From an optimization exercise on the open Yosys and OpenROAD flow, aimed at small area; shortcuts taken in it are not production practice. Only simulation tests tie the RTL to the original design; equivalence was not proved. The series may have gaps, and a smaller design here may also do less where the tests do not look. The flow treats the clock pin as an ideal source, which a real chip does not have.

===== design/flow/config.mk =====
export PLATFORM = sky130hd
export DESIGN_NAME = qoi_encoder
export DESIGN_NICKNAME = qoi_encoder
export VERILOG_FILES = /design/flow/design.v
export SDC_FILE = /design/flow/constraint.sdc
export NUM_CORES = 4
export LEC_CHECK = 0
export CAP_MARGIN = 20
export CORE_MARGIN = 2
export CORE_UTILIZATION = 40
export SLEW_MARGIN = 20
export SYNTH_HIERARCHICAL = 1

===== design/flow/constraint.sdc =====
create_clock -name core_clock -period 10.0 [get_ports {clk}]
set_input_delay 2.0000 -clock core_clock [delete_from_list [all_inputs] [get_ports {clk}]]
set_output_delay 2.0000 -clock core_clock [all_outputs]
set_load 0.01 [all_outputs]

===== design/flow/design.v =====
module qoi_encoder(
	input wire[7:0] r,
	input wire[7:0] g,
	input wire[7:0] b,
	input wire[7:0] a,
	input wire finish,
	input wire clk,
	input wire rst,
	output wire[39:0] chunk,
	output wire[2:0] chunk_len
);
reg[7:0] pr, pg, pb, pa;
reg[7:0] ppa;
reg[7:0] c0, c1;
reg[2:0] clen;
reg rep;       
reg[5:0] runm1;  
reg pre_run;   
reg pre_pend;  
reg ph;
reg[25:0] st[0:63];
reg[63:0] valid;
wire[5:0] h = r[5:0] * 6'd3 + g[5:0] * 6'd5 + b[5:0] * 6'd7 + a[5:0] * 6'd11;
wire[25:0] px26 = {r, g, b, a[7:6]};
wire[25:0] wd = px26 ^ {26{ph}};
wire[63:0] we = 64'd1 << h;
wire[25:0] rd = st[h];
wire match = valid[h] ? (rd == wd) : (h == 6'd0 && px26 == 26'd0);
wire[25:0] st_d[0:63];
genvar e, i;
generate for (e = 0; e < 64; e = e + 1) begin : ent
	wire nwe = ~we[e];
	for (i = 0; i < 26; i = i + 1) begin : bt
		qoi_encoder_cell c(.s(st[e][i]), .we(we[e]), .nwe(nwe), .d(wd[i]), .y(st_d[e][i]));
	end
	always @(posedge clk)
		st[e] <= st_d[e];
end endgenerate
wire is_rep = {pr, pg, pb, pa} == {r, g, b, a};
wire[7:0] vr = r - pr;
wire[7:0] vg = g - pg;
wire[7:0] vb = b - pb;
wire[7:0] vg_r = vr - vg;
wire[7:0] vg_b = vb - vg;
wire[7:0] vr_p2 = vr + 8'd2;
wire[7:0] vg_p2 = vg + 8'd2;
wire[7:0] vb_p2 = vb + 8'd2;
wire[7:0] vg_p32 = vg + 8'd32;
wire[7:0] vg_r_p8 = vg_r + 8'd8;
wire[7:0] vg_b_p8 = vg_b + 8'd8;
wire is_diff = vr_p2[7:2] == 0 && vg_p2[7:2] == 0 && vb_p2[7:2] == 0;
wire is_luma = vg_p32[7:6] == 0 && vg_r_p8[7:4] == 0 && vg_b_p8[7:4] == 0;
wire k = pre_run | pre_pend;
wire[7:0] pfx = pre_pend ? ppa : {2'b11, runm1};
assign chunk[7:0]   = k ? pfx : c0;
assign chunk[15:8]  = k ? c0 : c1;
assign chunk[23:16] = k ? c1 : pg;
assign chunk[31:24] = k ? pg : pb;
assign chunk[39:32] = k ? pb : pa;
assign chunk_len = (k && clen == 3'd5) ? 3'd5 : clen + {2'b00, k};
wire ovf = k && clen == 3'd5;
always @(posedge clk) begin
	ph <= ~ph;
	ppa <= pa;
	pr <= r;
	pg <= g;
	pb <= b;
	pa <= a;
	pre_pend <= ovf;
	c1 <= r;
	if (finish) begin
		clen <= 0;
		rep <= 0;
		pre_run <= rep;
	end else if (is_rep) begin
		clen <= 0;
		if (rep) begin
			runm1 <= runm1 + 6'd1;
			pre_run <= runm1 == 6'd60;
			rep <= runm1 != 6'd60;
		end else begin
			runm1 <= 0;
			pre_run <= 0;
			rep <= 1;
		end
	end else begin
		pre_run <= rep;
		rep <= 0;
		if (match) begin
			c0 <= {2'b00, h};
			clen <= 1;
		end else if (pa != a) begin
			c0 <= 8'hff;
			clen <= 5;
		end else if (is_diff) begin
			c0 <= {2'b01, vr_p2[1:0], vg_p2[1:0], vb_p2[1:0]};
			clen <= 1;
		end else if (is_luma) begin
			c0 <= {2'b10, vg_p32[5:0]};
			c1 <= {vg_r_p8[3:0], vg_b_p8[3:0]};
			clen <= 2;
		end else begin
			c0 <= 8'hfe;
			clen <= 4;
		end
	end
	if (rst) begin
		pr <= 0;
		pg <= 0;
		pb <= 0;
		pa <= 255;
		clen <= 0;
		rep <= 0;
		pre_run <= 0;
		pre_pend <= 0;
		valid <= 0;
	end else begin
		valid[h] <= 1'b1;
	end
end
endmodule
module qoi_encoder_cell(input wire s, input wire we, input wire nwe, input wire d, output wire y);
assign y = ~((s | we) & (nwe | d));
endmodule

===== design/flow/run.sh =====
#!/bin/bash
# synth_recipe.tcl (not shown) runs the flow's synth.tcl, then flattens the netlist and writes it again
# the make line also repeats each setting of config.mk as NAME=value (left out here)
make -C /OpenROAD-flow-scripts/flow DESIGN_CONFIG=/design/flow/config.mk WORK_HOME=/design/flow/orfs CLKGATE_MAP_FILE= SYNTH_SCRIPT=/design/flow/synth_recipe.tcl finish

==> key figures, run 1 <==
Run status
  – Status: failed layout checks
  – SO Faults: negative setup slack

Timing
  – Final hold slack: 414.8 ps
  – Min cycle time layout: 10,120 ps
  – Fin. Hold Viols: 0
  – RSZ-0062 raised after global routing: false
  – Setup Total Neg Slack: -830.9 ps
  – Final worst slack: -123.7 ps
  – Skew final: 44.87 ps
  – Rel. slew slack: 8.914%
  – Worst-Margin Slew: 1332 ps
  – Maximum clock rate: approximately 0.099 GHz
  – Tcrit/Tclk final: 101.2%
  – Slew Limit Fails: 0
  – Setup violators final: 8

Synthesis
  – Synthesized flop and latch total: 1,797
  – Yosys top cell by area: dfxtp_1
  – Yosys cell types: 89
  – Seq/Total Area, Yosys: 54.25%
  – Cell area after synthesis: about 0.067 mm2
  – Top FF cell, synth: dfxtp_1
  – Synth Warn #: 9
  – Post-Synthesis Cells: approximately 6,500
  – Ys async rst share: 0%
  – Area contributors post-synth: dfxtp_1 (54%), o22ai_1 (16%), a22oi_1 (3.1%)
  – Post-synth EDFFs: 14

Clocking
  – Clock Path Buffers: 3
  – H-Tree Depth: 4
  – CTS tree: built
  – Clock root buffer: clkbuf_16
  – Clk pin slew, worst setup/hold paths: ~60 ps
  – CTS Buf Count: 190
  – Hold Buf Count CTS: 0
  – Post-CTS Setup Inserts: 0
  – Worst-Skew Late Latency: 890 ps
  – Clock sink count: 1,797

Global routing
  – Largest net degree at the start of global routing: 98
  – Grt met2 use: 63.52%
  – First-pass GRT wire length: 543,000 um
  – Gr ovfl total: 0
  – Vias in the first global route: 65,276
  – Met3 GRT Util: 16.46%
  – Met1 Usage GRT: between 50% and 60%
  – Busiest grt layer: met2
  – Initial antenna violation count: 26

Critical path
  – Worst setup path endpoint: c1[2]
  – Crit. Startpoint: b[1]
  – Endpoint type of the worst setup path: flop
  – Worst Reg-to-Reg Cells: 23
  – CP peak stage delay: 670 ps
  – Reg2Reg Capture Point: c1[1]
  – CP required: 10,760 ps
  – Setup slack, reg-to-reg: about 4000 ps
  – Crit path launch type: input pin

Place
  – IO Port Bufs: 77
  – Area post-placement: 0.07816 mm2
  – DP HPWL: 271,000 um
  – Post-place setup slack: -1166 ps
  – GPL Wtd Cong: ~1.1
  – Dpl cells: 9,407

Floorplan
  – Initial Util: 40.30%
  – # rows: between 100 and 150
  – Core area: 0.1652 mm2
  – IO Pins: 78

Detailed routing
  – Initial DRT Pass Iterations: 8
  – Met3 WL: between 50,000 and 60,000 um
  – Post-route ant nets: 0
  – Met2 WL: 158,800 um
  – Residual DRC: 0
  – Initial drt markers: 12,224
  – Top routing layer in use: met5
  – Wl on met1: 146,500 um

Min path
  – Worst hold path class: reg -> reg
  – WHS Path Cells: 0
  – HP Start: pa[7]
  – Worst Hold End: ppa[7]

Layout
  – Synth-to-Final Area Change: 27.26%
  – Most frequent cells in the layout: dfxtp_1 (1,782), o22ai_1 (1,702), buf_4 (849)
[run 1: modules after synthesis, one instance, submodules excluded]
module	cells inside	flops+latches
qoi_encoder	4816	1797
qoi_encoder_cell	1	0
[run 1: registers in the layout (all words and copies together), names as in the netlist, 3 cells and up]
signal  cells
pa          8
c1          8
ppa         8
st       1664
clen        3
valid      64
pb          8
pg          8
pr          8
runm1       6
c0          8
[run 1: what timing repair did]
item                                   4_1_cts  5_1_grt
gates resized for setup                      4        9
setup endpoints to repair                    8       18
endpoints found under the hold margin        0        0
[run 1: synthesized netlist by cell type, drive strengths merged, types with 18 or more instances]
library cell,instances
dfxtp,1783
o22ai,1702
a22oi,279
nand2,275
a21oi,221
nor2,214
clkbuf,184
inv,172
a221oi,135
o21ai,132
buf,126
nand3,111
a22o,91
ha,84
mux2i,78
a222oi,59
xnor2,59
xor2,54
mux2,48
nor3,46
a31oi,36
a221o,32
nor2b,32
and3,31
nand4,30
nor4,30
a211oi,28
fa,28
a2111oi,25
mux4,24
o211ai,24
a32oi,23
a21o,20
and2,18
[run 1: critical path, delay by kind of cell]
kind | cells | cell delay, ps
AOI/OAI and AO/OA | 5 | 1360
xor gates and xnor gates | 1 | 160
adders and majority gates | 6 | 3210
buffers and inverters | 9 | 1910
muxes | 1 | 340
and+or+nand+nor | 5 | 1840
[run 1: kinds of logic (layout without fill, tap and decap cells)]
family | Yosys count | after routing | share of synthesized area, %
AOI/OAI and AO/OA | 2922 | 2922 | 29.48
xor gates and xnor gates | 116 | 116 | 1.600
adders and majority gates | 112 | 112 | 2.421
buffers and inverters | 485 | 1568 | 2.897
DFF | 1797 | 1797 | 54.25
muxes | 150 | 150 | 2.797
other | 0 | 8 | 0
and+or+nand+nor | 898 | 898 | 6.551
[run 1: cell type report]
| cell class | instances | area [um2] |
|---|---|---|
| clock inverters | 73 | 912.1 |
| multi-input cells | 4198 | 29150 |
| diodes | 8 | 20.02 |
| fillers | 15170 | 80460 |
| well taps | 2189 | 2739 |
| inverters | 175 | 656.9 |
| repair buffers | 1048 | 9572 |
| clock buffers | 272 | 5543 |
| flip-flops and latches | 1797 | 36120 |
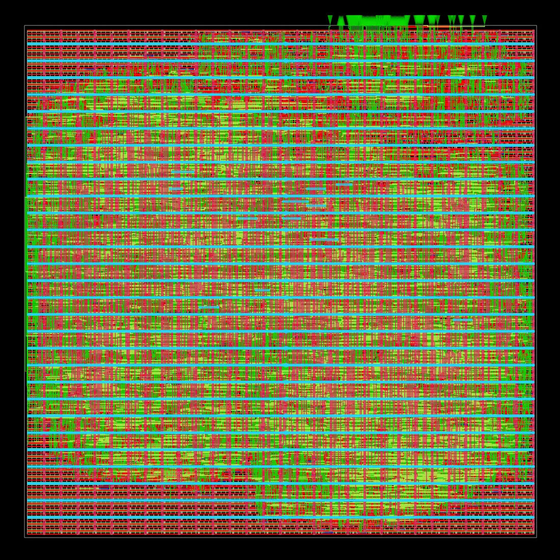
Figure 1: run 1, top view of the die.
final core occ: 51.29%
final std cells w/o fill: 9,760
width of the die: 411.9 um
Total Wirelength: 404,100 um
die area: 0.1697 mm2

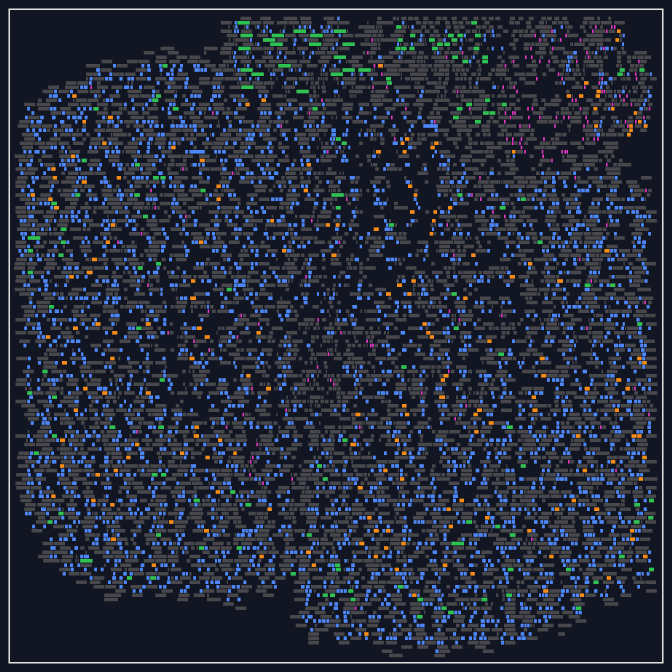
Figure 2: run 1, gate-type map.
| family | colour | cells |
|---|---|---|
| non-inverting ao/oa cells | orange | 180 |
| mux cells | green | 150 |
| aoi and oai cells | blue | 2,742 |
| inv cells | magenta | 175 |
commonest non-fill, non-tap cell in the layout: dfxtp_1
multi-input combinational area share: 34.41%

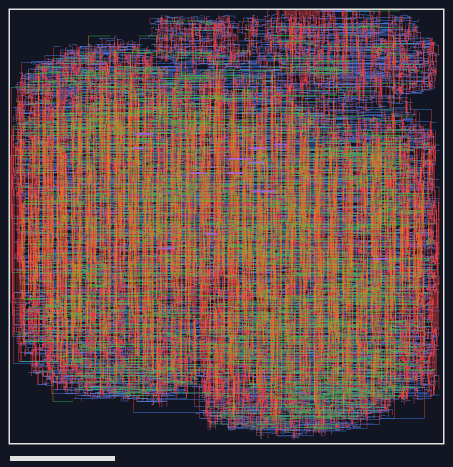
Figure 3: run 1, wiring by layer.
Scale bar: 100 um.
| layer | colour | wire length |
|---|---|---|
| M1 | blue | 146 mm |
| M2 | red | 159 mm |
| M4 | orange | 40.5 mm |
| M5 | purple | 170 um |
| M3 | green | 58.2 mm |
routed len/inst: 41.40 um
Via Count: 71,413
gr usage total: 45.89%

==> run 2: a larger rewrite; changed files in full <==
==> design/flow/design.v <==
module qoi_encoder(
	input wire[7:0] r,
	input wire[7:0] g,
	input wire[7:0] b,
	input wire[7:0] a,
	input wire finish,
	input wire clk,
	input wire rst,
	output wire[39:0] chunk,
	output wire[2:0] chunk_len
);
reg[7:0] pr, pg, pb, pa;
reg[7:0] ppa;
reg[5:0] ph_hash;  
reg wv;            
reg pix;           
reg[7:0] c0;
reg[7:0] c1;
reg[2:0] clen;
reg rep;         
reg[5:0] runm1;  
reg pre_run;     
reg pre_pend;    
reg ph;
reg[25:0] st[0:63];
reg[63:0] valid;
wire[25:0] cur26 = {pr, pg, pb, pa[7:6]};
wire[25:0] wd = cur26 ^ {26{ph}};
wire[63:0] we = 64'd1 << ph_hash;
wire[25:0] st_d[0:63];
genvar e, i;
generate for (e = 0; e < 64; e = e + 1) begin : ent
	wire wr = we[e] & wv;
	wire nwr = ~wr;
	for (i = 0; i < 26; i = i + 1) begin : bt
		qoi_encoder_cell c(.s(st[e][i]), .we(wr), .nwe(nwr), .d(wd[i]), .y(st_d[e][i]));
	end
	always @(posedge clk)
		st[e] <= st_d[e];
end endgenerate
wire[26:0] rdn[0:21];
wire[26:0] rd;
generate for (e = 0; e < 21; e = e + 1) begin : rg
	for (i = 0; i < 27; i = i + 1) begin : rb
		qoi_encoder_sel3 s(
			.a0(i < 26 ? st[3*e][i] : valid[3*e]), .s0(we[3*e]),
			.a1(i < 26 ? st[3*e+1][i] : valid[3*e+1]), .s1(we[3*e+1]),
			.a2(i < 26 ? st[3*e+2][i] : valid[3*e+2]), .s2(we[3*e+2]),
			.y(rdn[e][i]));
	end
end endgenerate
assign rdn[21] = ~({valid[63], st[63]} & {27{we[63]}});
generate for (i = 0; i < 27; i = i + 1) begin : ro
	wire[21:0] col;
	for (e = 0; e < 22; e = e + 1) begin : rc
		assign col[e] = rdn[e][i];
	end
	assign rd[i] = ~&col;
end endgenerate
wire match = rd[26] ? (rd[25:0] == wd) : (ph_hash == 6'd0 && cur26 == 26'd0);
wire k = pre_run | pre_pend;
wire[7:0] pfx = pre_pend ? ppa : {2'b11, runm1};
wire[7:0] b0 = match ? {2'b00, ph_hash} : c0;
wire[2:0] len = !pix ? 3'd0 : match ? 3'd1 : clen;
assign chunk[7:0]   = k ? pfx : b0;
assign chunk[15:8]  = k ? b0 : c1;
assign chunk[23:16] = k ? c1 : pg;
assign chunk[31:24] = k ? pg : pb;
assign chunk[39:32] = k ? pb : pa;
assign chunk_len = (k && len == 3'd5) ? 3'd5 : len + {2'b00, k};
wire ovf = k && len == 3'd5;
wire[5:0] h = r[5:0] * 6'd3 + g[5:0] * 6'd5 + b[5:0] * 6'd7 + a[5:0] * 6'd11;
wire is_rep = {pr, pg, pb, pa} == {r, g, b, a};
wire[7:0] vr = r - pr;
wire[7:0] vg = g - pg;
wire[7:0] vb = b - pb;
wire[7:0] vg_r = vr - vg;
wire[7:0] vg_b = vb - vg;
wire is_diff = (vr[7:1] == 7'h00 || vr[7:1] == 7'h7f) &&
               (vg[7:1] == 7'h00 || vg[7:1] == 7'h7f) &&
               (vb[7:1] == 7'h00 || vb[7:1] == 7'h7f);
wire is_luma = (vg[7:5] == 3'h0 || vg[7:5] == 3'h7) &&
               (vg_r[7:3] == 5'h00 || vg_r[7:3] == 5'h1f) &&
               (vg_b[7:3] == 5'h00 || vg_b[7:3] == 5'h1f);
always @(posedge clk) begin
	ph <= ~ph;
	ppa <= pa;
	pr <= r;
	pg <= g;
	pb <= b;
	pa <= a;
	ph_hash <= h;
	wv <= !finish;
	pre_pend <= ovf;
	c1 <= r;
	if (pa != a) begin
		c0 <= 8'hff;
		clen <= 5;
	end else if (is_diff) begin
		c0 <= {2'b01, ~vr[1], vr[0], ~vg[1], vg[0], ~vb[1], vb[0]};
		clen <= 1;
	end else if (is_luma) begin
		c0 <= {2'b10, ~vg[5], vg[4:0]};
		c1 <= {~vg_r[3], vg_r[2:0], ~vg_b[3], vg_b[2:0]};
		clen <= 2;
	end else begin
		c0 <= 8'hfe;
		clen <= 4;
	end
	if (finish) begin
		pix <= 0;
		rep <= 0;
		pre_run <= rep;
	end else if (is_rep) begin
		pix <= 0;
		if (rep) begin
			runm1 <= runm1 + 6'd1;
			pre_run <= runm1 == 6'd60;
			rep <= runm1 != 6'd60;
		end else begin
			runm1 <= 0;
			pre_run <= 0;
			rep <= 1;
		end
	end else begin
		pix <= 1;
		pre_run <= rep;
		rep <= 0;
	end
	if (wv)
		valid[ph_hash] <= 1'b1;
	if (rst) begin
		pr <= 0;
		pg <= 0;
		pb <= 0;
		pa <= 255;
		wv <= 0;
		pix <= 0;
		rep <= 0;
		pre_run <= 0;
		pre_pend <= 0;
		valid <= 0;
	end
end
endmodule
module qoi_encoder_cell(input wire s, input wire we, input wire nwe, input wire d, output wire y);
assign y = ~((s | we) & (nwe | d));
endmodule
module qoi_encoder_sel3(input wire a0, input wire s0, input wire a1, input wire s1,
	input wire a2, input wire s2, output wire y);
assign y = ~(a0 & s0 | a1 & s1 | a2 & s2);
endmodule
==> design/flow/config.mk <==
export PLATFORM = sky130hd
export DESIGN_NAME = qoi_encoder
export DESIGN_NICKNAME = qoi_encoder
export VERILOG_FILES = /design/flow/design.v
export SDC_FILE = /design/flow/constraint.sdc
export NUM_CORES = 4
export LEC_CHECK = 0
export CAP_MARGIN = 20
export CORE_MARGIN = 2
export CORE_UTILIZATION = 65
export SLEW_MARGIN = 20
export SYNTH_HIERARCHICAL = 1
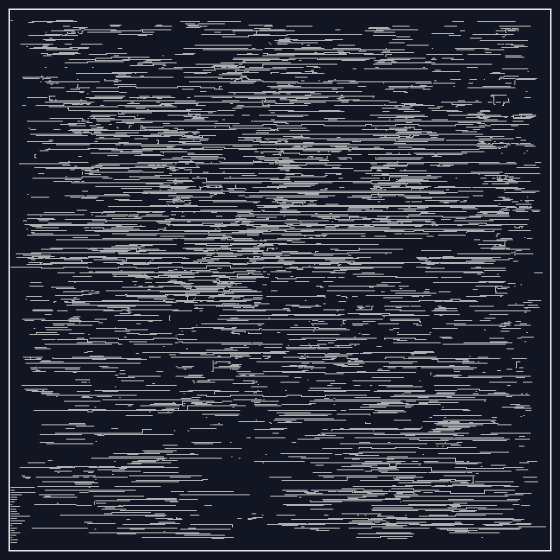
Figure 4: run 2, signal wires on met3.
nets with wire on the layer: 1,105
longest straight run: 160 um
share of all routed wire: 15%
main direction: horizontal

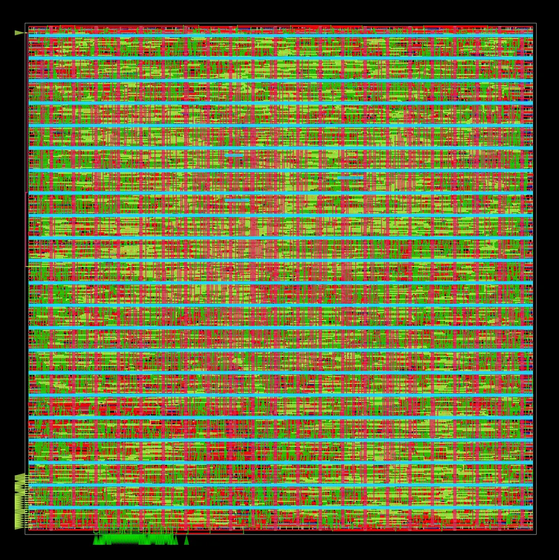
Figure 5: run 2, top view of the die.
IO Pins: 78
final core occ: 76.03%
final std cells w/o fill: 7,190
width of the die: 309.5 um
Die Y: 309.5 um

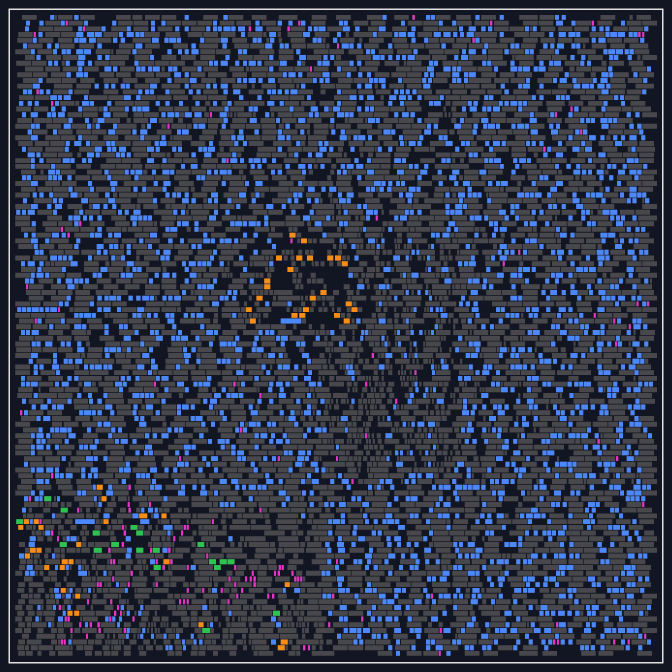
Figure 6: run 2, gate-type map.
| family | colour | cells |
|---|---|---|
| aoi and oai cells | blue | 2,383 |
| mux cells | green | 19 |
| non-inverting ao/oa cells | orange | 49 |
| inv cells | magenta | 152 |

==> key figures, run 2 <==
Layout
  – Area occupied by multi-input gates: 0.02438 mm2 (-16%)
  – Most frequent cells in the layout: dfxtp_1 (1,798), o22ai_1 (1,664), a222oi_1 (567)
  – Synth-to-Final Area Change: 16.44%
  – Fillcell total: 6,438 (-58%)
  – Register Area: 0.03620 mm2 (+0.22%)
  – Largest regs: st x1664, valid x64
  – Commonest non-fill, non-tap cell in the layout: dfxtp_1
  – Biggest register: st
  – Max reg flops: 1,664 (unchanged)
  – Final net count: 5,924

Synthesis
  – Area contributors post-synth: dfxtp_1 (59%), o22ai_1 (17%), a222oi_1 (9.4%)
  – Top FF cell, synth: dfxtp_1
  – Compound-gate portion of the synthesized area: 28.70% (-0.79 points)
  – Seq/Total Area, Yosys: 59.66% (+5.4 points)
  – Adder-Cell Fraction of Synth Area: 2.264% (-0.16 points)
  – Post-synth EDFFs: 6 (-8)
  – Synth top cells by count: dfxtp_1 (1,799), o22ai_1 (1,664), a222oi_1 (567), nor2_1 (215), nand2_1 (171)
  – Yosys cell types: 69 (-22%)
  – Post-Synth XOR/XNOR Area: 1.407% (-0.19 points)
  – Mux share of post-synthesis cell area: 0.3197% (-2.5 points)
  – Yosys top cell by area: dfxtp_1
  – Ys async rst share: 0% (unchanged)
  – Synthesized flop and latch total: 1,805 (+0.45%)
  – Cell area after synthesis: 0.06067 mm2 (-8.9%)
  – Post-Synthesis Cells: 5,423 (-16%)
  – Post-synth top area share: about three fifths
  – Post-Synthesis Net Count: 5,551
  – Simple-gate portion of the synthesized area: 6.340% (-0.21 points)
  – Leading cell type by number of instances after synthesis: dfxtp_1
  – Synth Warn #: 9 (unchanged)
  – Largest family of logic cells by synthesized area: compound AO/OA/AOI/OAI gates

Global routing
  – Initial antenna violation count: 6 (-77%)
  – Vias in the first global route: 51,628 (-21%)
  – First-pass GRT wire length: 338,800 um (-38%)
  – Gr ovfl total: 0 (unchanged)
  – Largest net degree at the start of global routing: 101 (+3.1%)
  – Gr usage total: 46.93% (+1.0 points)

Timing
  – Rel. slew slack: 18.00% (+9.1 points)
  – Min cycle time layout: 10,040 ps (-83.82 ps)
  – Slew Limit Fails: 0 (unchanged)
  – Maximum clock rate: 0.09960 GHz (+0.83%)
  – RSZ-0062 raised after global routing: false
  – Final worst slack: -39.92 ps (+83.82 ps)
  – Fin. Hold Viols: 0 (unchanged)
  – Tcrit/Tclk final: 100.4% (-0.84 points)
  – Skew final: 34.62 ps (-10.25 ps)
  – Worst-Margin Slew: 1230 ps (-101.9 ps)
  – Setup violators final: 3 (-5)

Clocking
  – Hold Buf Count CTS: 0 (unchanged)
  – Post-CTS Setup Inserts: 0 (unchanged)
  – CTS Buf Count: 171 (-10%)
  – Clock Path Buffers: 3 (unchanged)
  – CTS tree: built
  – Clock sink count: 1,805 (+0.45%)
  – Post-cts resize count: 0 (-4)
  – Worst-Skew Late Latency: 790 ps (-100 ps)
  – Clock root buffer: clkbuf_16
  – Clk pin slew, worst setup/hold paths: 60 ps (about the same)
  – H-Tree Depth: 4 (unchanged)

Run status
  – Status: failed layout checks
  – SO Faults: negative setup slack

Place
  – DP HPWL: 144,100 um (-47%)
  – Area post-placement: 0.06478 mm2 (-17%)
  – IO Port Bufs: 77 (unchanged)
  – GPL Wtd Cong: 1.065 (+1.1%)
  – Post-place setup slack: 1304 ps (+2471 ps)
  – Dpl cells: 6,875 (-27%)

Floorplan
  – Die area: 0.09580 mm2 (-44%)
  – Core area: 0.09291 mm2 (-44%)
  – # rows: 112 (-25%)
  – Initial Util: 65.30% (+25 points)

Detailed routing
  – Residual DRC: 0 (unchanged)
  – Total Wirelength: 233,400 um (-42%)
  – Via Count: 57,241 (-20%)
  – Post-route ant nets: 0 (unchanged)
  – Routed len/inst: 32.46 um (-22%)
  – Initial drt markers: 11,647 (-4.7%)
  – Via density: 7.961
  – Initial DRT Pass Iterations: 14 (+6)

Critical path
  – Crit path launch type: flop
  – Endpoint type of the worst setup path: output pin
  – CP required: 8000 ps (-2760 ps)

Min path
  – Worst hold path class: reg -> reg
==> run 2: changes by cell type after synthesis, sizes merged, moves of 104 or more <==
cell | before | now
a21oi | 221 | 89
a221oi | 135 | 1
nand2 | 275 | 171
nand4 | 30 | 156
a222oi | 59 | 567
a22oi | 279 | 5
buf | 126 | 20
o21ai | 132 | 27
clkbuf | 184 | 34
==> run 2: per-module statistics from Yosys, one instance, submodules excluded <==
module | times used | area, um2 | cells inside | flops+latches
qoi_encoder_sel3 | 567 | 10.01 | 1 | 0
qoi_encoder_cell | 1664 | 6.256 | 1 | 0
qoi_encoder | 1 | 44580 | 3192 | 1805
==> run 2: layer usage <==
| metal | share of wire (%) | vias up | track usage [%] |
|---|---|---|---|
| met5 | 0.015 | - | 0 |
| met4 | 7.5 | 6 | 29.32 |
| met3 | 15 | 880 | 13.98 |
| met2 | 41 | 4607 | 65.89 |
| met1 | 37 | 27997 | 63.35 |
| li1 | - | 23751 | - |
==> run 2: final timing paths <==
path	end	from	depth (start not counted)	slack (ps)
max reg2reg	pre_pend	ph_hash[0]	16	3840
max	chunk[11]	ph_hash[0]	17	-40
min	ppa[0]	pa[0]	0	390
min reg2reg	ppa[0]	pa[0]	0	390
==> run 2: area by class of cell <==
type / count / area share, %
flip-flops and latches: 1805 / 51.24
multi-input cells: 3412 / 34.51
clock buffers: 256 / 7.373
repair buffers: 254 / 2.990
well taps: 1254 / 2.221
clock inverters: 54 / 0.8484
inverters: 152 / 0.8077
diodes: 3 / 0.01063
==> run 2: worst max-delay path, cell delays in order, from the launching register on <==
cell and delay, ps:
dfxtp_1 630, inv_1 140, ha_1 270, ha_1 330, inv_1 520, nor2_2 80, buf_4 270, a222oi_1 630
nand4_1 520, nor4_2 650, nand3_2 130, xor2_1 190, or4_1 550, or3_4 370, o41ai_4 750, mux2i_1 490
a21oi_1 130, clkdlybuf4s50_1 540
==> run 2: metrics by stage <==
step                      setup TNS [ps]  hold WS (ps)
after global routing                   0         406.8
after detailed placement               0         386.4
after CTS                              0         395.0
after floorplan                        0         362.5
final                             -65.67         394.7
after global placement                 0         380.6
==> run 2 -> run 3 <==
--- a/design/flow/design.v
+++ b/design/flow/design.v
@@ -6,13 +6,13 @@
 	input wire finish,
 	input wire clk,
 	input wire rst,
-	output wire[39:0] chunk,
-	output wire[2:0] chunk_len
+	output reg[39:0] chunk,
+	output reg[2:0] chunk_len
 );
 reg[7:0] pr, pg, pb, pa;
 reg[7:0] ppa;
 reg[5:0] ph_hash;  
-reg wv;            
+reg[7:0] sel_lo, sel_hi;
 reg pix;           
 reg[7:0] c0;
 reg[7:0] c1;
@@ -26,12 +26,13 @@
 reg[63:0] valid;
 wire[25:0] cur26 = {pr, pg, pb, pa[7:6]};
 wire[25:0] wd = cur26 ^ {26{ph}};
-wire[63:0] we = 64'd1 << ph_hash;
+wire[63:0] we;
 wire[25:0] st_d[0:63];
 genvar e, i;
 generate for (e = 0; e < 64; e = e + 1) begin : ent
-	wire wr = we[e] & wv;
-	wire nwr = ~wr;
+	assign we[e] = sel_lo[e % 8] & sel_hi[e / 8];
+	wire wr = we[e];
+	wire nwr = ~(sel_lo[e % 8] & sel_hi[e / 8]);
 	for (i = 0; i < 26; i = i + 1) begin : bt
 		qoi_encoder_cell c(.s(st[e][i]), .we(wr), .nwe(nwr), .d(wd[i]), .y(st_d[e][i]));
 	end
@@ -62,12 +63,8 @@
 wire[7:0] pfx = pre_pend ? ppa : {2'b11, runm1};
 wire[7:0] b0 = match ? {2'b00, ph_hash} : c0;
 wire[2:0] len = !pix ? 3'd0 : match ? 3'd1 : clen;
-assign chunk[7:0]   = k ? pfx : b0;
-assign chunk[15:8]  = k ? b0 : c1;
-assign chunk[23:16] = k ? c1 : pg;
-assign chunk[31:24] = k ? pg : pb;
-assign chunk[39:32] = k ? pb : pa;
-assign chunk_len = (k && len == 3'd5) ? 3'd5 : len + {2'b00, k};
+wire[39:0] chunk_d = {k ? pb : pa, k ? pg : pb, k ? c1 : pg, k ? b0 : c1, k ? pfx : b0};
+wire[2:0] chunk_len_d = (k && len == 3'd5) ? 3'd5 : len + {2'b00, k};
 wire ovf = k && len == 3'd5;
 wire[5:0] h = r[5:0] * 6'd3 + g[5:0] * 6'd5 + b[5:0] * 6'd7 + a[5:0] * 6'd11;
 wire is_rep = {pr, pg, pb, pa} == {r, g, b, a};
@@ -84,13 +81,16 @@
                (vg_b[7:3] == 5'h00 || vg_b[7:3] == 5'h1f);
 always @(posedge clk) begin
 	ph <= ~ph;
+	chunk <= chunk_d;
+	chunk_len <= chunk_len_d;
 	ppa <= pa;
 	pr <= r;
 	pg <= g;
 	pb <= b;
 	pa <= a;
 	ph_hash <= h;
-	wv <= !finish;
+	sel_lo <= (8'd1 << h[2:0]) & {8{!finish && !rst}};
+	sel_hi <= 8'd1 << h[5:3];
 	pre_pend <= ovf;
 	c1 <= r;
 	if (pa != a) begin
@@ -127,14 +127,12 @@
 		pre_run <= rep;
 		rep <= 0;
 	end
-	if (wv)
-		valid[ph_hash] <= 1'b1;
+	valid <= valid | we;
 	if (rst) begin
 		pr <= 0;
 		pg <= 0;
 		pb <= 0;
 		pa <= 255;
-		wv <= 0;
 		pix <= 0;
 		rep <= 0;
 		pre_run <= 0;
--- a/design/flow/config.mk
+++ b/design/flow/config.mk
@@ -8,5 +8,8 @@
 export CAP_MARGIN = 20
 export CORE_MARGIN = 2
 export CORE_UTILIZATION = 65
+export CTS_BUF_LIST = sky130_fd_sc_hd__clkbuf_8
+export CTS_CLUSTER_DIAMETER = 45
+export CTS_CLUSTER_SIZE = 16
 export SLEW_MARGIN = 20
 export SYNTH_HIERARCHICAL = 1
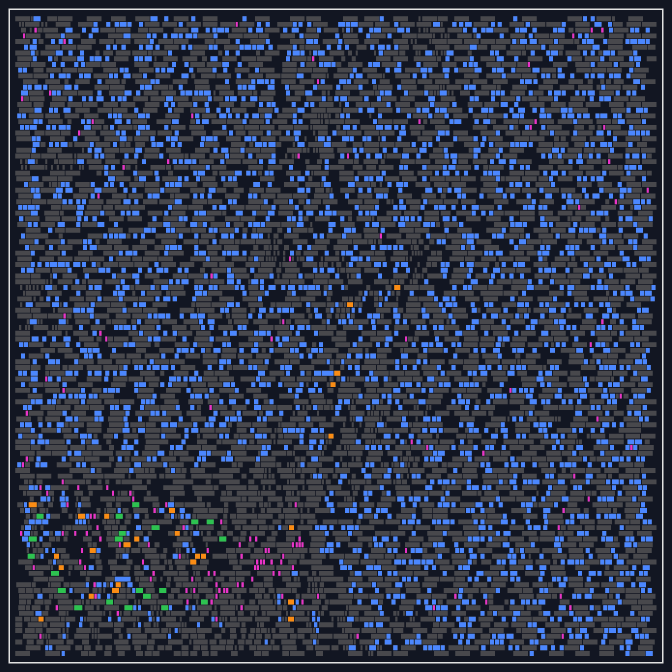
Figure 7: run 3, gate-type map.
| family | colour | cells |
|---|---|---|
| inv cells | magenta | 144 |
| mux cells | green | 21 |
| non-inverting ao/oa cells | orange | 25 |
| aoi and oai cells | blue | 2,377 |

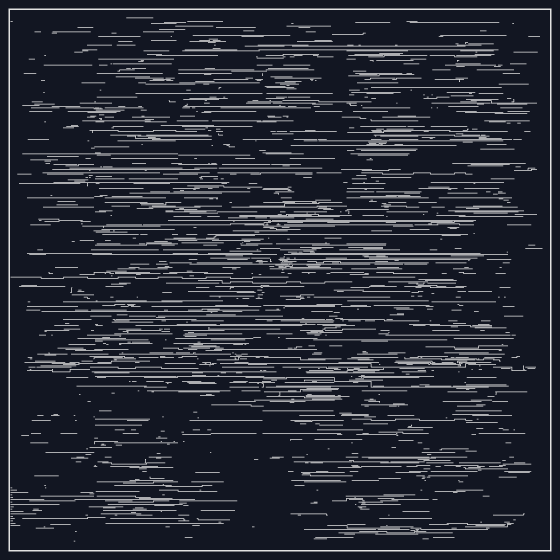
Figure 8: run 3, signal wires on met3.
wire length on this layer: 22.1 mm
share of all routed wire: 11%
nets with wire on the layer: 645
Via Count: 52,687
Total Wirelength: 195,600 um
met3 GRT Util: 8.235%

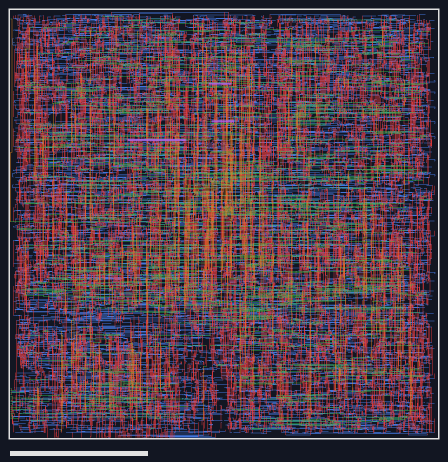
Figure 9: run 3, wiring by layer.
Scale bar: 100 um.
| layer | colour | wire length |
|---|---|---|
| M5 | purple | 69.9 um |
| M4 | orange | 10,600 um |
| M3 | green | 22.1 mm |
| M1 | blue | 78.9 mm |
| M2 | red | 84.0 mm |

==> key figures, run 3 <==
Detailed routing
  – Wl on met1: 78,920 um (-8.3%)
  – Initial DRT Pass Iterations: 10 (-4)
  – Initial drt markers: 7,844 (-33%)
  – Post-route ant nets: 0 (unchanged)
  – Residual DRC: 0 (unchanged)
  – Met3 WL: 22,060 um (-35%)
  – Met2 WL: 83,960 um (-12%)
  – Via density: 7.499 (-5.8%)
  – Routed len/inst: 27.84 um (-14%)
  – Top routing layer in use: met5

Timing
  – Maximum clock rate: 0.1433 GHz (+44%)
  – Skew final: 47.11 ps (+12.49 ps)
  – Rel. slew slack: 19.67% (+1.7 points)
  – Final worst slack: 3023 ps (+3063 ps)
  – Slew Limit Fails: 0 (unchanged)
  – Setup violators final: 0 (-3)
  – RSZ-0062 raised after global routing: false
  – Final hold slack: 391.4 ps (-3.266 ps)
  – Tcrit/Tclk final: 69.77% (-31 points)
  – Fin. Hold Viols: 0 (unchanged)
  – Setup Total Neg Slack: 0 ps (+65.67 ps)
  – Min cycle time layout: 6977 ps (-3063 ps)
  – Worst-Margin Slew: 1194 ps (-36.10 ps)

Clocking
  – Post-CTS Setup Inserts: 0 (unchanged)
  – CTS tree: built
  – Hold Buf Count CTS: 0 (unchanged)
  – Clock Path Buffers: 3 (unchanged)
  – Clock root buffer: clkbuf_8
  – Clock sink count: 1,863 (+3.2%)
  – Post-cts resize count: 0 (unchanged)
  – Worst-Skew Late Latency: 890 ps (+100 ps)
  – Clk pin slew, worst setup/hold paths: 90 ps (+30 ps)
  – H-Tree Depth: 4 (unchanged)
  – CTS Buf Count: 155 (-9.4%)

Layout
  – Max reg flops: 1,664 (unchanged)
  – Final net count: 5,792 (-2.2%)
  – Biggest register: st
  – Fillcell total: 6,958 (+8.1%)
  – Synth-to-Final Area Change: 11.91%
  – Most frequent cells in the layout: dfxtp_1 (1,856), o22ai_1 (1,665), a222oi_1 (567)
  – Final std cells w/o fill: 7,026 (-2.3%)
  – Layout cells sized above 1: 8.146%
  – Largest regs: st x1664, valid x64, chunk x40
  – Post-route design area: 0.06817 mm2
  – Final core occ: 73.26% (-2.8 points)
  – Commonest non-fill, non-tap cell in the layout: dfxtp_1

Place
  – Dpl cells: 6,770 (-1.5%)
  – GPL Wtd Cong: 0.9452 (-11%)
  – Post-place setup slack: 2521 ps (+1217 ps)
  – Area post-placement: 0.06483 mm2 (about the same)
  – DP HPWL: 117,800 um (-18%)
  – IO Port Bufs: 77 (unchanged)

Critical path
  – Setup slack, reg-to-reg: 3020 ps (-820 ps)
  – Worst Reg-to-Reg Cells: 15 (-1)
  – Reg2reg start: sel_lo[2]
  – Crit path launch type: flop
  – Worst setup path endpoint: chunk[4]
  – Reg2Reg Capture Point: chunk[4]
  – Crit path DAT: 7690 ps
  – Endpoint type of the worst setup path: flop
  – CP required: 10,710 ps (+2710 ps)
  – Crit. Startpoint: sel_lo[2]
  – Crit path max fanout: 34
  – WS Path Type: reg -> reg

Global routing
  – Grt met2 use: 59.20% (-6.7 points)
  – Largest net degree at the start of global routing: 67 (-34%)
  – Initial antenna violation count: 10 (+4)
  – Met1 Usage GRT: 54.23% (-9.1 points)
  – Gr usage total: 39.52% (-7.4 points)
  – Busiest grt layer: met2
  – Gr ovfl total: 0 (unchanged)
  – Vias in the first global route: 48,121 (-6.8%)
  – First-pass GRT wire length: 291,700 um (-14%)

Run
  – Max-Cap Viols: 0

Synthesis
  – Top FF cell, synth: dfxtp_1
  – Yosys cell types: 74 (+7.2%)
  – Post-Synthesis Net Count: 5,436 (-2.1%)
  – Synth top cells by count: dfxtp_1 (1,857), o22ai_1 (1,665), a222oi_1 (567), nor2_1 (173), nand2_1 (162)
  – Seq/Total Area, Yosys: 61.32% (+1.7 points)
  – Synth Warn #: 9 (unchanged)
  – Area contributors post-synth: dfxtp_1 (61%), o22ai_1 (17%), a222oi_1 (9.3%)
  – Cell area after synthesis: 0.06092 mm2 (+0.41%)
  – Yosys top cell by area: dfxtp_1
  – Leading cell type by number of instances after synthesis: dfxtp_1
  – Post-synth top area share: 61.03% (+1.7 points)
  – Post-Synthesis Cells: 5,317 (-2.0%)
  – Ys async rst share: 0% (unchanged)
  – Post-synth EDFFs: 6 (unchanged)
  – Mean Syn Cell Area: 11.46 um2
  – Synthesized flop and latch total: 1,863 (+3.2%)

Run status
  – Status: complete, no violations

Floorplan
  – Die area: 0.09618 mm2 (+0.40%)
  – Die Y: 310.1 um (+0.20%)
  – # rows: 112 (unchanged)
  – IO Pins: 78 (unchanged)
  – Width of the die: 310.1 um (+0.20%)
  – Core area: 0.09305 mm2 (+0.15%)
  – Initial Util: 65.47% (+0.17 points)

Min path
  – Worst hold path class: reg -> reg
  – HP Start: pa[1]
-- run 3: cell count changes after synthesis, sizes merged, moves of 9 or more --
cell    change
inv         -9
dfxtp      +58
xor2       -10
nor2       -42
ha          -9
a211oi     +18
nand4      -30
o21ai      +11
a21oi      -40
a31o       -20
and3       +15
o21a        -9
nand3      -30
nand2       -9
-- run 3: logic make-up (layout without fill, tap and decap cells) --
logic type | count (synthesis) | in the layout | share of synthesized area [%]
mux | 21 | 21 | 0.3615
fa+ha+maj | 88 | 88 | 2.138
compound gates | 2402 | 2402 | 28.25
other cells | 0 | 2 | 0
flops | 1863 | 1863 | 61.32
buf+inv | 191 | 644 | 1.214
simple gates | 662 | 662 | 5.387
xor+xnor | 90 | 90 | 1.325
-- run 3: layout make-up --
type / instances / area [um2] / area share, %
sequential: 1863 / 37360 / 54.80
multi-input combinational: 3263 / 23330 / 34.23
clock buffer: 182 / 2505 / 3.674
timing repair buffer: 246 / 2037 / 2.988
tap: 1254 / 1569 / 2.302
clock inverter: 72 / 820.8 / 1.204
inverter: 144 / 540.5 / 0.7929
antenna: 2 / 5.005 / 0.007342
-- run 3: worst min-delay path by stage --
stage | endpoint | slack (ps) | cells past startpoint
floorplan | ppa[0] | 360 | 0
global placement | ppa[5] | 380 | 0
detailed placement | ppa[1] | 380 | 0
CTS | ppa[1] | 390 | 0
global route | ppa[1] | 400 | 0
finish | ppa[1] | 390 | 0
-- run 3: Yosys stat by module, one instance, submodules excluded --
module / area (um2) / times used
qoi_encoder_cell: 6.256 / 1664
qoi_encoder_sel3: 10.01 / 567
qoi_encoder: 44830 / 1
-- run 3: critical path: stages, from the launching register on --
cell and delay [ps]:
dfxtp_1 560, nand2_1 150, buf_4 380, clkinv_1 630, buf_4 480, a222oi_1 390, nand4_1 300, a211oi_1 940
a21oi_1 140, or4_1 550, nor4_1 470, a41oi_2 680, mux2i_1 780, nand2_1 130, o21ai_0 100, o21ai_0 90
==> run 3 -> run 4 <==
--- a/design/flow/design.v
+++ b/design/flow/design.v
@@ -11,12 +11,14 @@
 );
 reg[7:0] pr, pg, pb, pa;
 reg[7:0] ppa;
-reg[5:0] ph_hash;  
 reg[7:0] sel_lo, sel_hi;
+wire[5:0] ph_hash = {
+	|sel_hi[7:4], sel_hi[7] | sel_hi[6] | sel_hi[3] | sel_hi[2], sel_hi[7] | sel_hi[5] | sel_hi[3] | sel_hi[1],
+	|sel_lo[7:4], sel_lo[7] | sel_lo[6] | sel_lo[3] | sel_lo[2], sel_lo[7] | sel_lo[5] | sel_lo[3] | sel_lo[1]};
 reg pix;           
 reg[7:0] c0;
 reg[7:0] c1;
-reg[2:0] clen;
+wire[2:0] clen = c0[7:6] == 2'b11 ? (c0[0] ? 3'd5 : 3'd4) : c0[7] ? 3'd2 : 3'd1;
 reg rep;         
 reg[5:0] runm1;  
 reg pre_run;     
@@ -58,7 +60,7 @@
 	end
 	assign rd[i] = ~&col;
 end endgenerate
-wire match = rd[26] ? (rd[25:0] == wd) : (ph_hash == 6'd0 && cur26 == 26'd0);
+wire match = rd[26] ? (rd[25:0] == wd) : (sel_lo[0] && sel_hi[0] && cur26 == 26'd0);
 wire k = pre_run | pre_pend;
 wire[7:0] pfx = pre_pend ? ppa : {2'b11, runm1};
 wire[7:0] b0 = match ? {2'b00, ph_hash} : c0;
@@ -88,24 +90,19 @@
 	pg <= g;
 	pb <= b;
 	pa <= a;
-	ph_hash <= h;
 	sel_lo <= (8'd1 << h[2:0]) & {8{!finish && !rst}};
 	sel_hi <= 8'd1 << h[5:3];
 	pre_pend <= ovf;
 	c1 <= r;
 	if (pa != a) begin
 		c0 <= 8'hff;
-		clen <= 5;
 	end else if (is_diff) begin
 		c0 <= {2'b01, ~vr[1], vr[0], ~vg[1], vg[0], ~vb[1], vb[0]};
-		clen <= 1;
 	end else if (is_luma) begin
 		c0 <= {2'b10, ~vg[5], vg[4:0]};
 		c1 <= {~vg_r[3], vg_r[2:0], ~vg_b[3], vg_b[2:0]};
-		clen <= 2;
 	end else begin
 		c0 <= 8'hfe;
-		clen <= 4;
 	end
 	if (finish) begin
 		pix <= 0;
--- a/design/flow/config.mk
+++ b/design/flow/config.mk
@@ -8,8 +8,8 @@
 export CAP_MARGIN = 20
 export CORE_MARGIN = 2
 export CORE_UTILIZATION = 65
-export CTS_BUF_LIST = sky130_fd_sc_hd__clkbuf_8
-export CTS_CLUSTER_DIAMETER = 45
-export CTS_CLUSTER_SIZE = 16
+export CTS_BUF_LIST = sky130_fd_sc_hd__clkbuf_16
+export CTS_CLUSTER_DIAMETER = 80
+export CTS_CLUSTER_SIZE = 32
 export SLEW_MARGIN = 20
 export SYNTH_HIERARCHICAL = 1
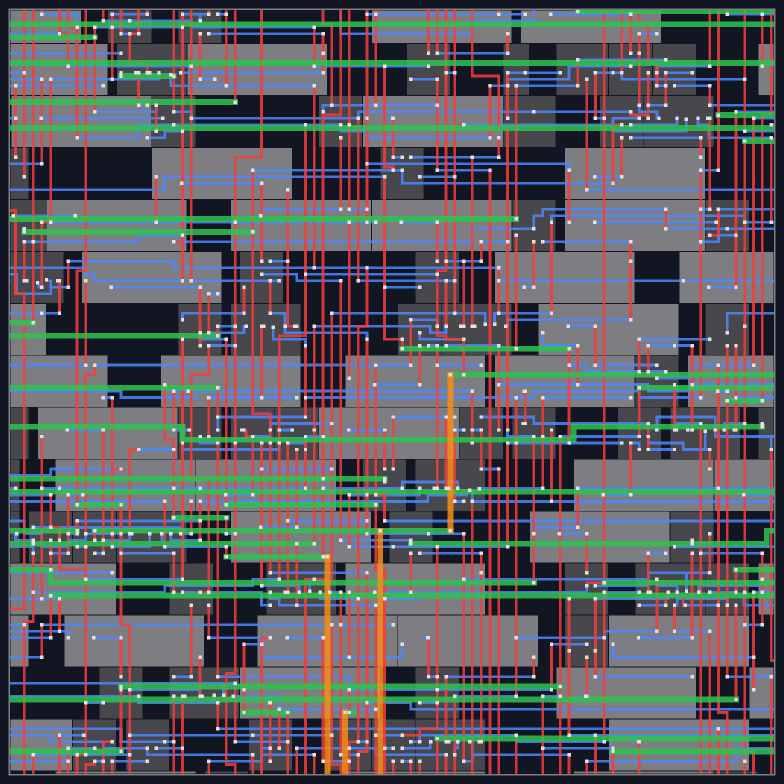
Figure 10: run 4, layout detail.
Region (212, 212) to (252, 252) um. Cells in grey, sequential cells in the stronger grey; small squares are vias.
| layer | colour |
|---|---|
| M4 | orange |
| M3 | green |
| M2 | red |
| M1 | blue |
sequential cells in the window: 38
cells with their middle in the window: 93
most frequent: dfxtp_1 (38), o22ai_1 (36), a222oi_1 (12)
netlist names of flops here include: `st` (38)

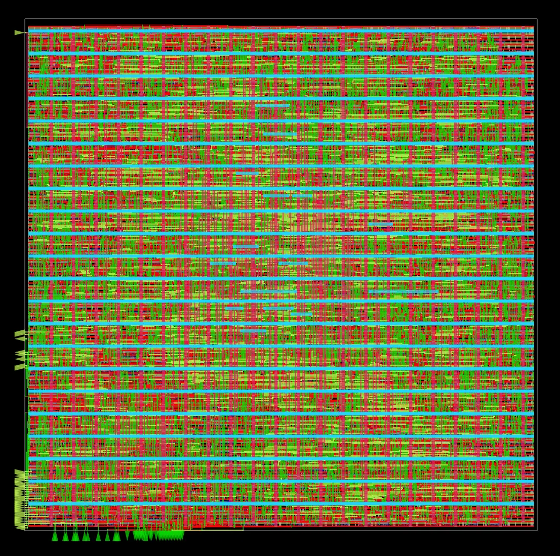
Figure 11: run 4, top view of the die.
width of the die: 309.3 um
final core occ: 72.16%
post-route design area: 0.06644 mm2
# rows: 111
Die Y: 309.3 um

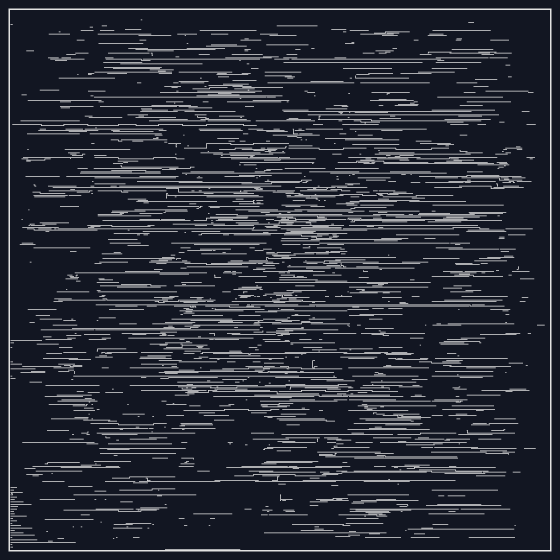
Figure 12: run 4, signal wires on met3.
wire length on this layer: 23.0 mm
longest straight run: 129 um
nets with wire on the layer: 710
main direction: horizontal

==> key figures, run 4 <==
Detailed routing
  – Routed len/inst: 29.24 um (+5.0%)
  – Via density: 7.663 (+2.2%)
  – Post-route ant nets: 0 (unchanged)
  – Initial DRT Pass Iterations: 14 (+4)
  – Via Count: 51,927 (-1.4%)
  – Initial drt markers: 8,300 (+5.8%)
  – Residual DRC: 0 (unchanged)
  – Total Wirelength: 198,100 um (+1.3%)

Timing
  – Maximum clock rate: 0.1375 GHz (-4.1%)
  – Rel. slew slack: 30.05% (+10 points)
  – Worst-Margin Slew: 1048 ps (-145.8 ps)
  – Setup violators final: 0 (unchanged)
  – Skew final: 47.48 ps (+0.3732 ps)
  – Fin. Hold Viols: 0 (unchanged)
  – Setup Total Neg Slack: 0 ps (unchanged)
  – Min cycle time layout: 7275 ps (+298.0 ps)
  – Slew Limit Fails: 0 (unchanged)
  – Tcrit/Tclk final: 72.75% (+3.0 points)
  – RSZ-0062 raised after global routing: false

Place
  – DP HPWL: 120,800 um (+2.6%)
  – IO Port Bufs: 77 (unchanged)
  – GPL Wtd Cong: 0.9552 (+1.1%)
  – Dpl cells: 6,685 (-1.3%)

Floorplan
  – IO Pins: 78 (unchanged)
  – Core area: 0.09208 mm2 (-1.0%)
  – Initial Util: 65.81% (+0.34 points)
  – Die area: 0.09569 mm2 (-0.52%)

Critical path
  – Crit path DAT: 7850 ps (+160 ps)
  – Endpoint type of the worst setup path: flop
  – CP required: 10,580 ps (-130 ps)
  – WS Path Type: reg -> reg
  – Crit path cell chain: nand2_1 -> buf_4 -> clkinv_1 -> buf_4 -> a222oi_1 -> nand4_1 -> or4_1 -> a2111oi_0 -> xor2_1 -> nand4_1 -> nor4_2 -> a41o_1 -> nor2_1 -> a21boi_0 -> ha_1 -> ha_1 -> nand2_1 -> mux2_2
  – Crit path max fanout: 30 (-12%)
  – CP top delay family: simple AND/OR/NAND/NOR gates
  – Crit path launch type: flop
  – Crit path buf inv count: 3 (unchanged)
  – Slowest-stage cell, CP: nor4_2
  – CP peak stage delay: 880 ps (-60 ps)

Clocking
  – Clock sink count: 1,854 (-0.48%)
  – Hold Buf Count CTS: 0 (unchanged)
  – Post-CTS Setup Inserts: 0 (unchanged)
  – Clock root buffer: clkbuf_16
  – Clk pin slew, worst setup/hold paths: 120 ps (+30 ps)
  – Post-cts resize count: 0 (unchanged)
  – Worst-Skew Late Latency: 710 ps (-180 ps)
  – H-Tree Depth: 3 (-1)
  – CTS tree: built
  – CTS Buf Count: 69 (-55%)
  – Clock Path Buffers: 3 (unchanged)

Synthesis
  – Cell area after synthesis: 0.06060 mm2 (-0.53%)
  – Ys async rst share: 0% (unchanged)
  – Leading cell type by number of instances after synthesis: dfxtp_1
  – Post-Synthesis Net Count: 5,361 (-1.4%)
  – Post-Synth XOR/XNOR Area: 1.774% (+0.45 points)
  – Synth top cells by count: dfxtp_1 (1,848), o22ai_1 (1,664), a222oi_1 (567), nor2_1 (167), inv_1 (144)
  – Synth Warn #: 9 (unchanged)
  – Yosys cell types: 68 (-8.1%)
  – Largest family of logic cells by synthesized area: compound AO/OA/AOI/OAI gates
  – Mux share of post-synthesis cell area: 0.5699% (+0.21 points)
  – Synthesized flop and latch total: 1,854 (-0.48%)
  – Post-Synthesis Cells: 5,242 (-1.4%)
  – Mean Syn Cell Area: 11.56 um2 (+0.90%)
  – Compound-gate portion of the synthesized area: 27.98% (-0.28 points)
  – Adder-Cell Fraction of Synth Area: 2.114% (-0.024 points)
  – Seq/Total Area, Yosys: 61.35% (about the same)
  – Top FF cell, synth: dfxtp_1
  – Post-synth EDFFs: 6 (unchanged)
  – Area contributors post-synth: dfxtp_1 (61%), o22ai_1 (17%), a222oi_1 (9.4%)
  – Yosys top cell by area: dfxtp_1
  – Simple-gate portion of the synthesized area: 5.007% (-0.38 points)
  – Post-synth top area share: 61.05% (about the same)

Global routing
  – Gr ovfl total: 0 (unchanged)
  – Largest net degree at the start of global routing: 71 (+6.0%)
  – First-pass GRT wire length: 293,400 um (+0.57%)
  – Vias in the first global route: 47,108 (-2.1%)
  – Gr usage total: 40.07% (+0.55 points)
  – Initial antenna violation count: 27 (+17)

Layout
  – Fillcell total: 6,755 (-2.9%)
  – Layout cells sized above 1: 5.940% (-2.2 points)
  – Biggest register: st
  – Synth-to-Final Area Change: 9.643%
  – Max reg flops: 1,664 (unchanged)
  – Final std cells w/o fill: 6,776 (-3.6%)
  – Final net count: 5,632 (-2.8%)
  – Commonest non-fill, non-tap cell in the layout: dfxtp_1
  – Largest regs: st x1664, valid x64, chunk x40
  – Most frequent cells in the layout: dfxtp_1 (1,847), o22ai_1 (1,664), a222oi_1 (567)

Run status
  – Status: complete, no violations

Run
  – Max-Cap Viols: 0 (unchanged)

Min path
  – Worst hold path class: reg -> reg
run 4: modules after synthesis, one instance, submodules excluded:
| module | cell area, um2 | flops+latches | cells |
|---|---|---|---|
| qoi_encoder | 44510 | 1854 | 3011 |
| qoi_encoder_sel3 | 10.01 | 0 | 1 |
| qoi_encoder_cell | 6.256 | 0 | 1 |
run 4: area by class of cell:
type                    count  area (um2)  share of cell area [%]
diodes                     11       27.53                 0.04143
clock buffers              71        1777                   2.674
clock inverters             9       120.1                  0.1808
inverters                 145       544.3                  0.8192
multi-input cells        3196       23190                   34.91
flip-flops and latches   1854       37180                   55.96
well taps                1243        1555                   2.341
repair buffers            247        2044                   3.077
run 4: worst paths after layout:
path	cells after the start	start	slack, ps	endpoint
max	18	sel_lo[7]	2730	chunk_len[2]
min	0	pa[2]	370	ppa[2]
max reg2reg	18	sel_lo[7]	2730	chunk_len[2]
min reg2reg	0	pa[2]	370	ppa[2]
run 4: logic make-up (layout without fill, tap and decap cells):
family | after synthesis | in the layout
flip-flops | 1854 | 1854
XOR/XNOR | 121 | 121
AO/OA/AOI/OAI | 2356 | 2356
other | 0 | 11
AND/OR/NAND/NOR | 602 | 602
adder cells (fa/ha/maj) | 86 | 86
multiplexers | 31 | 31
buffers and inverters | 192 | 472
run 4: routing by layer:
metal	global-route usage, %	up-vias	share of wire (%)
met5	0	-	0.13
met4	20.47	30	5.7
met3	9.236	557	12
met2	60.14	3017	43
met1	54.41	25557	39
li1	-	22766	-
run 4: stage by stage:
step	worst slack [ps]	instance area, um2	hold slack, ps
floorplan	3958	60600	360.0
global placement	2925	64510	380.7
detailed placement	2848	64510	380.8
CTS	3115	66410	377.4
global route	2591	66410	369.5
finish	2725	66440	372.3
run 4: worst register-to-register path, stage by stage (launching register included):
cell	delay [ps]
dfxtp_1	600
nand2_1	170
buf_4	390
clkinv_1	730
buf_4	520
a222oi_1	420
nand4_1	400
or4_1	620
a2111oi_0	430
xor2_1	190
nand4_1	150
nor4_2	880
a41o_1	680
nor2_1	170
a21boi_0	200
ha_1	170
ha_1	160
nand2_1	50
mux2_2	250
==> run 4 -> run 5 <==
==> design/flow/config.mk (replaced) <==
export PLATFORM = sky130hd
export DESIGN_NAME = qoi_encoder
export DESIGN_NICKNAME = qoi_encoder
export VERILOG_FILES = /design/flow/design.v
export SDC_FILE = /design/flow/constraint.sdc
export NUM_CORES = 4
export LEC_CHECK = 0
export CAP_MARGIN = 10
export CORE_MARGIN = 2
export CORE_UTILIZATION = 80
export CTS_BUF_LIST = sky130_fd_sc_hd__clkbuf_16
export CTS_CLUSTER_DIAMETER = 80
export CTS_CLUSTER_SIZE = 32
export SLEW_MARGIN = 10
export SYNTH_HIERARCHICAL = 1
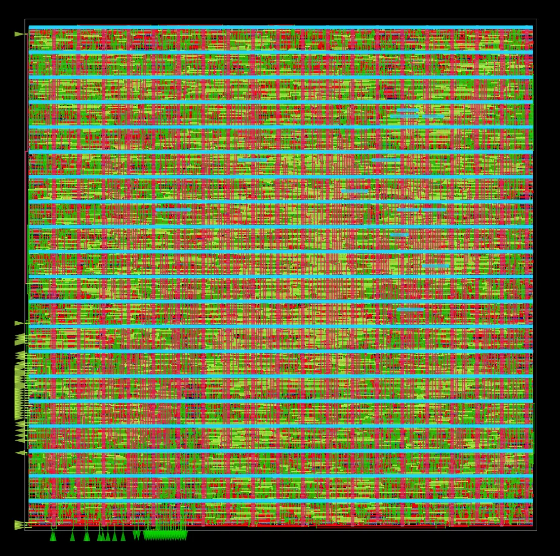
Figure 13: run 5, top view of the die.
Total Wirelength: 200,800 um
final std cells w/o fill: 6,493
final core occ: 88.44%

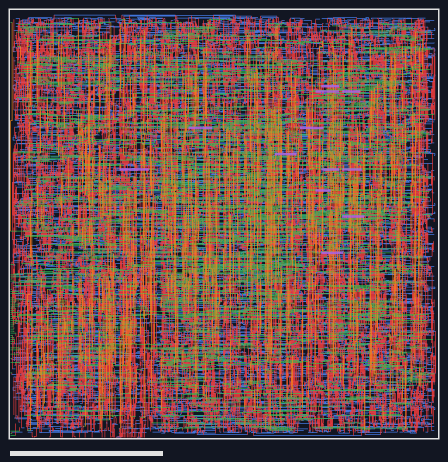
Figure 14: run 5, wiring by layer.
Scale bar: 100 um.
| layer | colour | wire length |
|---|---|---|
| M5 | purple | 147 um |
| M4 | orange | 18,900 um |
| M1 | blue | 66.9 mm |
| M2 | red | 84.8 mm |
| M3 | green | 30.0 mm |

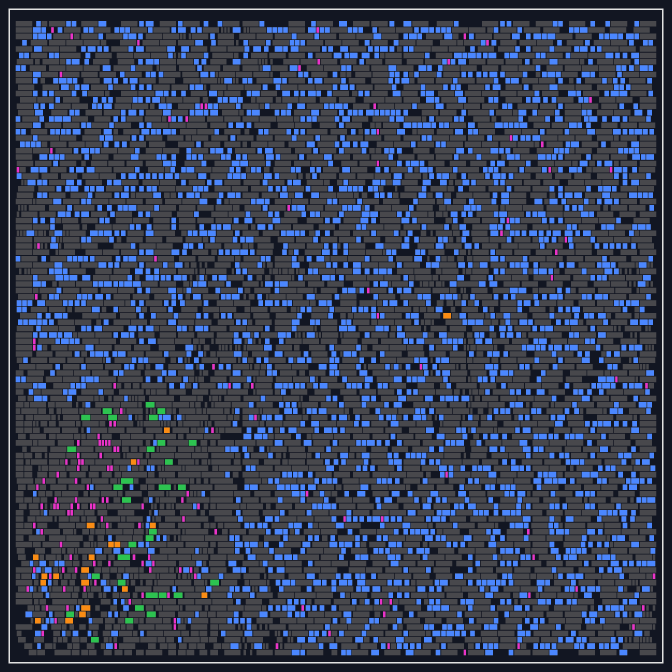
Figure 15: run 5, gate-type map.
| family | colour | cells | where |
|---|---|---|---|
| mux cells | green | 31 | lower left |
| aoi and oai cells | blue | 2,336 | widely spread |
| non-inverting ao/oa cells | orange | 20 | lower left |
| inv cells | magenta | 145 | widely spread |
multi-input combinational area share: 35.09%

==> key figures, run 5 <==
Clocking
  – Clock sink count: 1,854 (unchanged)
  – Clk pin slew, worst setup/hold paths: 120 ps (about the same)
  – CTS Buf Count: 69 (unchanged)
  – Worst-Skew Late Latency: 690 ps (-20 ps)
  – CTS tree: built

Timing
  – Maximum clock rate: 0.1417 GHz (+3.1%)
  – Tcrit/Tclk final: 70.59% (-2.2 points)
  – Fin. Hold Viols: 0 (unchanged)
  – Skew final: 37.63 ps (-9.849 ps)
  – RSZ-0062 raised after global routing: false
  – Min cycle time layout: 7059 ps (-215.3 ps)
  – Setup violators final: 0 (unchanged)
  – Rel. slew slack: 13.37% (-17 points)
  – Worst-Margin Slew: 1297 ps (+249.2 ps)
  – Slew Limit Fails: 0 (unchanged)

Layout
  – Largest regs: st x1664, valid x64, chunk x40
  – Biggest register: st
  – Commonest non-fill, non-tap cell in the layout: dfxtp_1
  – Synth-to-Final Area Change: 9.023%
  – Max reg flops: 1,664 (unchanged)
  – Most frequent cells in the layout: dfxtp_1 (1,847), o22ai_1 (1,664), a222oi_1 (567)
  – Final net count: 5,626 (-0.11%)
  – Fillcell total: 3,567 (-47%)

Min path
  – Worst Hold End: ppa[5]
  – HP Start: pa[5]
  – WHS Path Cells: 0 (unchanged)
  – Worst hold path class: reg -> reg

Critical path
  – CP required: 10,570 ps (about the same)
  – Crit path DAT: 7630 ps (-220 ps)
  – Crit path cell chain: nand2_1 -> buf_4 -> clkinv_1 -> buf_4 -> a222oi_1 -> nand4_1 -> or4_1 -> a2111oi_0 -> xor2_1 -> nand4_1 -> nor4_1 -> a41o_1 -> nor2_1 -> a21boi_0 -> ha_1 -> ha_1 -> nand2_1 -> mux2_2
  – Worst Reg-to-Reg Cells: 18 (unchanged)
  – WS Path Type: reg -> reg
  – CP top delay family: simple AND/OR/NAND/NOR gates
  – Reg2reg start: sel_lo[6]
  – CP peak stage delay: 820 ps (-60 ps)
  – Crit path buf inv count: 3 (unchanged)
  – Endpoint type of the worst setup path: flop
  – Crit path max fanout: 32 (+6.7%)
  – Reg2Reg Capture Point: chunk_len[2]

Synthesis
  – Synth top cells by count: dfxtp_1 (1,848), o22ai_1 (1,664), a222oi_1 (567), nor2_1 (167), inv_1 (144)
  – Synthesized flop and latch total: 1,854 (unchanged)
  – Post-Synth XOR/XNOR Area: 1.774% (unchanged)
  – Post-Synthesis Net Count: 5,361 (unchanged)
  – Cell area after synthesis: 0.06060 mm2 (unchanged)
  – Leading cell type by number of instances after synthesis: dfxtp_1
  – Adder-Cell Fraction of Synth Area: 2.114% (unchanged)
  – Ys async rst share: 0% (unchanged)
  – Compound-gate portion of the synthesized area: 27.98% (unchanged)
  – Post-synth top area share: 61.05% (unchanged)
  – Area contributors post-synth: dfxtp_1 (61%), o22ai_1 (17%), a222oi_1 (9.4%)
  – Seq/Total Area, Yosys: 61.35% (unchanged)
  – Synth Warn #: 9 (unchanged)
  – Simple-gate portion of the synthesized area: 5.007% (unchanged)
  – Top FF cell, synth: dfxtp_1
  – Mean Syn Cell Area: 11.56 um2 (unchanged)
  – Yosys cell types: 68 (unchanged)
  – Largest family of logic cells by synthesized area: compound AO/OA/AOI/OAI gates

Floorplan
  – # rows: 100 (-9.9%)
  – Core area: 0.07470 mm2 (-19%)
  – Initial Util: 81.12% (+15 points)
  – IO Pins: 78 (unchanged)
  – Die Y: 279.2 um (-9.7%)
  – Die area: 0.07796 mm2 (-19%)

Place
  – DP HPWL: 120,900 um (+0.13%)
  – Dpl cells: 6,405 (-4.2%)
  – GPL Wtd Cong: 0.9720 (+1.8%)

Detailed routing
  – Post-route ant nets: 0 (unchanged)
  – Routed len/inst: 30.93 um (+5.8%)
  – Via Count: 54,648 (+5.2%)
  – Via density: 8.416 (+9.8%)
  – Residual DRC: 0 (unchanged)

Run status
  – Status: complete, no violations

Global routing
  – Gr ovfl total: 0 (unchanged)
  – Gr usage total: 49.44% (+9.4 points)
  – Largest net degree at the start of global routing: 79 (+11%)
  – Initial antenna violation count: 17 (-37%)

Run
  – Max-Cap Viols: 0 (unchanged)
[run 5: cell counts after synthesis]
No cell type changed its count.
[run 5: layer usage]
metal	GRT usage (%)	part of all wire, %
met5	0.2502	0.073
met3	14.04	15
met1	61.08	33
met4	39.41	9.4
met2	72.87	42
[run 5: cell families after synthesis]
group,count (synthesis)
mux,31
xor+xnor,121
flops,1854
buf+inv,192
simple gates,602
compound gates,2356
fa+ha+maj,86
[run 5: cell type report]
cell class / instances / area [um2] / area share (%)
clock buffer: 72 / 1802 / 2.727
timing repair buffer: 241 / 1999 / 3.026
multi-input combinational: 3196 / 23180 / 35.09
sequential: 1854 / 37180 / 56.28
tap: 969 / 1212 / 1.835
inverter: 145 / 544.3 / 0.8238
antenna: 7 / 17.52 / 0.02651
clock inverter: 9 / 130.1 / 0.1970
[run 5: worst max path at each step]
| stage | from | to | slack [ps] | cells past startpoint |
|---|---|---|---|---|
| 6_report | sel_lo[6] | chunk_len[2] | 2940 | 18 |
| 5_1_grt | sel_lo[6] | chunk_len[2] | 2750 | 18 |
| 4_1_cts | sel_lo[6] | chunk_len[2] | 3230 | 18 |
| 3_5_place_dp | b[1] | sel_hi[5] | 2860 | 15 |
| 3_3_place_gp | b[1] | sel_hi[6] | 3020 | 15 |
| 2_1_floorplan | b[2] | sel_hi[4] | 3960 | 14 |
[run 5: per-module statistics from Yosys, one instance, submodules excluded]
| module | times used | cells inside | flops+latches | cell area, um2 |
|---|---|---|---|---|
| qoi_encoder_sel3 | 567 | 1 | 0 | 10.01 |
| qoi_encoder | 1 | 3011 | 1854 | 44510 |
| qoi_encoder_cell | 1664 | 1 | 0 | 6.256 |
[run 5: through the flow]
stage               setup slack [ps]  hold WS, ps  cell area [um2]  utilization [%]
CTS                             3234        394.8            66050            88.42
finish                          2941        397.9            66060            88.44
global placement                3023        369.8            64120            85.83
floorplan                       3958        360.0            60600                -
global route                    2748        408.7            66050            88.42
detailed placement              2859        377.1            64120            85.83
==> run 5 -> run 6 <==
--- a/design/flow/design.v
+++ b/design/flow/design.v
@@ -6,8 +6,8 @@
 	input wire finish,
 	input wire clk,
 	input wire rst,
-	output reg[39:0] chunk,
-	output reg[2:0] chunk_len
+	output wire[39:0] chunk,
+	output wire[2:0] chunk_len
 );
 reg[7:0] pr, pg, pb, pa;
 reg[7:0] ppa;
@@ -63,11 +63,20 @@
 wire match = rd[26] ? (rd[25:0] == wd) : (sel_lo[0] && sel_hi[0] && cur26 == 26'd0);
 wire k = pre_run | pre_pend;
 wire[7:0] pfx = pre_pend ? ppa : {2'b11, runm1};
-wire[7:0] b0 = match ? {2'b00, ph_hash} : c0;
-wire[2:0] len = !pix ? 3'd0 : match ? 3'd1 : clen;
-wire[39:0] chunk_d = {k ? pb : pa, k ? pg : pb, k ? c1 : pg, k ? b0 : c1, k ? pfx : b0};
-wire[2:0] chunk_len_d = (k && len == 3'd5) ? 3'd5 : len + {2'b00, k};
-wire ovf = k && len == 3'd5;
+wire[7:0] hb = {2'b00, ph_hash};
+wire[7:0] x0 = k ? pfx : hb;   
+wire[7:0] y0 = k ? pfx : c0;   
+wire[7:0] x1 = k ? hb : c1;
+wire[7:0] y1 = k ? c0 : c1;
+wire[2:0] len_x = {2'b00, k} + {2'b00, pix};
+wire[2:0] len_y = !pix ? {2'b00, k} : (k && clen == 3'd5) ? 3'd5 : clen + {2'b00, k};
+assign chunk[7:0]   = match ? x0 : y0;
+assign chunk[15:8]  = match ? x1 : y1;
+assign chunk[23:16] = k ? c1 : pg;
+assign chunk[31:24] = k ? pg : pb;
+assign chunk[39:32] = k ? pb : pa;
+assign chunk_len = match ? len_x : len_y;
+wire ovf = k && pix && !match && clen == 3'd5;
 wire[5:0] h = r[5:0] * 6'd3 + g[5:0] * 6'd5 + b[5:0] * 6'd7 + a[5:0] * 6'd11;
 wire is_rep = {pr, pg, pb, pa} == {r, g, b, a};
 wire[7:0] vr = r - pr;
@@ -83,8 +92,6 @@
                (vg_b[7:3] == 5'h00 || vg_b[7:3] == 5'h1f);
 always @(posedge clk) begin
 	ph <= ~ph;
-	chunk <= chunk_d;
-	chunk_len <= chunk_len_d;
 	ppa <= pa;
 	pr <= r;
 	pg <= g;
==> design/flow/config.mk (replaced) <==
export PLATFORM = sky130hd
export DESIGN_NAME = qoi_encoder
export DESIGN_NICKNAME = qoi_encoder
export VERILOG_FILES = /design/flow/design.v
export SDC_FILE = /design/flow/constraint.sdc
export NUM_CORES = 4
export LEC_CHECK = 0
export CAP_MARGIN = 20
export CORE_MARGIN = 2
export CORE_UTILIZATION = 65
export CTS_BUF_LIST = sky130_fd_sc_hd__clkbuf_16
export CTS_CLUSTER_DIAMETER = 80
export CTS_CLUSTER_SIZE = 28
export SLEW_MARGIN = 20
export SYNTH_HIERARCHICAL = 1
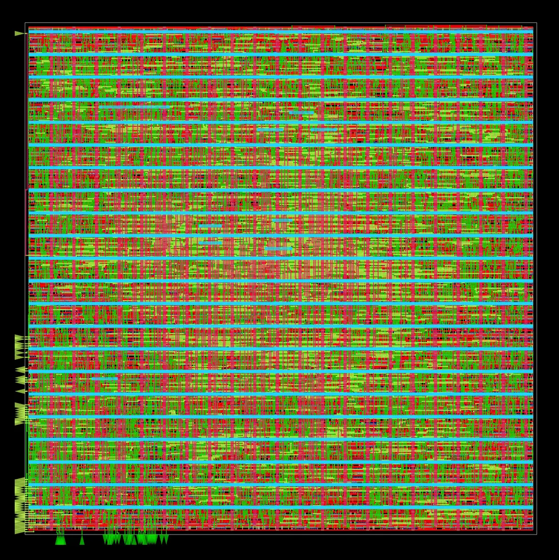
Figure 16: run 6, top view of the die.
die area: 0.09447 mm2
Total Wirelength: 207,000 um
Die Y: 307.4 um
final std cells w/o fill: 6,706
final core occ: 72.20%

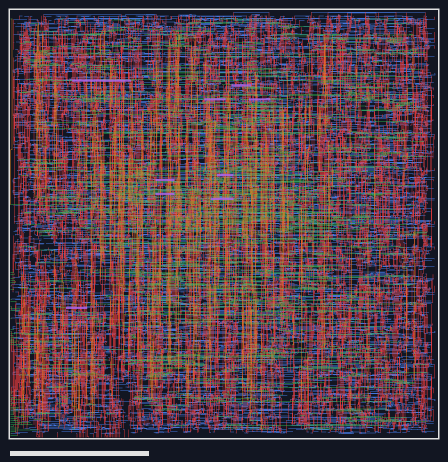
Figure 17: run 6, wiring by layer.
Scale bar: 100 um.
| layer | colour | wire length |
|---|---|---|
| M5 | purple | 144 um |
| M2 | red | 89.6 mm |
| M3 | green | 24.2 mm |
| M4 | orange | 15,100 um |
| M1 | blue | 77.9 mm |

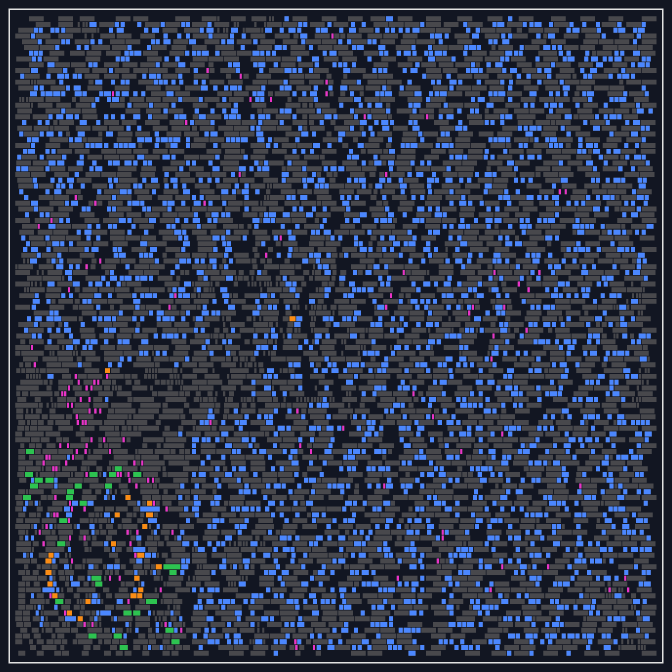
Figure 18: run 6, gate-type map.
| family | colour | cells |
|---|---|---|
| non-inverting ao/oa cells | orange | 22 |
| mux cells | green | 30 |
| inv cells | magenta | 143 |
| aoi and oai cells | blue | 2,345 |

==> key figures, run 6 <==
Critical path
  – Setup slack, reg-to-reg: 3680 ps
  – Reg2reg start: sel_lo[4]
  – Endpoint type of the worst setup path: output pin
  – Crit path launch type: flop
  – Crit path max fanout: 38 (+19%)
  – CP required: 8000 ps (-2570 ps)
  – CP peak stage delay: 780 ps (-40 ps)
  – Crit path DAT: 7760 ps (+130 ps)
  – Slowest-stage cell, CP: a31o_1
  – Crit path cell chain: nand2_1 -> buf_4 -> clkinv_1 -> buf_4 -> a222oi_1 -> nand4_1 -> or4_1 -> a2111oi_0 -> xor2_1 -> nand4_1 -> nor4_1 -> a31o_1 -> mux2i_1 -> o21ai_0 -> clkdlybuf4s50_1
  – Reg2Reg Capture Point: pre_pend
  – Worst Reg-to-Reg Cells: 15 (-3)
  – WS Path Type: reg -> out

Floorplan
  – Initial Util: 65.46% (-16 points)
  – Core area: 0.09139 mm2 (+22%)
  – IO Pins: 78 (unchanged)
  – # rows: 111 (+11%)
  – Width of the die: ~310 um

Clocking
  – Clock sink count: 1,811 (-2.3%)
  – Clk pin slew, worst setup/hold paths: 110 ps (about the same)
  – Post-cts resize count: 0
  – Hold Buf Count CTS: 0
  – CTS tree: built
  – Worst-Skew Late Latency: 700 ps (about the same)
  – CTS Buf Count: 76 (+10%)
  – Clock root buffer: clkbuf_16
  – Post-CTS Setup Inserts: 0
  – H-Tree Depth: 3
  – Clock Path Buffers: 3

Timing
  – RSZ-0062 raised after global routing: false
  – Slew Limit Fails: 0 (unchanged)
  – Min cycle time layout: 9761 ps (+2702 ps)
  – Rel. slew slack: 21.43% (+8.1 points)
  – Setup Total Neg Slack: 0 ps
  – Final hold slack: 387.8 ps (-10.15 ps)
  – Maximum clock rate: 0.1024 GHz (-28%)
  – Setup violators final: 0 (unchanged)
  – Final worst slack: 239.0 ps (-2702 ps)
  – Fin. Hold Viols: 0 (unchanged)
  – Worst-Margin Slew: 1171 ps (-125.9 ps)
  – Skew final: 43.13 ps (+5.497 ps)
  – Tcrit/Tclk final: 97.61% (+27 points)

Layout
  – Commonest non-fill, non-tap cell in the layout: dfxtp_1
  – Largest regs: st x1664, valid x64
  – Most frequent cells in the layout: dfxtp_1 (1,804), o22ai_1 (1,664), a222oi_1 (567)
  – Post-route design area: 0.06598 mm2 (-0.13%)
  – Layout cells sized above 1: approximately 6.4%
  – Final net count: 5,625 (-0.018%)
  – Biggest register: st
  – Max reg flops: 1,664 (unchanged)
  – Synth-to-Final Area Change: 10.30%

Detailed routing
  – Post-route ant nets: 0 (unchanged)
  – Via Count: 52,243 (-4.4%)
  – Residual DRC: 0 (unchanged)
  – Routed len/inst: 30.86 um (-0.22%)
  – Initial drt markers: roughly 9,000
  – Via density: 7.790 (-7.4%)
  – Initial DRT Pass Iterations: 14

Run status
  – Status: complete, no violations

Global routing
  – First-pass GRT wire length: 302,100 um
  – Initial antenna violation count: 18 (+1)
  – Largest net degree at the start of global routing: 78 (-1.3%)
  – Vias in the first global route: 47,089
  – Gr ovfl total: 0 (unchanged)
  – Gr usage total: 42.12% (-7.3 points)

Synthesis
  – Post-Synthesis Net Count: 5,324 (-0.69%)
  – Synth top cells by count: dfxtp_1 (1,805), o22ai_1 (1,664), a222oi_1 (567), nor2_1 (169), nand2_1 (147)
  – Synthesized flop and latch total: 1,811 (-2.3%)
  – Area contributors post-synth: dfxtp_1 (60%), o22ai_1 (17%), a222oi_1 (9.5%)
  – Cell area after synthesis: 0.05982 mm2 (-1.3%)
  – Seq/Total Area, Yosys: 60.71% (-0.64 points)
  – Yosys top cell by area: dfxtp_1
  – Post-Synthesis Cells: 5,204
  – Mean Syn Cell Area: 11.49 um2 (-0.56%)
  – Post-synth top area share: 60.41% (-0.64 points)
  – Synth Warn #: 9 (unchanged)
  – Post-synth EDFFs: 6
  – Ys async rst share: 0% (unchanged)
  – Yosys cell types: 75 (+10%)
  – Top FF cell, synth: dfxtp_1
  – Leading cell type by number of instances after synthesis: dfxtp_1

Min path
  – WHS Path Cells: 0 (unchanged)
  – Worst Hold End: ppa[0]
  – Worst hold path class: reg -> reg
  – HP Start: pa[0]

Place
  – Area post-placement: 0.06393 mm2 (-0.30%)
  – Post-place setup slack: 1279 ps (-1579 ps)
  – DP HPWL: 130,800 um (+8.1%)
  – IO Port Bufs: 77
  – Dpl cells: 6,613 (+3.2%)
  – GPL Wtd Cong: 0.9984 (+2.7%)

Run
  – Max-Cap Viols: 0 (unchanged)
## run 6: cell count changes after synthesis, moves of 5 or more
| cell | change |
|---|---|
| dfxtp_1 | -43 |
| nand2_1 | +10 |
| nor4_1 | -9 |
| o21ai_1 | +8 |
| clkbuf_1 | -7 |
| mux2_2 | +5 |
| mux2i_1 | -5 |
## run 6: per-layer routing
| metal | part of all wire, % | GRT usage, % |
|---|---|---|
| met5 | 0.069 | 0 |
| met4 | 7.3 | 26.17 |
| met3 | 12 | 9.986 |
| met2 | 43 | 63.13 |
| met1 | 38 | 55.20 |
## run 6: cells by family (layout without fill, tap and decap cells)
group           count (synthesis)  in the layout  synth area share, %
compound gates               2367           2367                28.54
buf+inv                       186            494                1.205
fa+ha+maj                      86             86                2.146
xor+xnor                      122            122                1.824
mux                            30             30               0.5731
other cells                     0              8                    0
simple gates                  602            602                5.003
flops                        1811           1811                60.71
## run 6: cell type report
type / count / area (um2)
Antenna cell: 8 / 20.02
Clock buffer: 78 / 1952
Clock inverter: 7 / 81.33
Fill cell: 6721 / 25400
Inverter: 143 / 536.8
Multi-Input combinational cell: 3207 / 23280
Sequential cell: 1811 / 36320
Tap cell: 1186 / 1484
Timing Repair Buffer: 266 / 2312
## run 6: how the worst max path moves through the flow
stage / start / endpoint / slack, ps / cells past startpoint
2_1_floorplan: ph / chunk[0] / 3460 / 11
3_3_place_gp: sel_hi[2] / chunk[12] / 1450 / 16
3_5_place_dp: sel_lo[3] / chunk[8] / 1280 / 16
4_1_cts: sel_lo[3] / chunk[8] / 530 / 16
5_1_grt: sel_lo[3] / chunk[12] / 230 / 16
6_report: sel_lo[4] / chunk[8] / 240 / 15
## run 6: per-module statistics from Yosys (local to each module, per instance)
module	copies in the design	flops+latches
qoi_encoder_cell	1664	0
qoi_encoder_sel3	567	0
qoi_encoder	1	1811
## run 6: worst max-delay path, delay by kind of cell, from the launching register on
| kind | cells | cell delay, ps |
|---|---|---|
| compound gates | 4 | 2010 |
| xor+xnor | 1 | 220 |
| buf+inv | 4 | 1950 |
| flops | 1 | 500 |
| mux | 1 | 250 |
| simple gates | 5 | 2060 |
==> run 6 -> run 7 <==
==> design/flow/flow/run.sh (new file) <==
#!/bin/bash
# The standard layout (standard.sh: the standard synthesis, then ORFS
# through finish), with two ORFS steps given other arguments:
#  - the port buffers are sky130_fd_sc_hd__buf_1 cells (every input and
#    output port still gets its own buffer);
#  - clock tree synthesis uses clkbuf_16 leaf clusters of up to 32 sinks
#    and inserts no dummy loads.
# make's full output goes to standard.log in the work folder; ORFS keeps
# each step's log under orfs/logs/.
set -euo pipefail
export BUFFER_PORTS_ARGS="-buffer_cell sky130_fd_sc_hd__buf_1"
export CTS_ARGS="-sink_clustering_enable -repair_clock_nets -sink_clustering_size 32 -sink_clustering_max_diameter 80 -buf_list sky130_fd_sc_hd__clkbuf_16 -dont_use_dummy_load"
bash standard.sh > standard.log 2>&1
==> design/flow/standard.sh (new file) <==
#!/bin/bash
# synth_recipe.tcl (not shown) runs the flow's synth.tcl, then flattens the netlist and writes it again
# the make line also repeats each setting of config.mk as NAME=value (left out here)
make -C /OpenROAD-flow-scripts/flow DESIGN_CONFIG=/design/flow/config.mk WORK_HOME=/design/flow/orfs CLKGATE_MAP_FILE= SYNTH_SCRIPT=/design/flow/synth_recipe.tcl "${@:-finish}"
--- a/design/flow/config.mk
+++ b/design/flow/config.mk
@@ -8,8 +8,5 @@
 export CAP_MARGIN = 20
 export CORE_MARGIN = 2
 export CORE_UTILIZATION = 65
-export CTS_BUF_LIST = sky130_fd_sc_hd__clkbuf_16
-export CTS_CLUSTER_DIAMETER = 80
-export CTS_CLUSTER_SIZE = 28
 export SLEW_MARGIN = 20
 export SYNTH_HIERARCHICAL = 1
removed: design/flow/run.sh
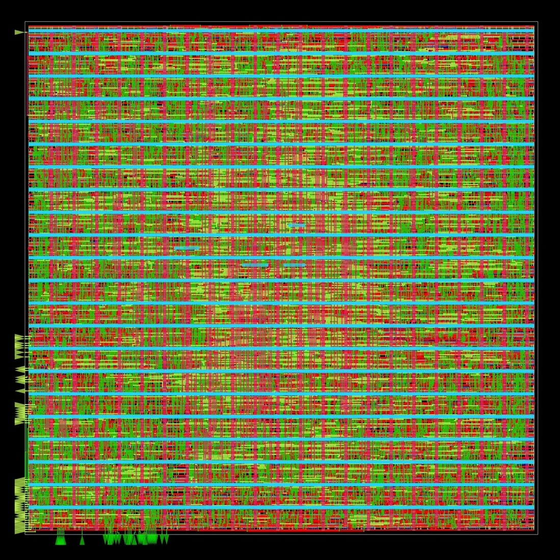
Figure 19: run 7, top view of the die.
final core occ: 71.29%
Total Wirelength: 203,200 um
width of the die: 307.4 um

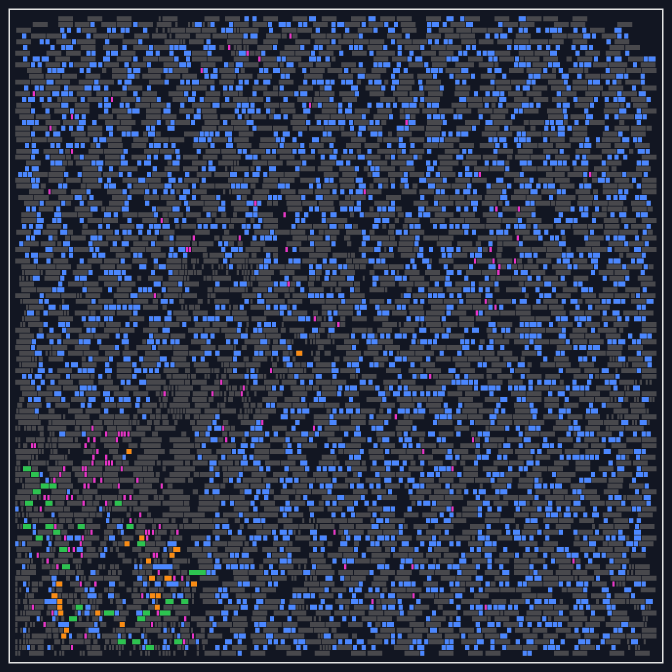
Figure 20: run 7, gate-type map.
| family | colour | cells | where |
|---|---|---|---|
| non-inverting ao/oa cells | orange | 22 | lower left |
| inv cells | magenta | 143 | widely spread |
| aoi and oai cells | blue | 2,345 | widely spread |
| mux cells | green | 30 | lower left |
multi-input combinational area share: 35.72%
final std cells w/o fill: 6,689

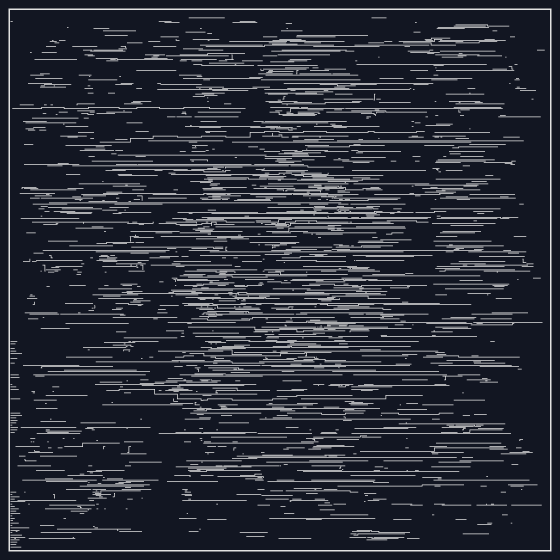
Figure 21: run 7, signal wires on met3.
share of all routed wire: 12%
longest straight run: 166 um
main direction: horizontal
wire length on this layer: 23.6 mm
nets with wire on the layer: 786

==> key figures, run 7 <==
Run status
  – Status: complete, no violations

Critical path
  – Endpoint type of the worst setup path: output pin
  – Reg2Reg Capture Point: pre_pend
  – Crit path DAT: 7290 ps (-470 ps)
  – Worst Reg-to-Reg Cells: 15 (unchanged)
  – Crit path max fanout: 44 (+16%)
  – Crit path cell chain: nand2_1 -> buf_4 -> clkinv_1 -> buf_4 -> a222oi_1 -> nand4_1 -> or4_1 -> a2111oi_0 -> xor2_1 -> nand4_1 -> nor4_1 -> a31o_1 -> mux2i_1 -> o21ai_0 -> buf_1
  – WS Path Type: reg -> out
  – CP peak stage delay: 800 ps (+20 ps)
  – Reg2reg start: sel_hi[2]
  – Crit path launch type: flop
  – Setup slack, reg-to-reg: 3790 ps (+110 ps)
  – CP required: 8000 ps (about the same)
  – Slowest-stage cell, CP: a31o_1

Global routing
  – Largest net degree at the start of global routing: 78 (unchanged)
  – Gr usage total: 41.54% (-0.58 points)
  – Gr ovfl total: 0 (unchanged)
  – Vias in the first global route: 46,992 (-0.21%)
  – Initial antenna violation count: 9 (-9)
  – First-pass GRT wire length: 299,900 um (-0.70%)

Synthesis
  – Mean Syn Cell Area: 11.49 um2 (unchanged)
  – Yosys cell types: 75 (unchanged)
  – Top FF cell, synth: dfxtp_1
  – Ys async rst share: 0% (unchanged)
  – Post-Synthesis Cells: 5,204 (unchanged)
  – Post-synth EDFFs: 6 (unchanged)
  – Leading cell type by number of instances after synthesis: dfxtp_1
  – Synth Warn #: 9 (unchanged)
  – Area contributors post-synth: dfxtp_1 (60%), o22ai_1 (17%), a222oi_1 (9.5%)
  – Synth top cells by count: dfxtp_1 (1,805), o22ai_1 (1,664), a222oi_1 (567), nor2_1 (169), nand2_1 (147)
  – Synthesized flop and latch total: 1,811 (unchanged)
  – Yosys top cell by area: dfxtp_1
  – Post-synth top area share: 60.41% (unchanged)
  – Cell area after synthesis: 0.05982 mm2 (unchanged)
  – Seq/Total Area, Yosys: 60.71% (unchanged)
  – Post-Synthesis Net Count: 5,324 (unchanged)

Layout
  – Commonest non-fill, non-tap cell in the layout: dfxtp_1
  – Biggest register: st
  – Synth-to-Final Area Change: 8.910%
  – Max reg flops: 1,664 (unchanged)
  – Final net count: 5,621 (-0.071%)
  – Post-route design area: 0.06515 mm2 (-1.3%)
  – Layout cells sized above 1: 6.237% (-0.18 points)
  – Most frequent cells in the layout: dfxtp_1 (1,804), o22ai_1 (1,664), a222oi_1 (567)
  – Largest regs: st x1664, valid x64

Min path
  – WHS Path Cells: 0 (unchanged)
  – Worst Hold End: ppa[4]
  – HP Start: pa[4]
  – Worst hold path class: reg -> reg

Timing
  – Final worst slack: 713.5 ps (+474.4 ps)
  – Skew final: 90.32 ps (+47.20 ps)
  – Rel. slew slack: 17.04% (-4.4 points)
  – RSZ-0062 raised after global routing: false
  – Slew Limit Fails: 0 (unchanged)
  – Min cycle time layout: 9287 ps (-474.4 ps)
  – Fin. Hold Viols: 0 (unchanged)
  – Tcrit/Tclk final: 92.87% (-4.7 points)
  – Worst-Margin Slew: 1213 ps (+41.60 ps)
  – Setup violators final: 0 (unchanged)
  – Setup Total Neg Slack: 0 ps (unchanged)
  – Maximum clock rate: 0.1077 GHz (+5.1%)

Clocking
  – Post-cts resize count: 0 (unchanged)
  – Post-CTS Setup Inserts: 0 (unchanged)
  – Clock root buffer: clkbuf_16
  – Hold Buf Count CTS: 0 (unchanged)
  – Worst-Skew Late Latency: 690 ps (about the same)
  – Clk pin slew, worst setup/hold paths: 120 ps (about the same)
  – CTS tree: built
  – Clock sink count: 1,811 (unchanged)
  – H-Tree Depth: 3 (unchanged)
  – CTS Buf Count: 68 (-11%)
  – Clock Path Buffers: 3 (unchanged)

Floorplan
  – # rows: 111 (unchanged)
  – Core area: 0.09139 mm2 (unchanged)
  – Die area: 0.09447 mm2 (unchanged)
  – IO Pins: 78 (unchanged)
  – Initial Util: 65.46% (unchanged)

Detailed routing
  – Initial DRT Pass Iterations: 14 (unchanged)
  – Post-route ant nets: 0 (unchanged)
  – Via Count: 51,856 (-0.74%)
  – Via density: 7.752 (-0.49%)
  – Initial drt markers: 8,535 (-7.1%)
  – Routed len/inst: 30.38 um (-1.6%)
  – Residual DRC: 0 (unchanged)

Run
  – Max-Cap Viols: 0 (unchanged)

Place
  – DP HPWL: 127,800 um (-2.3%)
  – Post-place setup slack: 1623 ps (+343.5 ps)
  – Area post-placement: 0.06344 mm2 (-0.76%)
  – GPL Wtd Cong: 0.9740 (-2.4%)
  – IO Port Bufs: 77 (unchanged)
run 7: cell counts after synthesis:
Identical to the previous run, type by type.
run 7: logic make-up (layout without fill, tap and decap cells):
family	Yosys count	count (layout)	synth area share (%)
AO/OA/AOI/OAI	2367	2367	28.54
XOR/XNOR	122	122	1.824
adder cells (fa/ha/maj)	86	86	2.146
buffers and inverters	186	481	1.205
flip-flops	1811	1811	60.71
multiplexers	30	30	0.5731
other	0	4	0
AND/OR/NAND/NOR	602	602	5.003
run 7: layer usage:
layer / track usage [%] / up-vias / share of wire [%]
met5: 0 / - / 0.023
met4: 22.35 / 8 / 6.4
met3: 9.070 / 553 / 12
met2: 62.95 / 2990 / 43
met1: 55.72 / 25634 / 39
li1: - / 22671 / -
run 7: final cells by class:
type	instances	area, um2
clock buffers	68	1702
fillers	6785	26240
inverters	143	536.8
repair buffers	270	1824
well taps	1186	1484
multi-input cells	3207	23270
diodes	4	10.01
flip-flops and latches	1811	36320
run 7: critical path, delay by kind of cell (launching register included):
family	cells	cell delay [ps]
AND/OR/NAND/NOR	5	2000
buffers and inverters	4	1360
multiplexers	1	220
XOR/XNOR	1	190
AO/OA/AOI/OAI	4	2340
flip-flops	1	410
run 7: worst max path at each step:
stage	start	to	slack, ps	cells past startpoint
finish	sel_hi[2]	chunk[8]	710	15
global route	sel_hi[2]	chunk[8]	620	15
CTS	sel_hi[2]	chunk[8]	920	15
detailed placement	sel_lo[2]	chunk[8]	1620	15
global placement	sel_lo[7]	chunk[8]	1650	14
floorplan	ph	chunk[0]	3460	11
run 7: metrics by stage:
step,std cells,utilization [%],hold slack (ps)
final,6689,71.29,353.5
after global routing,6685,71.28,359.1
after CTS,6685,71.28,355.1
after detailed placement,6617,69.42,369.7
after global placement,6616,69.39,369.9
after floorplan,5204,-,360.8
run 7: Yosys stat by module, one instance, submodules excluded:
module            flip-flops and latches  times used  cell area [um2]
qoi_encoder                         1811           1            43730
qoi_encoder_cell                       0        1664            6.256
qoi_encoder_sel3                       0         567            10.01
==> run 7 -> run 8 <==
--- a/design/flow/design.v
+++ b/design/flow/design.v
@@ -77,7 +77,7 @@
 assign chunk[39:32] = k ? pb : pa;
 assign chunk_len = match ? len_x : len_y;
 wire ovf = k && pix && !match && clen == 3'd5;
-wire[5:0] h = r[5:0] * 6'd3 + g[5:0] * 6'd5 + b[5:0] * 6'd7 + a[5:0] * 6'd11;
+wire[5:0] h = (r[5:0] + g[5:0] + b[5:0] + a[5:0]) + {r[4:0] + b[4:0] + a[4:0], 1'b0} + {g[3:0] + b[3:0], 2'b00} + {a[2:0], 3'b000};
 wire is_rep = {pr, pg, pb, pa} == {r, g, b, a};
 wire[7:0] vr = r - pr;
 wire[7:0] vg = g - pg;
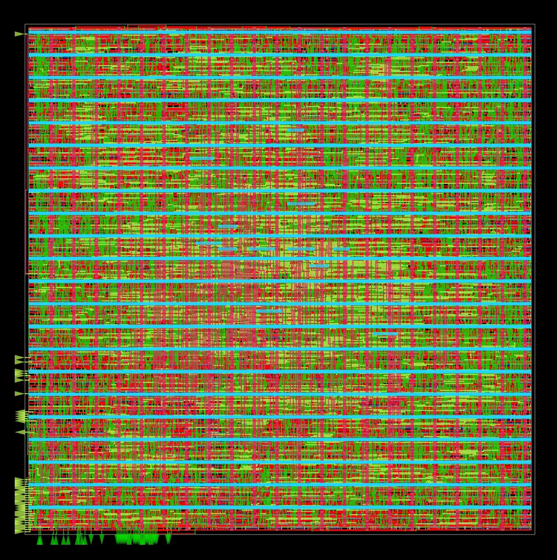
Figure 22: run 8, top view of the die.
width of the die: 306.9 um
final core occ: 71.10%
Die Y: 306.9 um

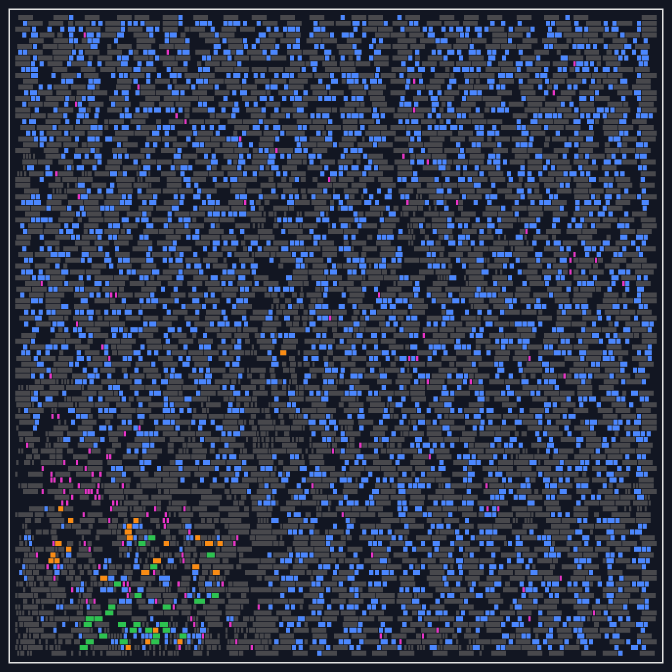
Figure 23: run 8, gate-type map.
| family | colour | cells | where |
|---|---|---|---|
| inv cells | magenta | 139 | widely spread |
| aoi and oai cells | blue | 2,352 | widely spread |
| mux cells | green | 27 | lower left |
| non-inverting ao/oa cells | orange | 25 | lower left |
final std cells w/o fill: 6,690
multi-input combinational area share: 35.60%

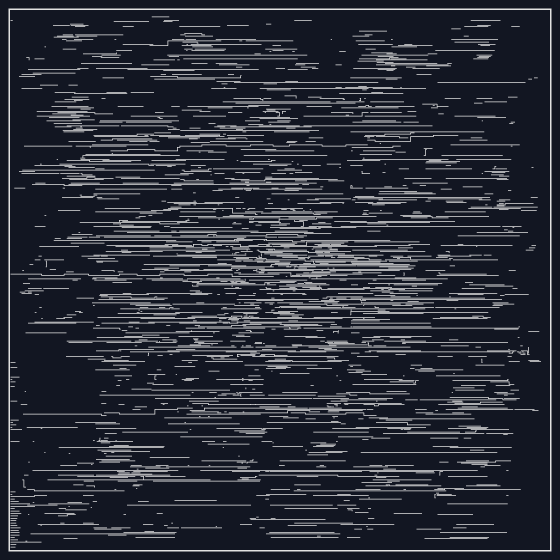
Figure 24: run 8, signal wires on met3.
wire length on this layer: 23.8 mm
longest straight run: 157 um
share of all routed wire: 12%
main direction: horizontal
nets with wire on the layer: 760
met3 GRT Util: 9.297%
Total Wirelength: 200,200 um
Via Count: 51,810

==> key figures, run 8 <==
Synthesis
  – Area contributors post-synth: dfxtp_1 (61%), o22ai_1 (17%), a222oi_1 (9.5%)
  – Cell area after synthesis: 0.05962 mm2 (-0.33%)
  – Synth top cells by count: dfxtp_1 (1,805), o22ai_1 (1,666), a222oi_1 (567), nor2_1 (181), nand2_1 (155)
  – Yosys top cell by area: dfxtp_1
  – Leading cell type by number of instances after synthesis: dfxtp_1
  – Synthesized flop and latch total: 1,811 (unchanged)
  – Ys async rst share: 0% (unchanged)
  – Yosys cell types: 69 (-8.0%)
  – Mean Syn Cell Area: 11.44 um2 (-0.49%)
  – Top FF cell, synth: dfxtp_1
  – Post-synth EDFFs: 6 (unchanged)
  – Seq/Total Area, Yosys: 60.91% (+0.20 points)
  – Post-Synthesis Cells: 5,212 (+0.15%)
  – Synth Warn #: 9 (unchanged)
  – Post-Synthesis Net Count: 5,321 (-0.056%)
  – Post-synth top area share: 60.61% (+0.20 points)

Clocking
  – CTS Buf Count: 69 (+1.5%)
  – Worst-Skew Late Latency: 690 ps (about the same)
  – Post-CTS Setup Inserts: 0 (unchanged)
  – H-Tree Depth: 3 (unchanged)
  – Clock sink count: 1,811 (unchanged)
  – Clock Path Buffers: 3 (unchanged)
  – Post-cts resize count: 0 (unchanged)
  – Clock root buffer: clkbuf_16
  – CTS tree: built
  – Hold Buf Count CTS: 0 (unchanged)
  – Clk pin slew, worst setup/hold paths: 120 ps (about the same)

Layout
  – Commonest non-fill, non-tap cell in the layout: dfxtp_1
  – Fillcell total: 6,879 (+1.4%)
  – Biggest register: st
  – Final net count: 5,609 (-0.21%)
  – Layout cells sized above 1: 6.039% (-0.20 points)
  – Most frequent cells in the layout: dfxtp_1 (1,804), o22ai_1 (1,666), a222oi_1 (567)
  – Max reg flops: 1,664 (unchanged)
  – Largest regs: st x1664, valid x64
  – Synth-to-Final Area Change: 8.815% (about the same)

Place
  – Dpl cells: 6,615 (-0.030%)
  – IO Port Bufs: 77 (unchanged)
  – Post-place setup slack: 1970 ps (+347.2 ps)
  – DP HPWL: 125,300 um (-1.9%)
  – GPL Wtd Cong: 1.003 (+3.0%)

Timing
  – Final worst slack: 915.7 ps (+202.2 ps)
  – Fin. Hold Viols: 0 (unchanged)
  – Skew final: 64.13 ps (-26.20 ps)
  – Min cycle time layout: 9084 ps (-202.2 ps)
  – RSZ-0062 raised after global routing: false
  – Setup Total Neg Slack: 0 ps (unchanged)
  – Slew Limit Fails: 0 (unchanged)
  – Maximum clock rate: 0.1101 GHz (+2.2%)
  – Worst-Margin Slew: 1232 ps (+18.48 ps)
  – Rel. slew slack: 17.40% (+0.36 points)
  – Setup violators final: 0 (unchanged)
  – Tcrit/Tclk final: 90.84% (-2.0 points)

Global routing
  – Gr usage total: 41.15% (-0.39 points)
  – Initial antenna violation count: 25 (+16)
  – First-pass GRT wire length: 298,000 um (-0.65%)
  – Largest net degree at the start of global routing: 66 (-15%)
  – Gr ovfl total: 0 (unchanged)
  – Vias in the first global route: 46,775 (-0.46%)

Run
  – Max-Cap Viols: 0 (unchanged)

Min path
  – Worst hold path class: reg -> reg
  – Worst Hold End: ppa[1]
  – HP Start: pa[1]
  – WHS Path Cells: 0 (unchanged)

Floorplan
  – IO Pins: 78 (unchanged)
  – Die area: 0.09416 mm2 (-0.33%)
  – # rows: 111 (unchanged)
  – Core area: 0.09125 mm2 (-0.15%)
  – Initial Util: 65.34% (-0.12 points)

Critical path
  – CP required: 8000 ps (about the same)
  – Crit path launch type: flop
  – Reg2reg start: sel_hi[3]
  – Setup slack, reg-to-reg: 4150 ps (+360 ps)
  – Endpoint type of the worst setup path: output pin
  – Worst Reg-to-Reg Cells: 13 (-2)
  – Crit path max fanout: 32 (-27%)
  – Crit path DAT: 7080 ps (-210 ps)
  – Reg2Reg Capture Point: pre_pend
  – WS Path Type: reg -> out

Detailed routing
  – Routed len/inst: 29.93 um (-1.5%)
  – Initial drt markers: 8,676 (+1.7%)
  – Initial DRT Pass Iterations: 12 (-2)
  – Via density: 7.744 (-0.10%)
  – Residual DRC: 0 (unchanged)
  – Post-route ant nets: 0 (unchanged)

Run status
  – Status: complete, no violations
run 8: how the worst max path moves through the flow:
| stage | end | cells past startpoint | slack, ps | startpoint |
|---|---|---|---|---|
| CTS | chunk[0] | 16 | 1170 | sel_hi[3] |
| detailed placement | chunk[0] | 15 | 1970 | sel_hi[3] |
| global placement | chunk[1] | 16 | 2160 | sel_hi[3] |
| global route | chunk[0] | 16 | 730 | sel_hi[3] |
| finish | chunk[0] | 16 | 920 | sel_hi[3] |
| floorplan | sel_hi[1] | 20 | 2870 | a[1] |
run 8: metrics by stage:
step	area [um2]	hold slack (ps)
global placement	63110	393.8
finish	64870	412.0
detailed placement	63130	398.4
CTS	64860	402.8
global route	64860	406.4
floorplan	59620	360.0
run 8: cells by family after synthesis:
| group | share of synthesized area (%) |
|---|---|
| compound gates | 28.68 |
| flops | 60.91 |
| simple gates | 5.108 |
| buf+inv | 1.179 |
| xor+xnor | 1.729 |
| fa+ha+maj | 1.897 |
| mux | 0.4890 |
run 8: layer usage:
metal | vias to the layer above | GRT usage (%) | part of all wire, %
met5 | - | 0 | 0.070
met4 | 24 | 21.72 | 6.0
met3 | 565 | 9.297 | 12
met2 | 3075 | 60.19 | 42
met1 | 25463 | 57.04 | 40
li1 | 22683 | - | -
run 8: layout make-up:
cell class / instances / area, um2 / share of cell area, %
Antenna cell: 6 / 15.01 / 0.02314
Timing Repair Buffer: 262 / 1714 / 2.642
Inverter: 139 / 521.8 / 0.8043
Sequential cell: 1811 / 36320 / 55.98
Clock buffer: 69 / 1727 / 2.662
Multi-Input combinational cell: 3217 / 23090 / 35.60
Tap cell: 1186 / 1484 / 2.287
run 8: worst max-delay path, cell delays in order, from the launching register on:
cell and delay, ps:
dfxtp_1 510, nand2_1 150, buf_4 370, clkinv_1 880
buf_4 550, a222oi_1 360, nand4_1 270, or4_1 450
a2111oi_0 550, xor2_1 270, nand4_1 140, nor4_1 460
a31o_2 560, mux2i_1 190, mux2_2 300, o21ai_0 170
buf_1 170
run 8: modules after synthesis, one instance, submodules excluded:
module,copies in the design,flops+latches,cell area [um2],cells
qoi_encoder,1,1811,43530,2981
qoi_encoder_cell,1664,0,6.256,1
qoi_encoder_sel3,567,0,10.01,1
==> run 8 -> run 9 <==
--- a/design/flow/config.mk
+++ b/design/flow/config.mk
@@ -8,5 +8,6 @@
 export CAP_MARGIN = 20
 export CORE_MARGIN = 2
 export CORE_UTILIZATION = 65
+export PLACE_DENSITY = 0.85
 export SLEW_MARGIN = 20
 export SYNTH_HIERARCHICAL = 1
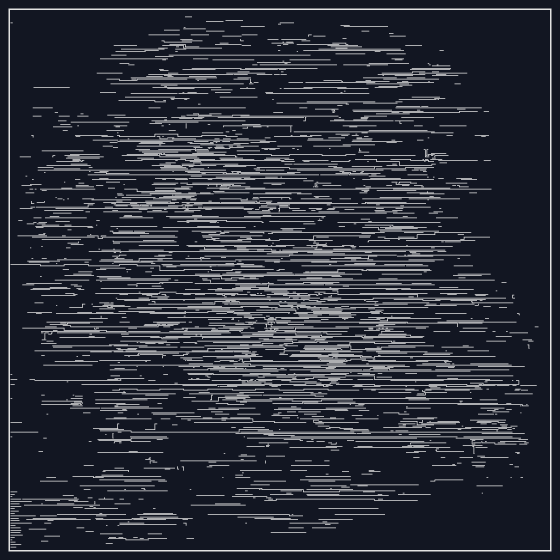
Figure 25: run 9, signal wires on met3.
longest straight run: 180 um
wire length on this layer: 26.7 mm
nets with wire on the layer: 852
main direction: horizontal

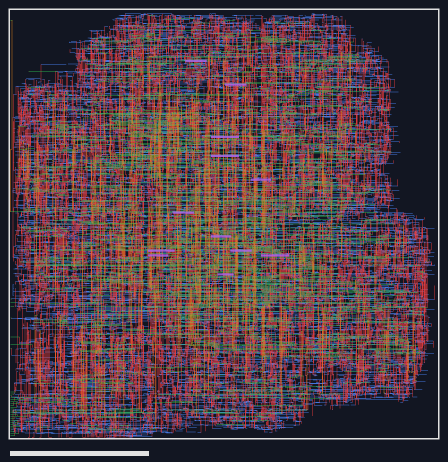
Figure 26: run 9, wiring by layer.
Scale bar: 100 um.
| layer | colour | wire length |
|---|---|---|
| M1 | blue | 70.8 mm |
| M5 | purple | 177 um |
| M4 | orange | 13,100 um |
| M3 | green | 26.7 mm |
| M2 | red | 83.2 mm |
routed len/inst: 29.03 um
Total Wirelength: 193,900 um
gr usage total: 39.42%

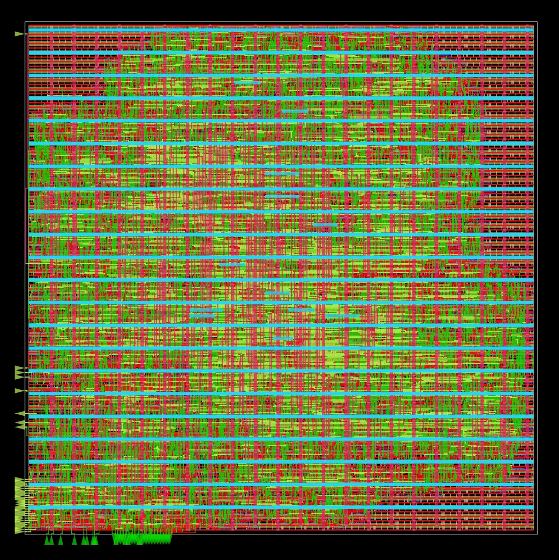
Figure 27: run 9, top view of the die.
final core occ: 71.01%
post-route design area: 0.06480 mm2

==> key figures, run 9 <==
Run status
  – Status: complete, no violations

Timing
  – Fin. Hold Viols: 0 (unchanged)
  – Setup violators final: 0 (unchanged)
  – Maximum clock rate: 0.1131 GHz (+2.7%)
  – RSZ-0062 raised after global routing: false
  – Skew final: 68.50 ps (+4.366 ps)
  – Slew Limit Fails: 0 (unchanged)
  – Tcrit/Tclk final: 88.43% (-2.4 points)
  – Rel. slew slack: 24.42% (+7.0 points)
  – Worst-Margin Slew: 1133 ps (-99.06 ps)
  – Min cycle time layout: 8843 ps (-241.7 ps)

Critical path
  – Worst Reg-to-Reg Cells: 13 (unchanged)
  – Endpoint type of the worst setup path: output pin
  – Crit path launch type: flop
  – CP top delay family: simple AND/OR/NAND/NOR gates
  – Setup slack, reg-to-reg: 4380 ps (+230 ps)
  – Crit path DAT: 6840 ps (-240 ps)
  – Crit path max fanout: 28 (-13%)
  – WS Path Type: reg -> out
  – CP peak stage delay: 660 ps (-220 ps)
  – Reg2reg start: sel_lo[1]

Min path
  – WHS Path Cells: 0 (unchanged)
  – Worst Hold End: ppa[4]
  – Worst hold path class: reg -> reg

Layout
  – Area occupied by multi-input gates: 0.02309 mm2 (unchanged)
  – Fillcell total: 6,323 (-8.1%)
  – Synth-to-Final Area Change: 8.689%
  – Final net count: 5,598 (-0.20%)
  – Layout cells sized above 1: 5.595% (-0.44 points)
  – Register Area: 0.03632 mm2 (unchanged)
  – Commonest non-fill, non-tap cell in the layout: dfxtp_1

Synthesis
  – Post-Synthesis Net Count: 5,321 (unchanged)
  – Mean Syn Cell Area: 11.44 um2 (unchanged)
  – Yosys cell types: 69 (unchanged)
  – Leading cell type by number of instances after synthesis: dfxtp_1
  – Synth top cells by count: dfxtp_1 (1,805), o22ai_1 (1,666), a222oi_1 (567), nor2_1 (181), nand2_1 (155)
  – Cell area after synthesis: 0.05962 mm2 (unchanged)
  – Top FF cell, synth: dfxtp_1
  – Synthesized flop and latch total: 1,811 (unchanged)
  – Compound-gate portion of the synthesized area: 28.68% (unchanged)
  – Mux share of post-synthesis cell area: 0.4890% (unchanged)
  – Adder-Cell Fraction of Synth Area: 1.897% (unchanged)
  – Largest family of logic cells by synthesized area: compound AO/OA/AOI/OAI gates
  – Synth Warn #: 9 (unchanged)
  – Area contributors post-synth: dfxtp_1 (61%), o22ai_1 (17%), a222oi_1 (9.5%)
  – Ys async rst share: 0% (unchanged)
  – Simple-gate portion of the synthesized area: 5.108% (unchanged)
  – Seq/Total Area, Yosys: 60.91% (unchanged)
  – Post-synth top area share: 60.61% (unchanged)
  – Yosys top cell by area: dfxtp_1
  – Post-Synth XOR/XNOR Area: 1.729% (unchanged)
  – Post-Synthesis Cells: 5,212 (unchanged)

Global routing
  – Gr ovfl total: 0 (unchanged)
  – Largest net degree at the start of global routing: 66 (unchanged)
  – Vias in the first global route: 48,955 (+4.7%)
  – First-pass GRT wire length: 290,600 um (-2.5%)
  – Initial antenna violation count: 22 (-12%)

Detailed routing
  – Wl on met1: 70,830 um (-11%)
  – Initial DRT Pass Iterations: 14 (+2)
  – Initial drt markers: 9,260 (+6.7%)
  – Via density: 7.876 (+1.7%)
  – Top routing layer in use: met5
  – Met3 WL: 26,680 um (+12%)
  – Post-route ant nets: 0 (unchanged)
  – Residual DRC: 0 (unchanged)
  – Met2 WL: 83,160 um (-1.6%)

Clocking
  – Worst-Skew Late Latency: 690 ps (about the same)
  – Clock sink count: 1,811 (unchanged)
  – Post-cts resize count: 0 (unchanged)
  – Clk pin slew, worst setup/hold paths: 120 ps (about the same)
  – Clock root buffer: clkbuf_16
  – H-Tree Depth: 3 (unchanged)
  – CTS tree: built
  – Hold Buf Count CTS: 0 (unchanged)

Floorplan
  – Die Y: 306.9 um (unchanged)
  – IO Pins: 78 (unchanged)
  – Die area: 0.09416 mm2 (unchanged)
  – Initial Util: 65.34% (unchanged)
  – Core area: 0.09125 mm2 (unchanged)
  – # rows: 111 (unchanged)

Place
  – DP HPWL: 119,400 um (-4.7%)
  – IO Port Bufs: 77 (unchanged)
  – GPL Wtd Cong: 0.9733 (-3.0%)
  – Area post-placement: 0.06305 mm2 (-0.12%)

Run
  – Max-Cap Viols: 0 (unchanged)
## run 9: cell counts after synthesis
No cell type changed its count.
## run 9: cell type report
cell class,instances,share of cell area (%)
multi-input cells,3217,35.64
clock buffers,69,2.665
repair buffers,251,2.526
diodes,7,0.02703
inverters,139,0.8052
flip-flops and latches,1811,56.05
well taps,1186,2.290
## run 9: per-module statistics from Yosys (local to each module, per instance)
module            times used  cells inside  cell area [um2]
qoi_encoder                1          2981            43530
qoi_encoder_cell        1664             1            6.256
qoi_encoder_sel3         567             1            10.01
## run 9: logic make-up after synthesis
| group | count (synthesis) |
|---|---|
| AO/OA/AOI/OAI | 2377 |
| XOR/XNOR | 116 |
| flip-flops | 1811 |
| multiplexers | 27 |
| AND/OR/NAND/NOR | 622 |
| buffers and inverters | 184 |
| adder cells (fa/ha/maj) | 75 |
## run 9: layer usage
layer	GRT usage (%)	vias to the layer above
li1	-	22668
met1	51.25	25548
met2	58.62	3604
met3	11.52	770
met4	23.05	24
met5	0	-
## run 9: how the worst max path moves through the flow
stage	start	end	slack, ps	cells after the start
floorplan	a[1]	sel_hi[1]	2870	20
global placement	b[1]	sel_hi[2]	2220	21
detailed placement	b[1]	sel_hi[1]	2200	21
CTS	sel_lo[1]	chunk[0]	1520	16
global route	sel_lo[1]	chunk[0]	990	16
finish	sel_lo[1]	chunk[0]	1160	16
## run 9: stage by stage
| stage | util [%] | cells |
|---|---|---|
| global placement | 69.10 | 6604 |
| finish | 71.01 | 6680 |
| CTS | 70.99 | 6673 |
| detailed placement | 69.10 | 6604 |
| global route | 71.00 | 6674 |
| floorplan | - | 5212 |
==> run 9 -> run 10 <==
--- a/design/flow/config.mk
+++ b/design/flow/config.mk
@@ -8,6 +8,6 @@
 export CAP_MARGIN = 20
 export CORE_MARGIN = 2
 export CORE_UTILIZATION = 65
-export PLACE_DENSITY = 0.85
+export PLACE_DENSITY = 0.95
 export SLEW_MARGIN = 20
 export SYNTH_HIERARCHICAL = 1
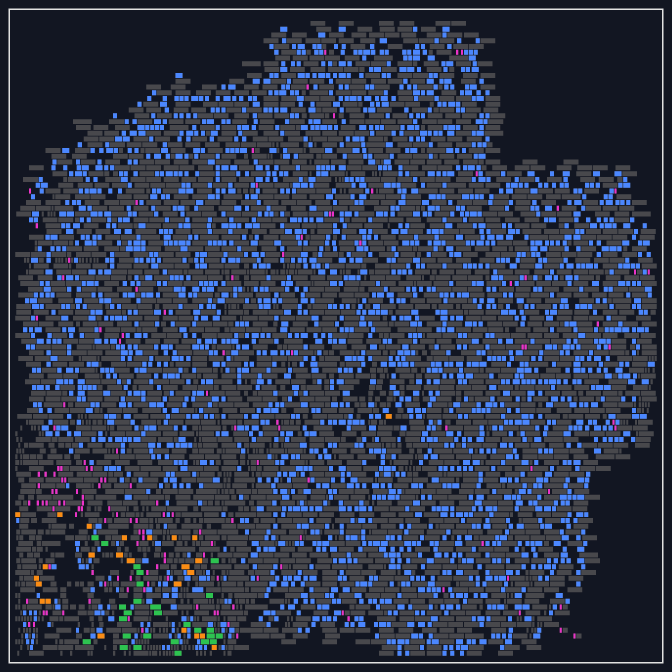
Figure 28: run 10, gate-type map.
| family | colour | cells | where |
|---|---|---|---|
| aoi and oai cells | blue | 2,352 | widely spread |
| non-inverting ao/oa cells | orange | 25 | lower left |
| inv cells | magenta | 139 | widely spread |
| mux cells | green | 27 | lower left |
multi-input combinational area share: 35.63%
final std cells w/o fill: 6,687

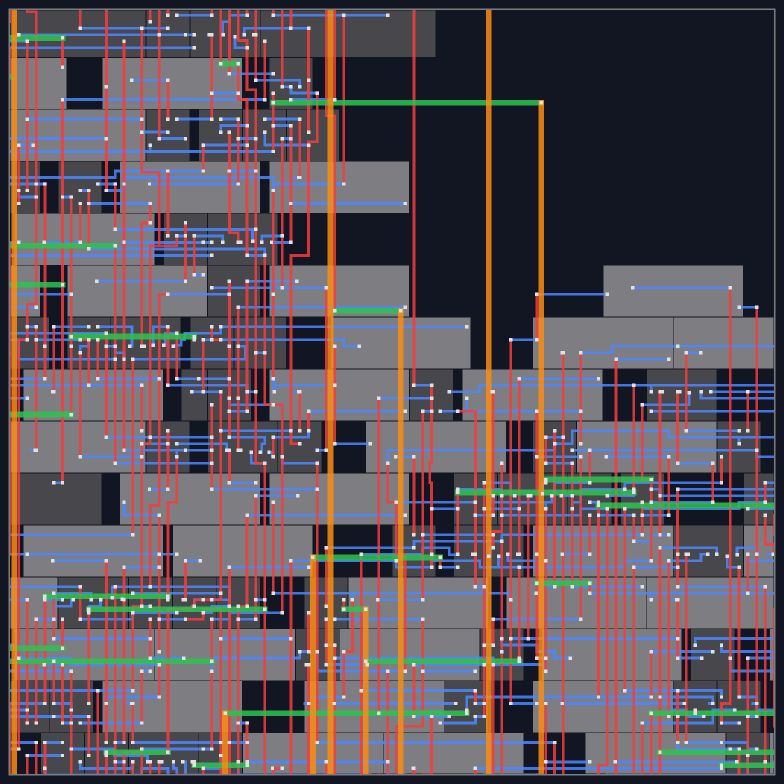
Figure 29: run 10, layout detail.
Region (210, 210) to (250, 250) um. Cells in grey, sequential cells in the stronger grey; small squares are vias.
| layer | colour |
|---|---|
| M4 | orange |
| M1 | blue |
| M2 | red |
| M3 | green |
sequential cells in the window: 35
most frequent: o22ai_1 (38), dfxtp_1 (35), a222oi_1 (10)
cells with their middle in the window: 90
netlist names of flops here include: `st` (35)

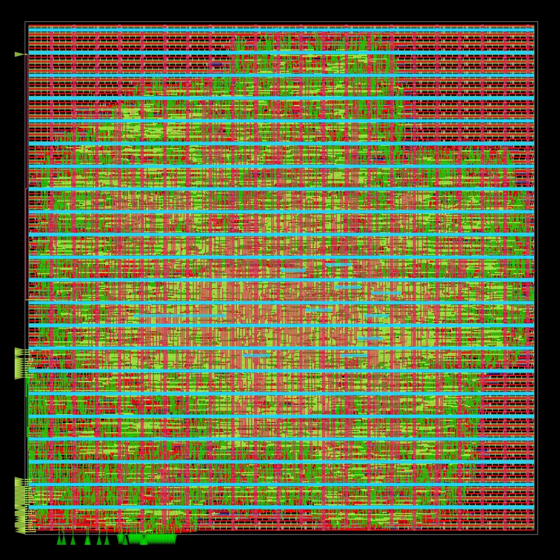
Figure 30: run 10, top view of the die.
final core occ: 71.02%
post-route design area: 0.06480 mm2
Total Wirelength: 203,700 um
die area: 0.09416 mm2

==> key figures, run 10 <==
Run status
  – Status: complete, no violations

Synthesis
  – Top FF cell, synth: dfxtp_1
  – Largest family of logic cells by synthesized area: compound AO/OA/AOI/OAI gates
  – Simple-gate portion of the synthesized area: 5.108% (unchanged)
  – Cell area after synthesis: 0.05962 mm2 (unchanged)
  – Mean Syn Cell Area: 11.44 um2 (unchanged)
  – Compound-gate portion of the synthesized area: 28.68% (unchanged)
  – Ys async rst share: 0% (unchanged)

Detailed routing
  – Routed len/inst: 30.47 um (+4.9%)
  – Top routing layer in use: met5
  – Wl on met1: 68,290 um (-3.6%)
  – Post-route ant nets: 0 (unchanged)
  – Met3 WL: 32,150 um (+20%)

Timing
  – Worst-Margin Slew: 1146 ps (+13.73 ps)
  – RSZ-0062 raised after global routing: false
  – Rel. slew slack: 23.11% (-1.3 points)
  – Skew final: 115.4 ps (+46.89 ps)
  – Fin. Hold Viols: 0 (unchanged)

Layout
  – Register Area: 0.03632 mm2 (unchanged)
  – Synth-to-Final Area Change: 8.697% (about the same)

Global routing
  – Largest net degree at the start of global routing: 66 (unchanged)
  – Busiest grt layer: met2
  – Initial antenna violation count: 32 (+45%)
  – Met1 Usage GRT: 50.63% (-0.62 points)
  – Grt met2 use: 59.90% (+1.3 points)
  – Vias in the first global route: 51,901 (+6.0%)

Clocking
  – Clk pin slew, worst setup/hold paths: 120 ps (about the same)
  – Clock sink count: 1,811 (unchanged)

Min path
  – Worst hold path class: reg -> reg

Critical path
  – Crit. Startpoint: sel_lo[4]
  – Setup slack, reg-to-reg: 3930 ps (-450 ps)
  – Reg2reg start: sel_lo[4]

Place
  – IO Port Bufs: 77 (unchanged)

Floorplan
  – # rows: 111 (unchanged)
  – IO Pins: 78 (unchanged)
## run 10: how the worst min path moves through the flow
stage,start,endpoint,slack [ps],depth (start not counted)
finish,pa[4],ppa[4],410,0
global placement,pa[5],ppa[5],410,0
floorplan,pa[0],ppa[0],360,0
global route,pa[4],ppa[4],400,0
CTS,pa[4],ppa[4],410,0
detailed placement,pa[4],ppa[4],410,0
## run 10: cells by family (layout without fill, tap and decap cells)
family / count (synthesis) / in the layout
AO/OA/AOI/OAI: 2377 / 2377
XOR/XNOR: 116 / 116
adder cells (fa/ha/maj): 75 / 75
buffers and inverters: 184 / 453
flip-flops: 1811 / 1811
multiplexers: 27 / 27
other: 0 / 20
AND/OR/NAND/NOR: 622 / 622
## run 10: per-stage QoR
step | setup slack, ps | cell area, um2
final | 674.9 | 64800
after global routing | 592.7 | 64770
after CTS | 1515 | 64690
after detailed placement | 2134 | 62960
after global placement | 2238 | 62960
after floorplan | 2868 | 59620
## run 10: Yosys stat by module, one instance, submodules excluded
module / flops+latches / cells inside
qoi_encoder_cell: 0 / 1
qoi_encoder: 1811 / 2981
qoi_encoder_sel3: 0 / 1
## run 10: layout make-up
class	instances	share of cell area, %
Tap cell	1186	2.290
Timing Repair Buffer	245	2.487
Antenna cell	20	0.07723
Inverter	139	0.8051
Sequential cell	1811	56.04
Multi-Input combinational cell	3217	35.63
Clock buffer	69	2.664
## run 10: critical path, stage by stage, from the launching register on
cell	delay, ps
dfxtp_1	630
nand2_1	180
buf_4	360
clkinv_1	950
buf_4	570
a222oi_1	390
nand4_1	390
or4_1	620
a2111oi_0	520
xor2_1	190
nand4_1	120
nor4_1	300
a31o_2	560
mux2i_1	170
mux2_2	300
o21ai_0	150
buf_1	170

==> notes/layouts.md <==
Pictures saved along the way, in no particular order.

Layout detail.
(a)
Region (213, 213) to (253, 253) um. Cells in grey, sequential cells in the stronger grey; small squares are vias.
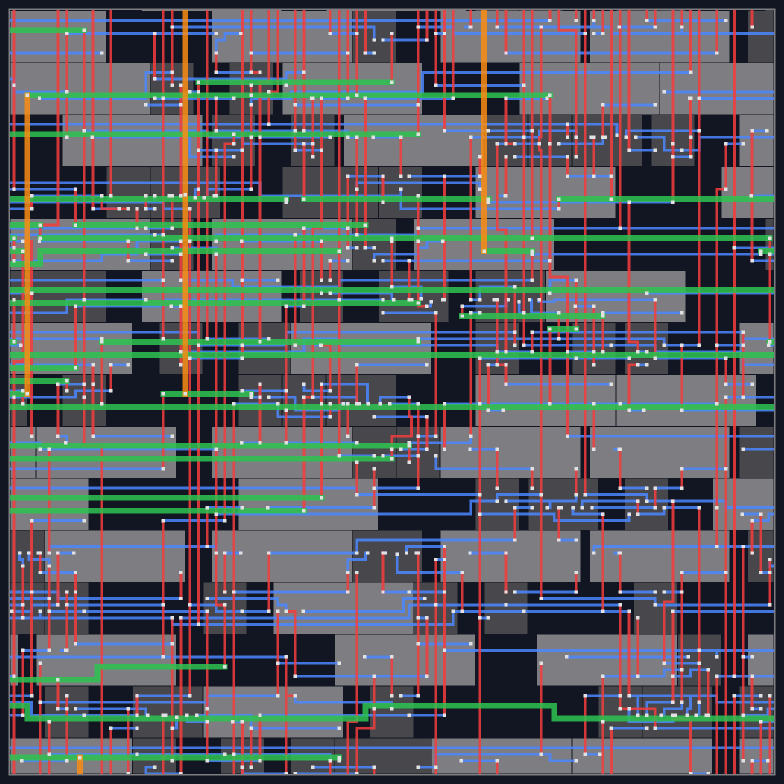
(b)
Region (189, 189) to (229, 229) um. Cells in grey, sequential cells in the stronger grey; small squares are vias.
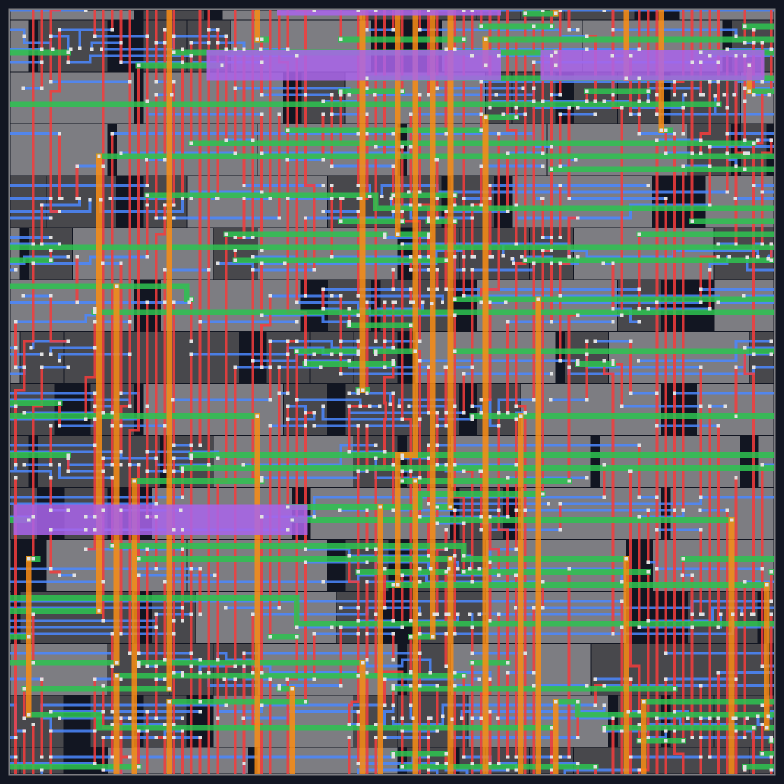
(c)
Region (289, 289) to (329, 329) um. Cells in grey, sequential cells in the stronger grey; small squares are vias.
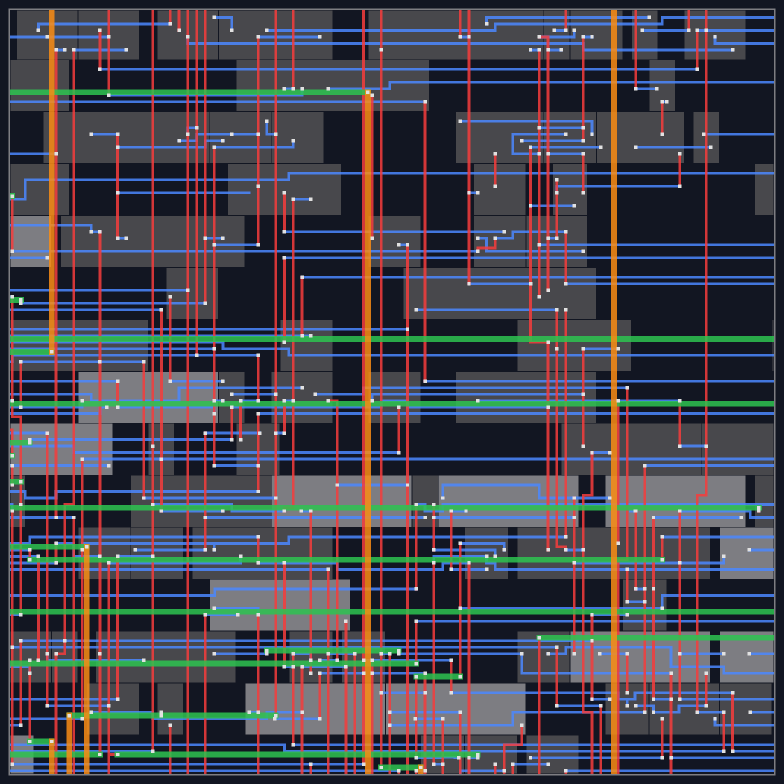
(d)
Region (211, 211) to (251, 251) um. Cells in grey, sequential cells in the stronger grey; small squares are vias.
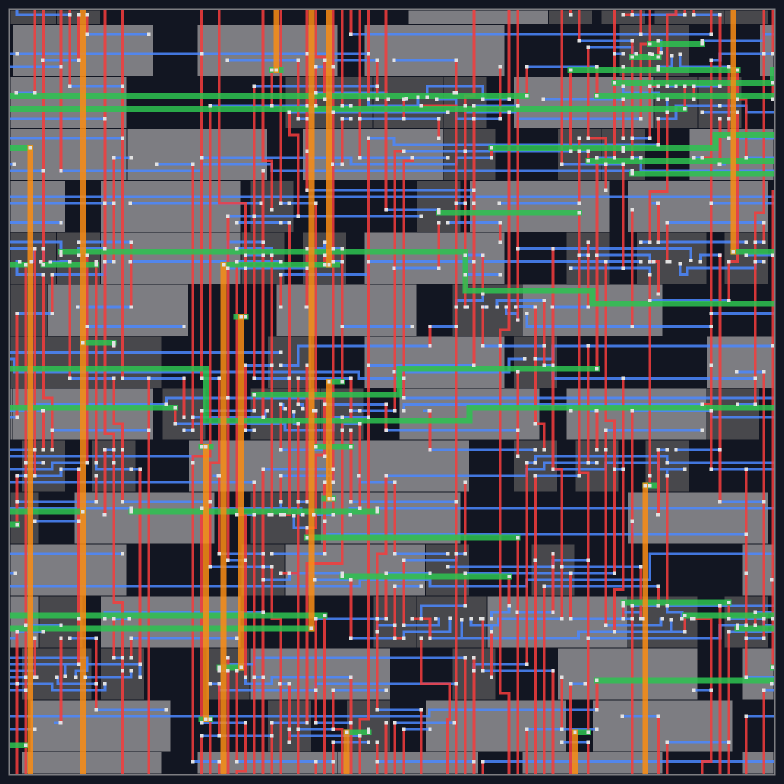
(a): run 3
(c): run 1
(b): run 5
(d): run 6

Key to (b):
| layer | colour |
|---|---|
| M3 | green |
| M5 | purple |
| M1 | blue |
| M2 | red |
| M4 | orange |
cells with their middle in the window: 117
most frequent: o22ai_1 (45), dfxtp_1 (44), a222oi_1 (13)
netlist names of flops here include: `st` (44)
sequential cells in the window: 44

==> separate check: timing with driven ports <==
No port has a modelled driver above. Below, the same layouts with a new extraction and two added sets of constraints.
Step 1: set_driving_cell puts a clkbuf_16 on clk and a buf_2 on each other input, an assumption about the parent block.
Step 2, shift: input delay + t, output delay - t, t = (earliest + latest rising clock arrival at the registers) / 2. This alone moves slack from input paths to output paths.
Slacks: no drivers / after step 1 / after step 2; pairs: no drivers / after step 1.
run | t (ns) | setup WS [ns] | clock arrival spread, ns
run 1 | 0.963 | -0.124 / -0.053 / -1.016 | 0.056 / 0.056
run 2 | 0.847 | -0.040 / -0.110 / 0.737 | 0.036 / 0.036
run 3 | 0.933 | 3.023 / 3.023 / 2.437 | 0.047 / 0.047
run 4 | 0.764 | 2.725 / 2.725 / 2.725 | 0.048 / 0.048
run 5 | 0.742 | 2.941 / 2.941 / 2.661 | 0.037 / 0.037
run 6 | 0.747 | 0.239 / 0.167 / 0.914 | 0.044 / 0.044
run 7 | 0.723 | 0.713 / 0.637 / 1.360 | 0.090 / 0.090
run 8 | 0.732 | 0.916 / 0.846 / 1.577 | 0.065 / 0.065
run 9 | 0.728 | 1.157 / 1.087 / 1.816 | 0.075 / 0.075
run 10 | 0.764 | 0.675 / 0.605 / 1.370 | 0.118 / 0.117
For run 1, which loses most, drivers alone change the setup slack by +0.071 ns; drivers and shift together by -0.892 ns.
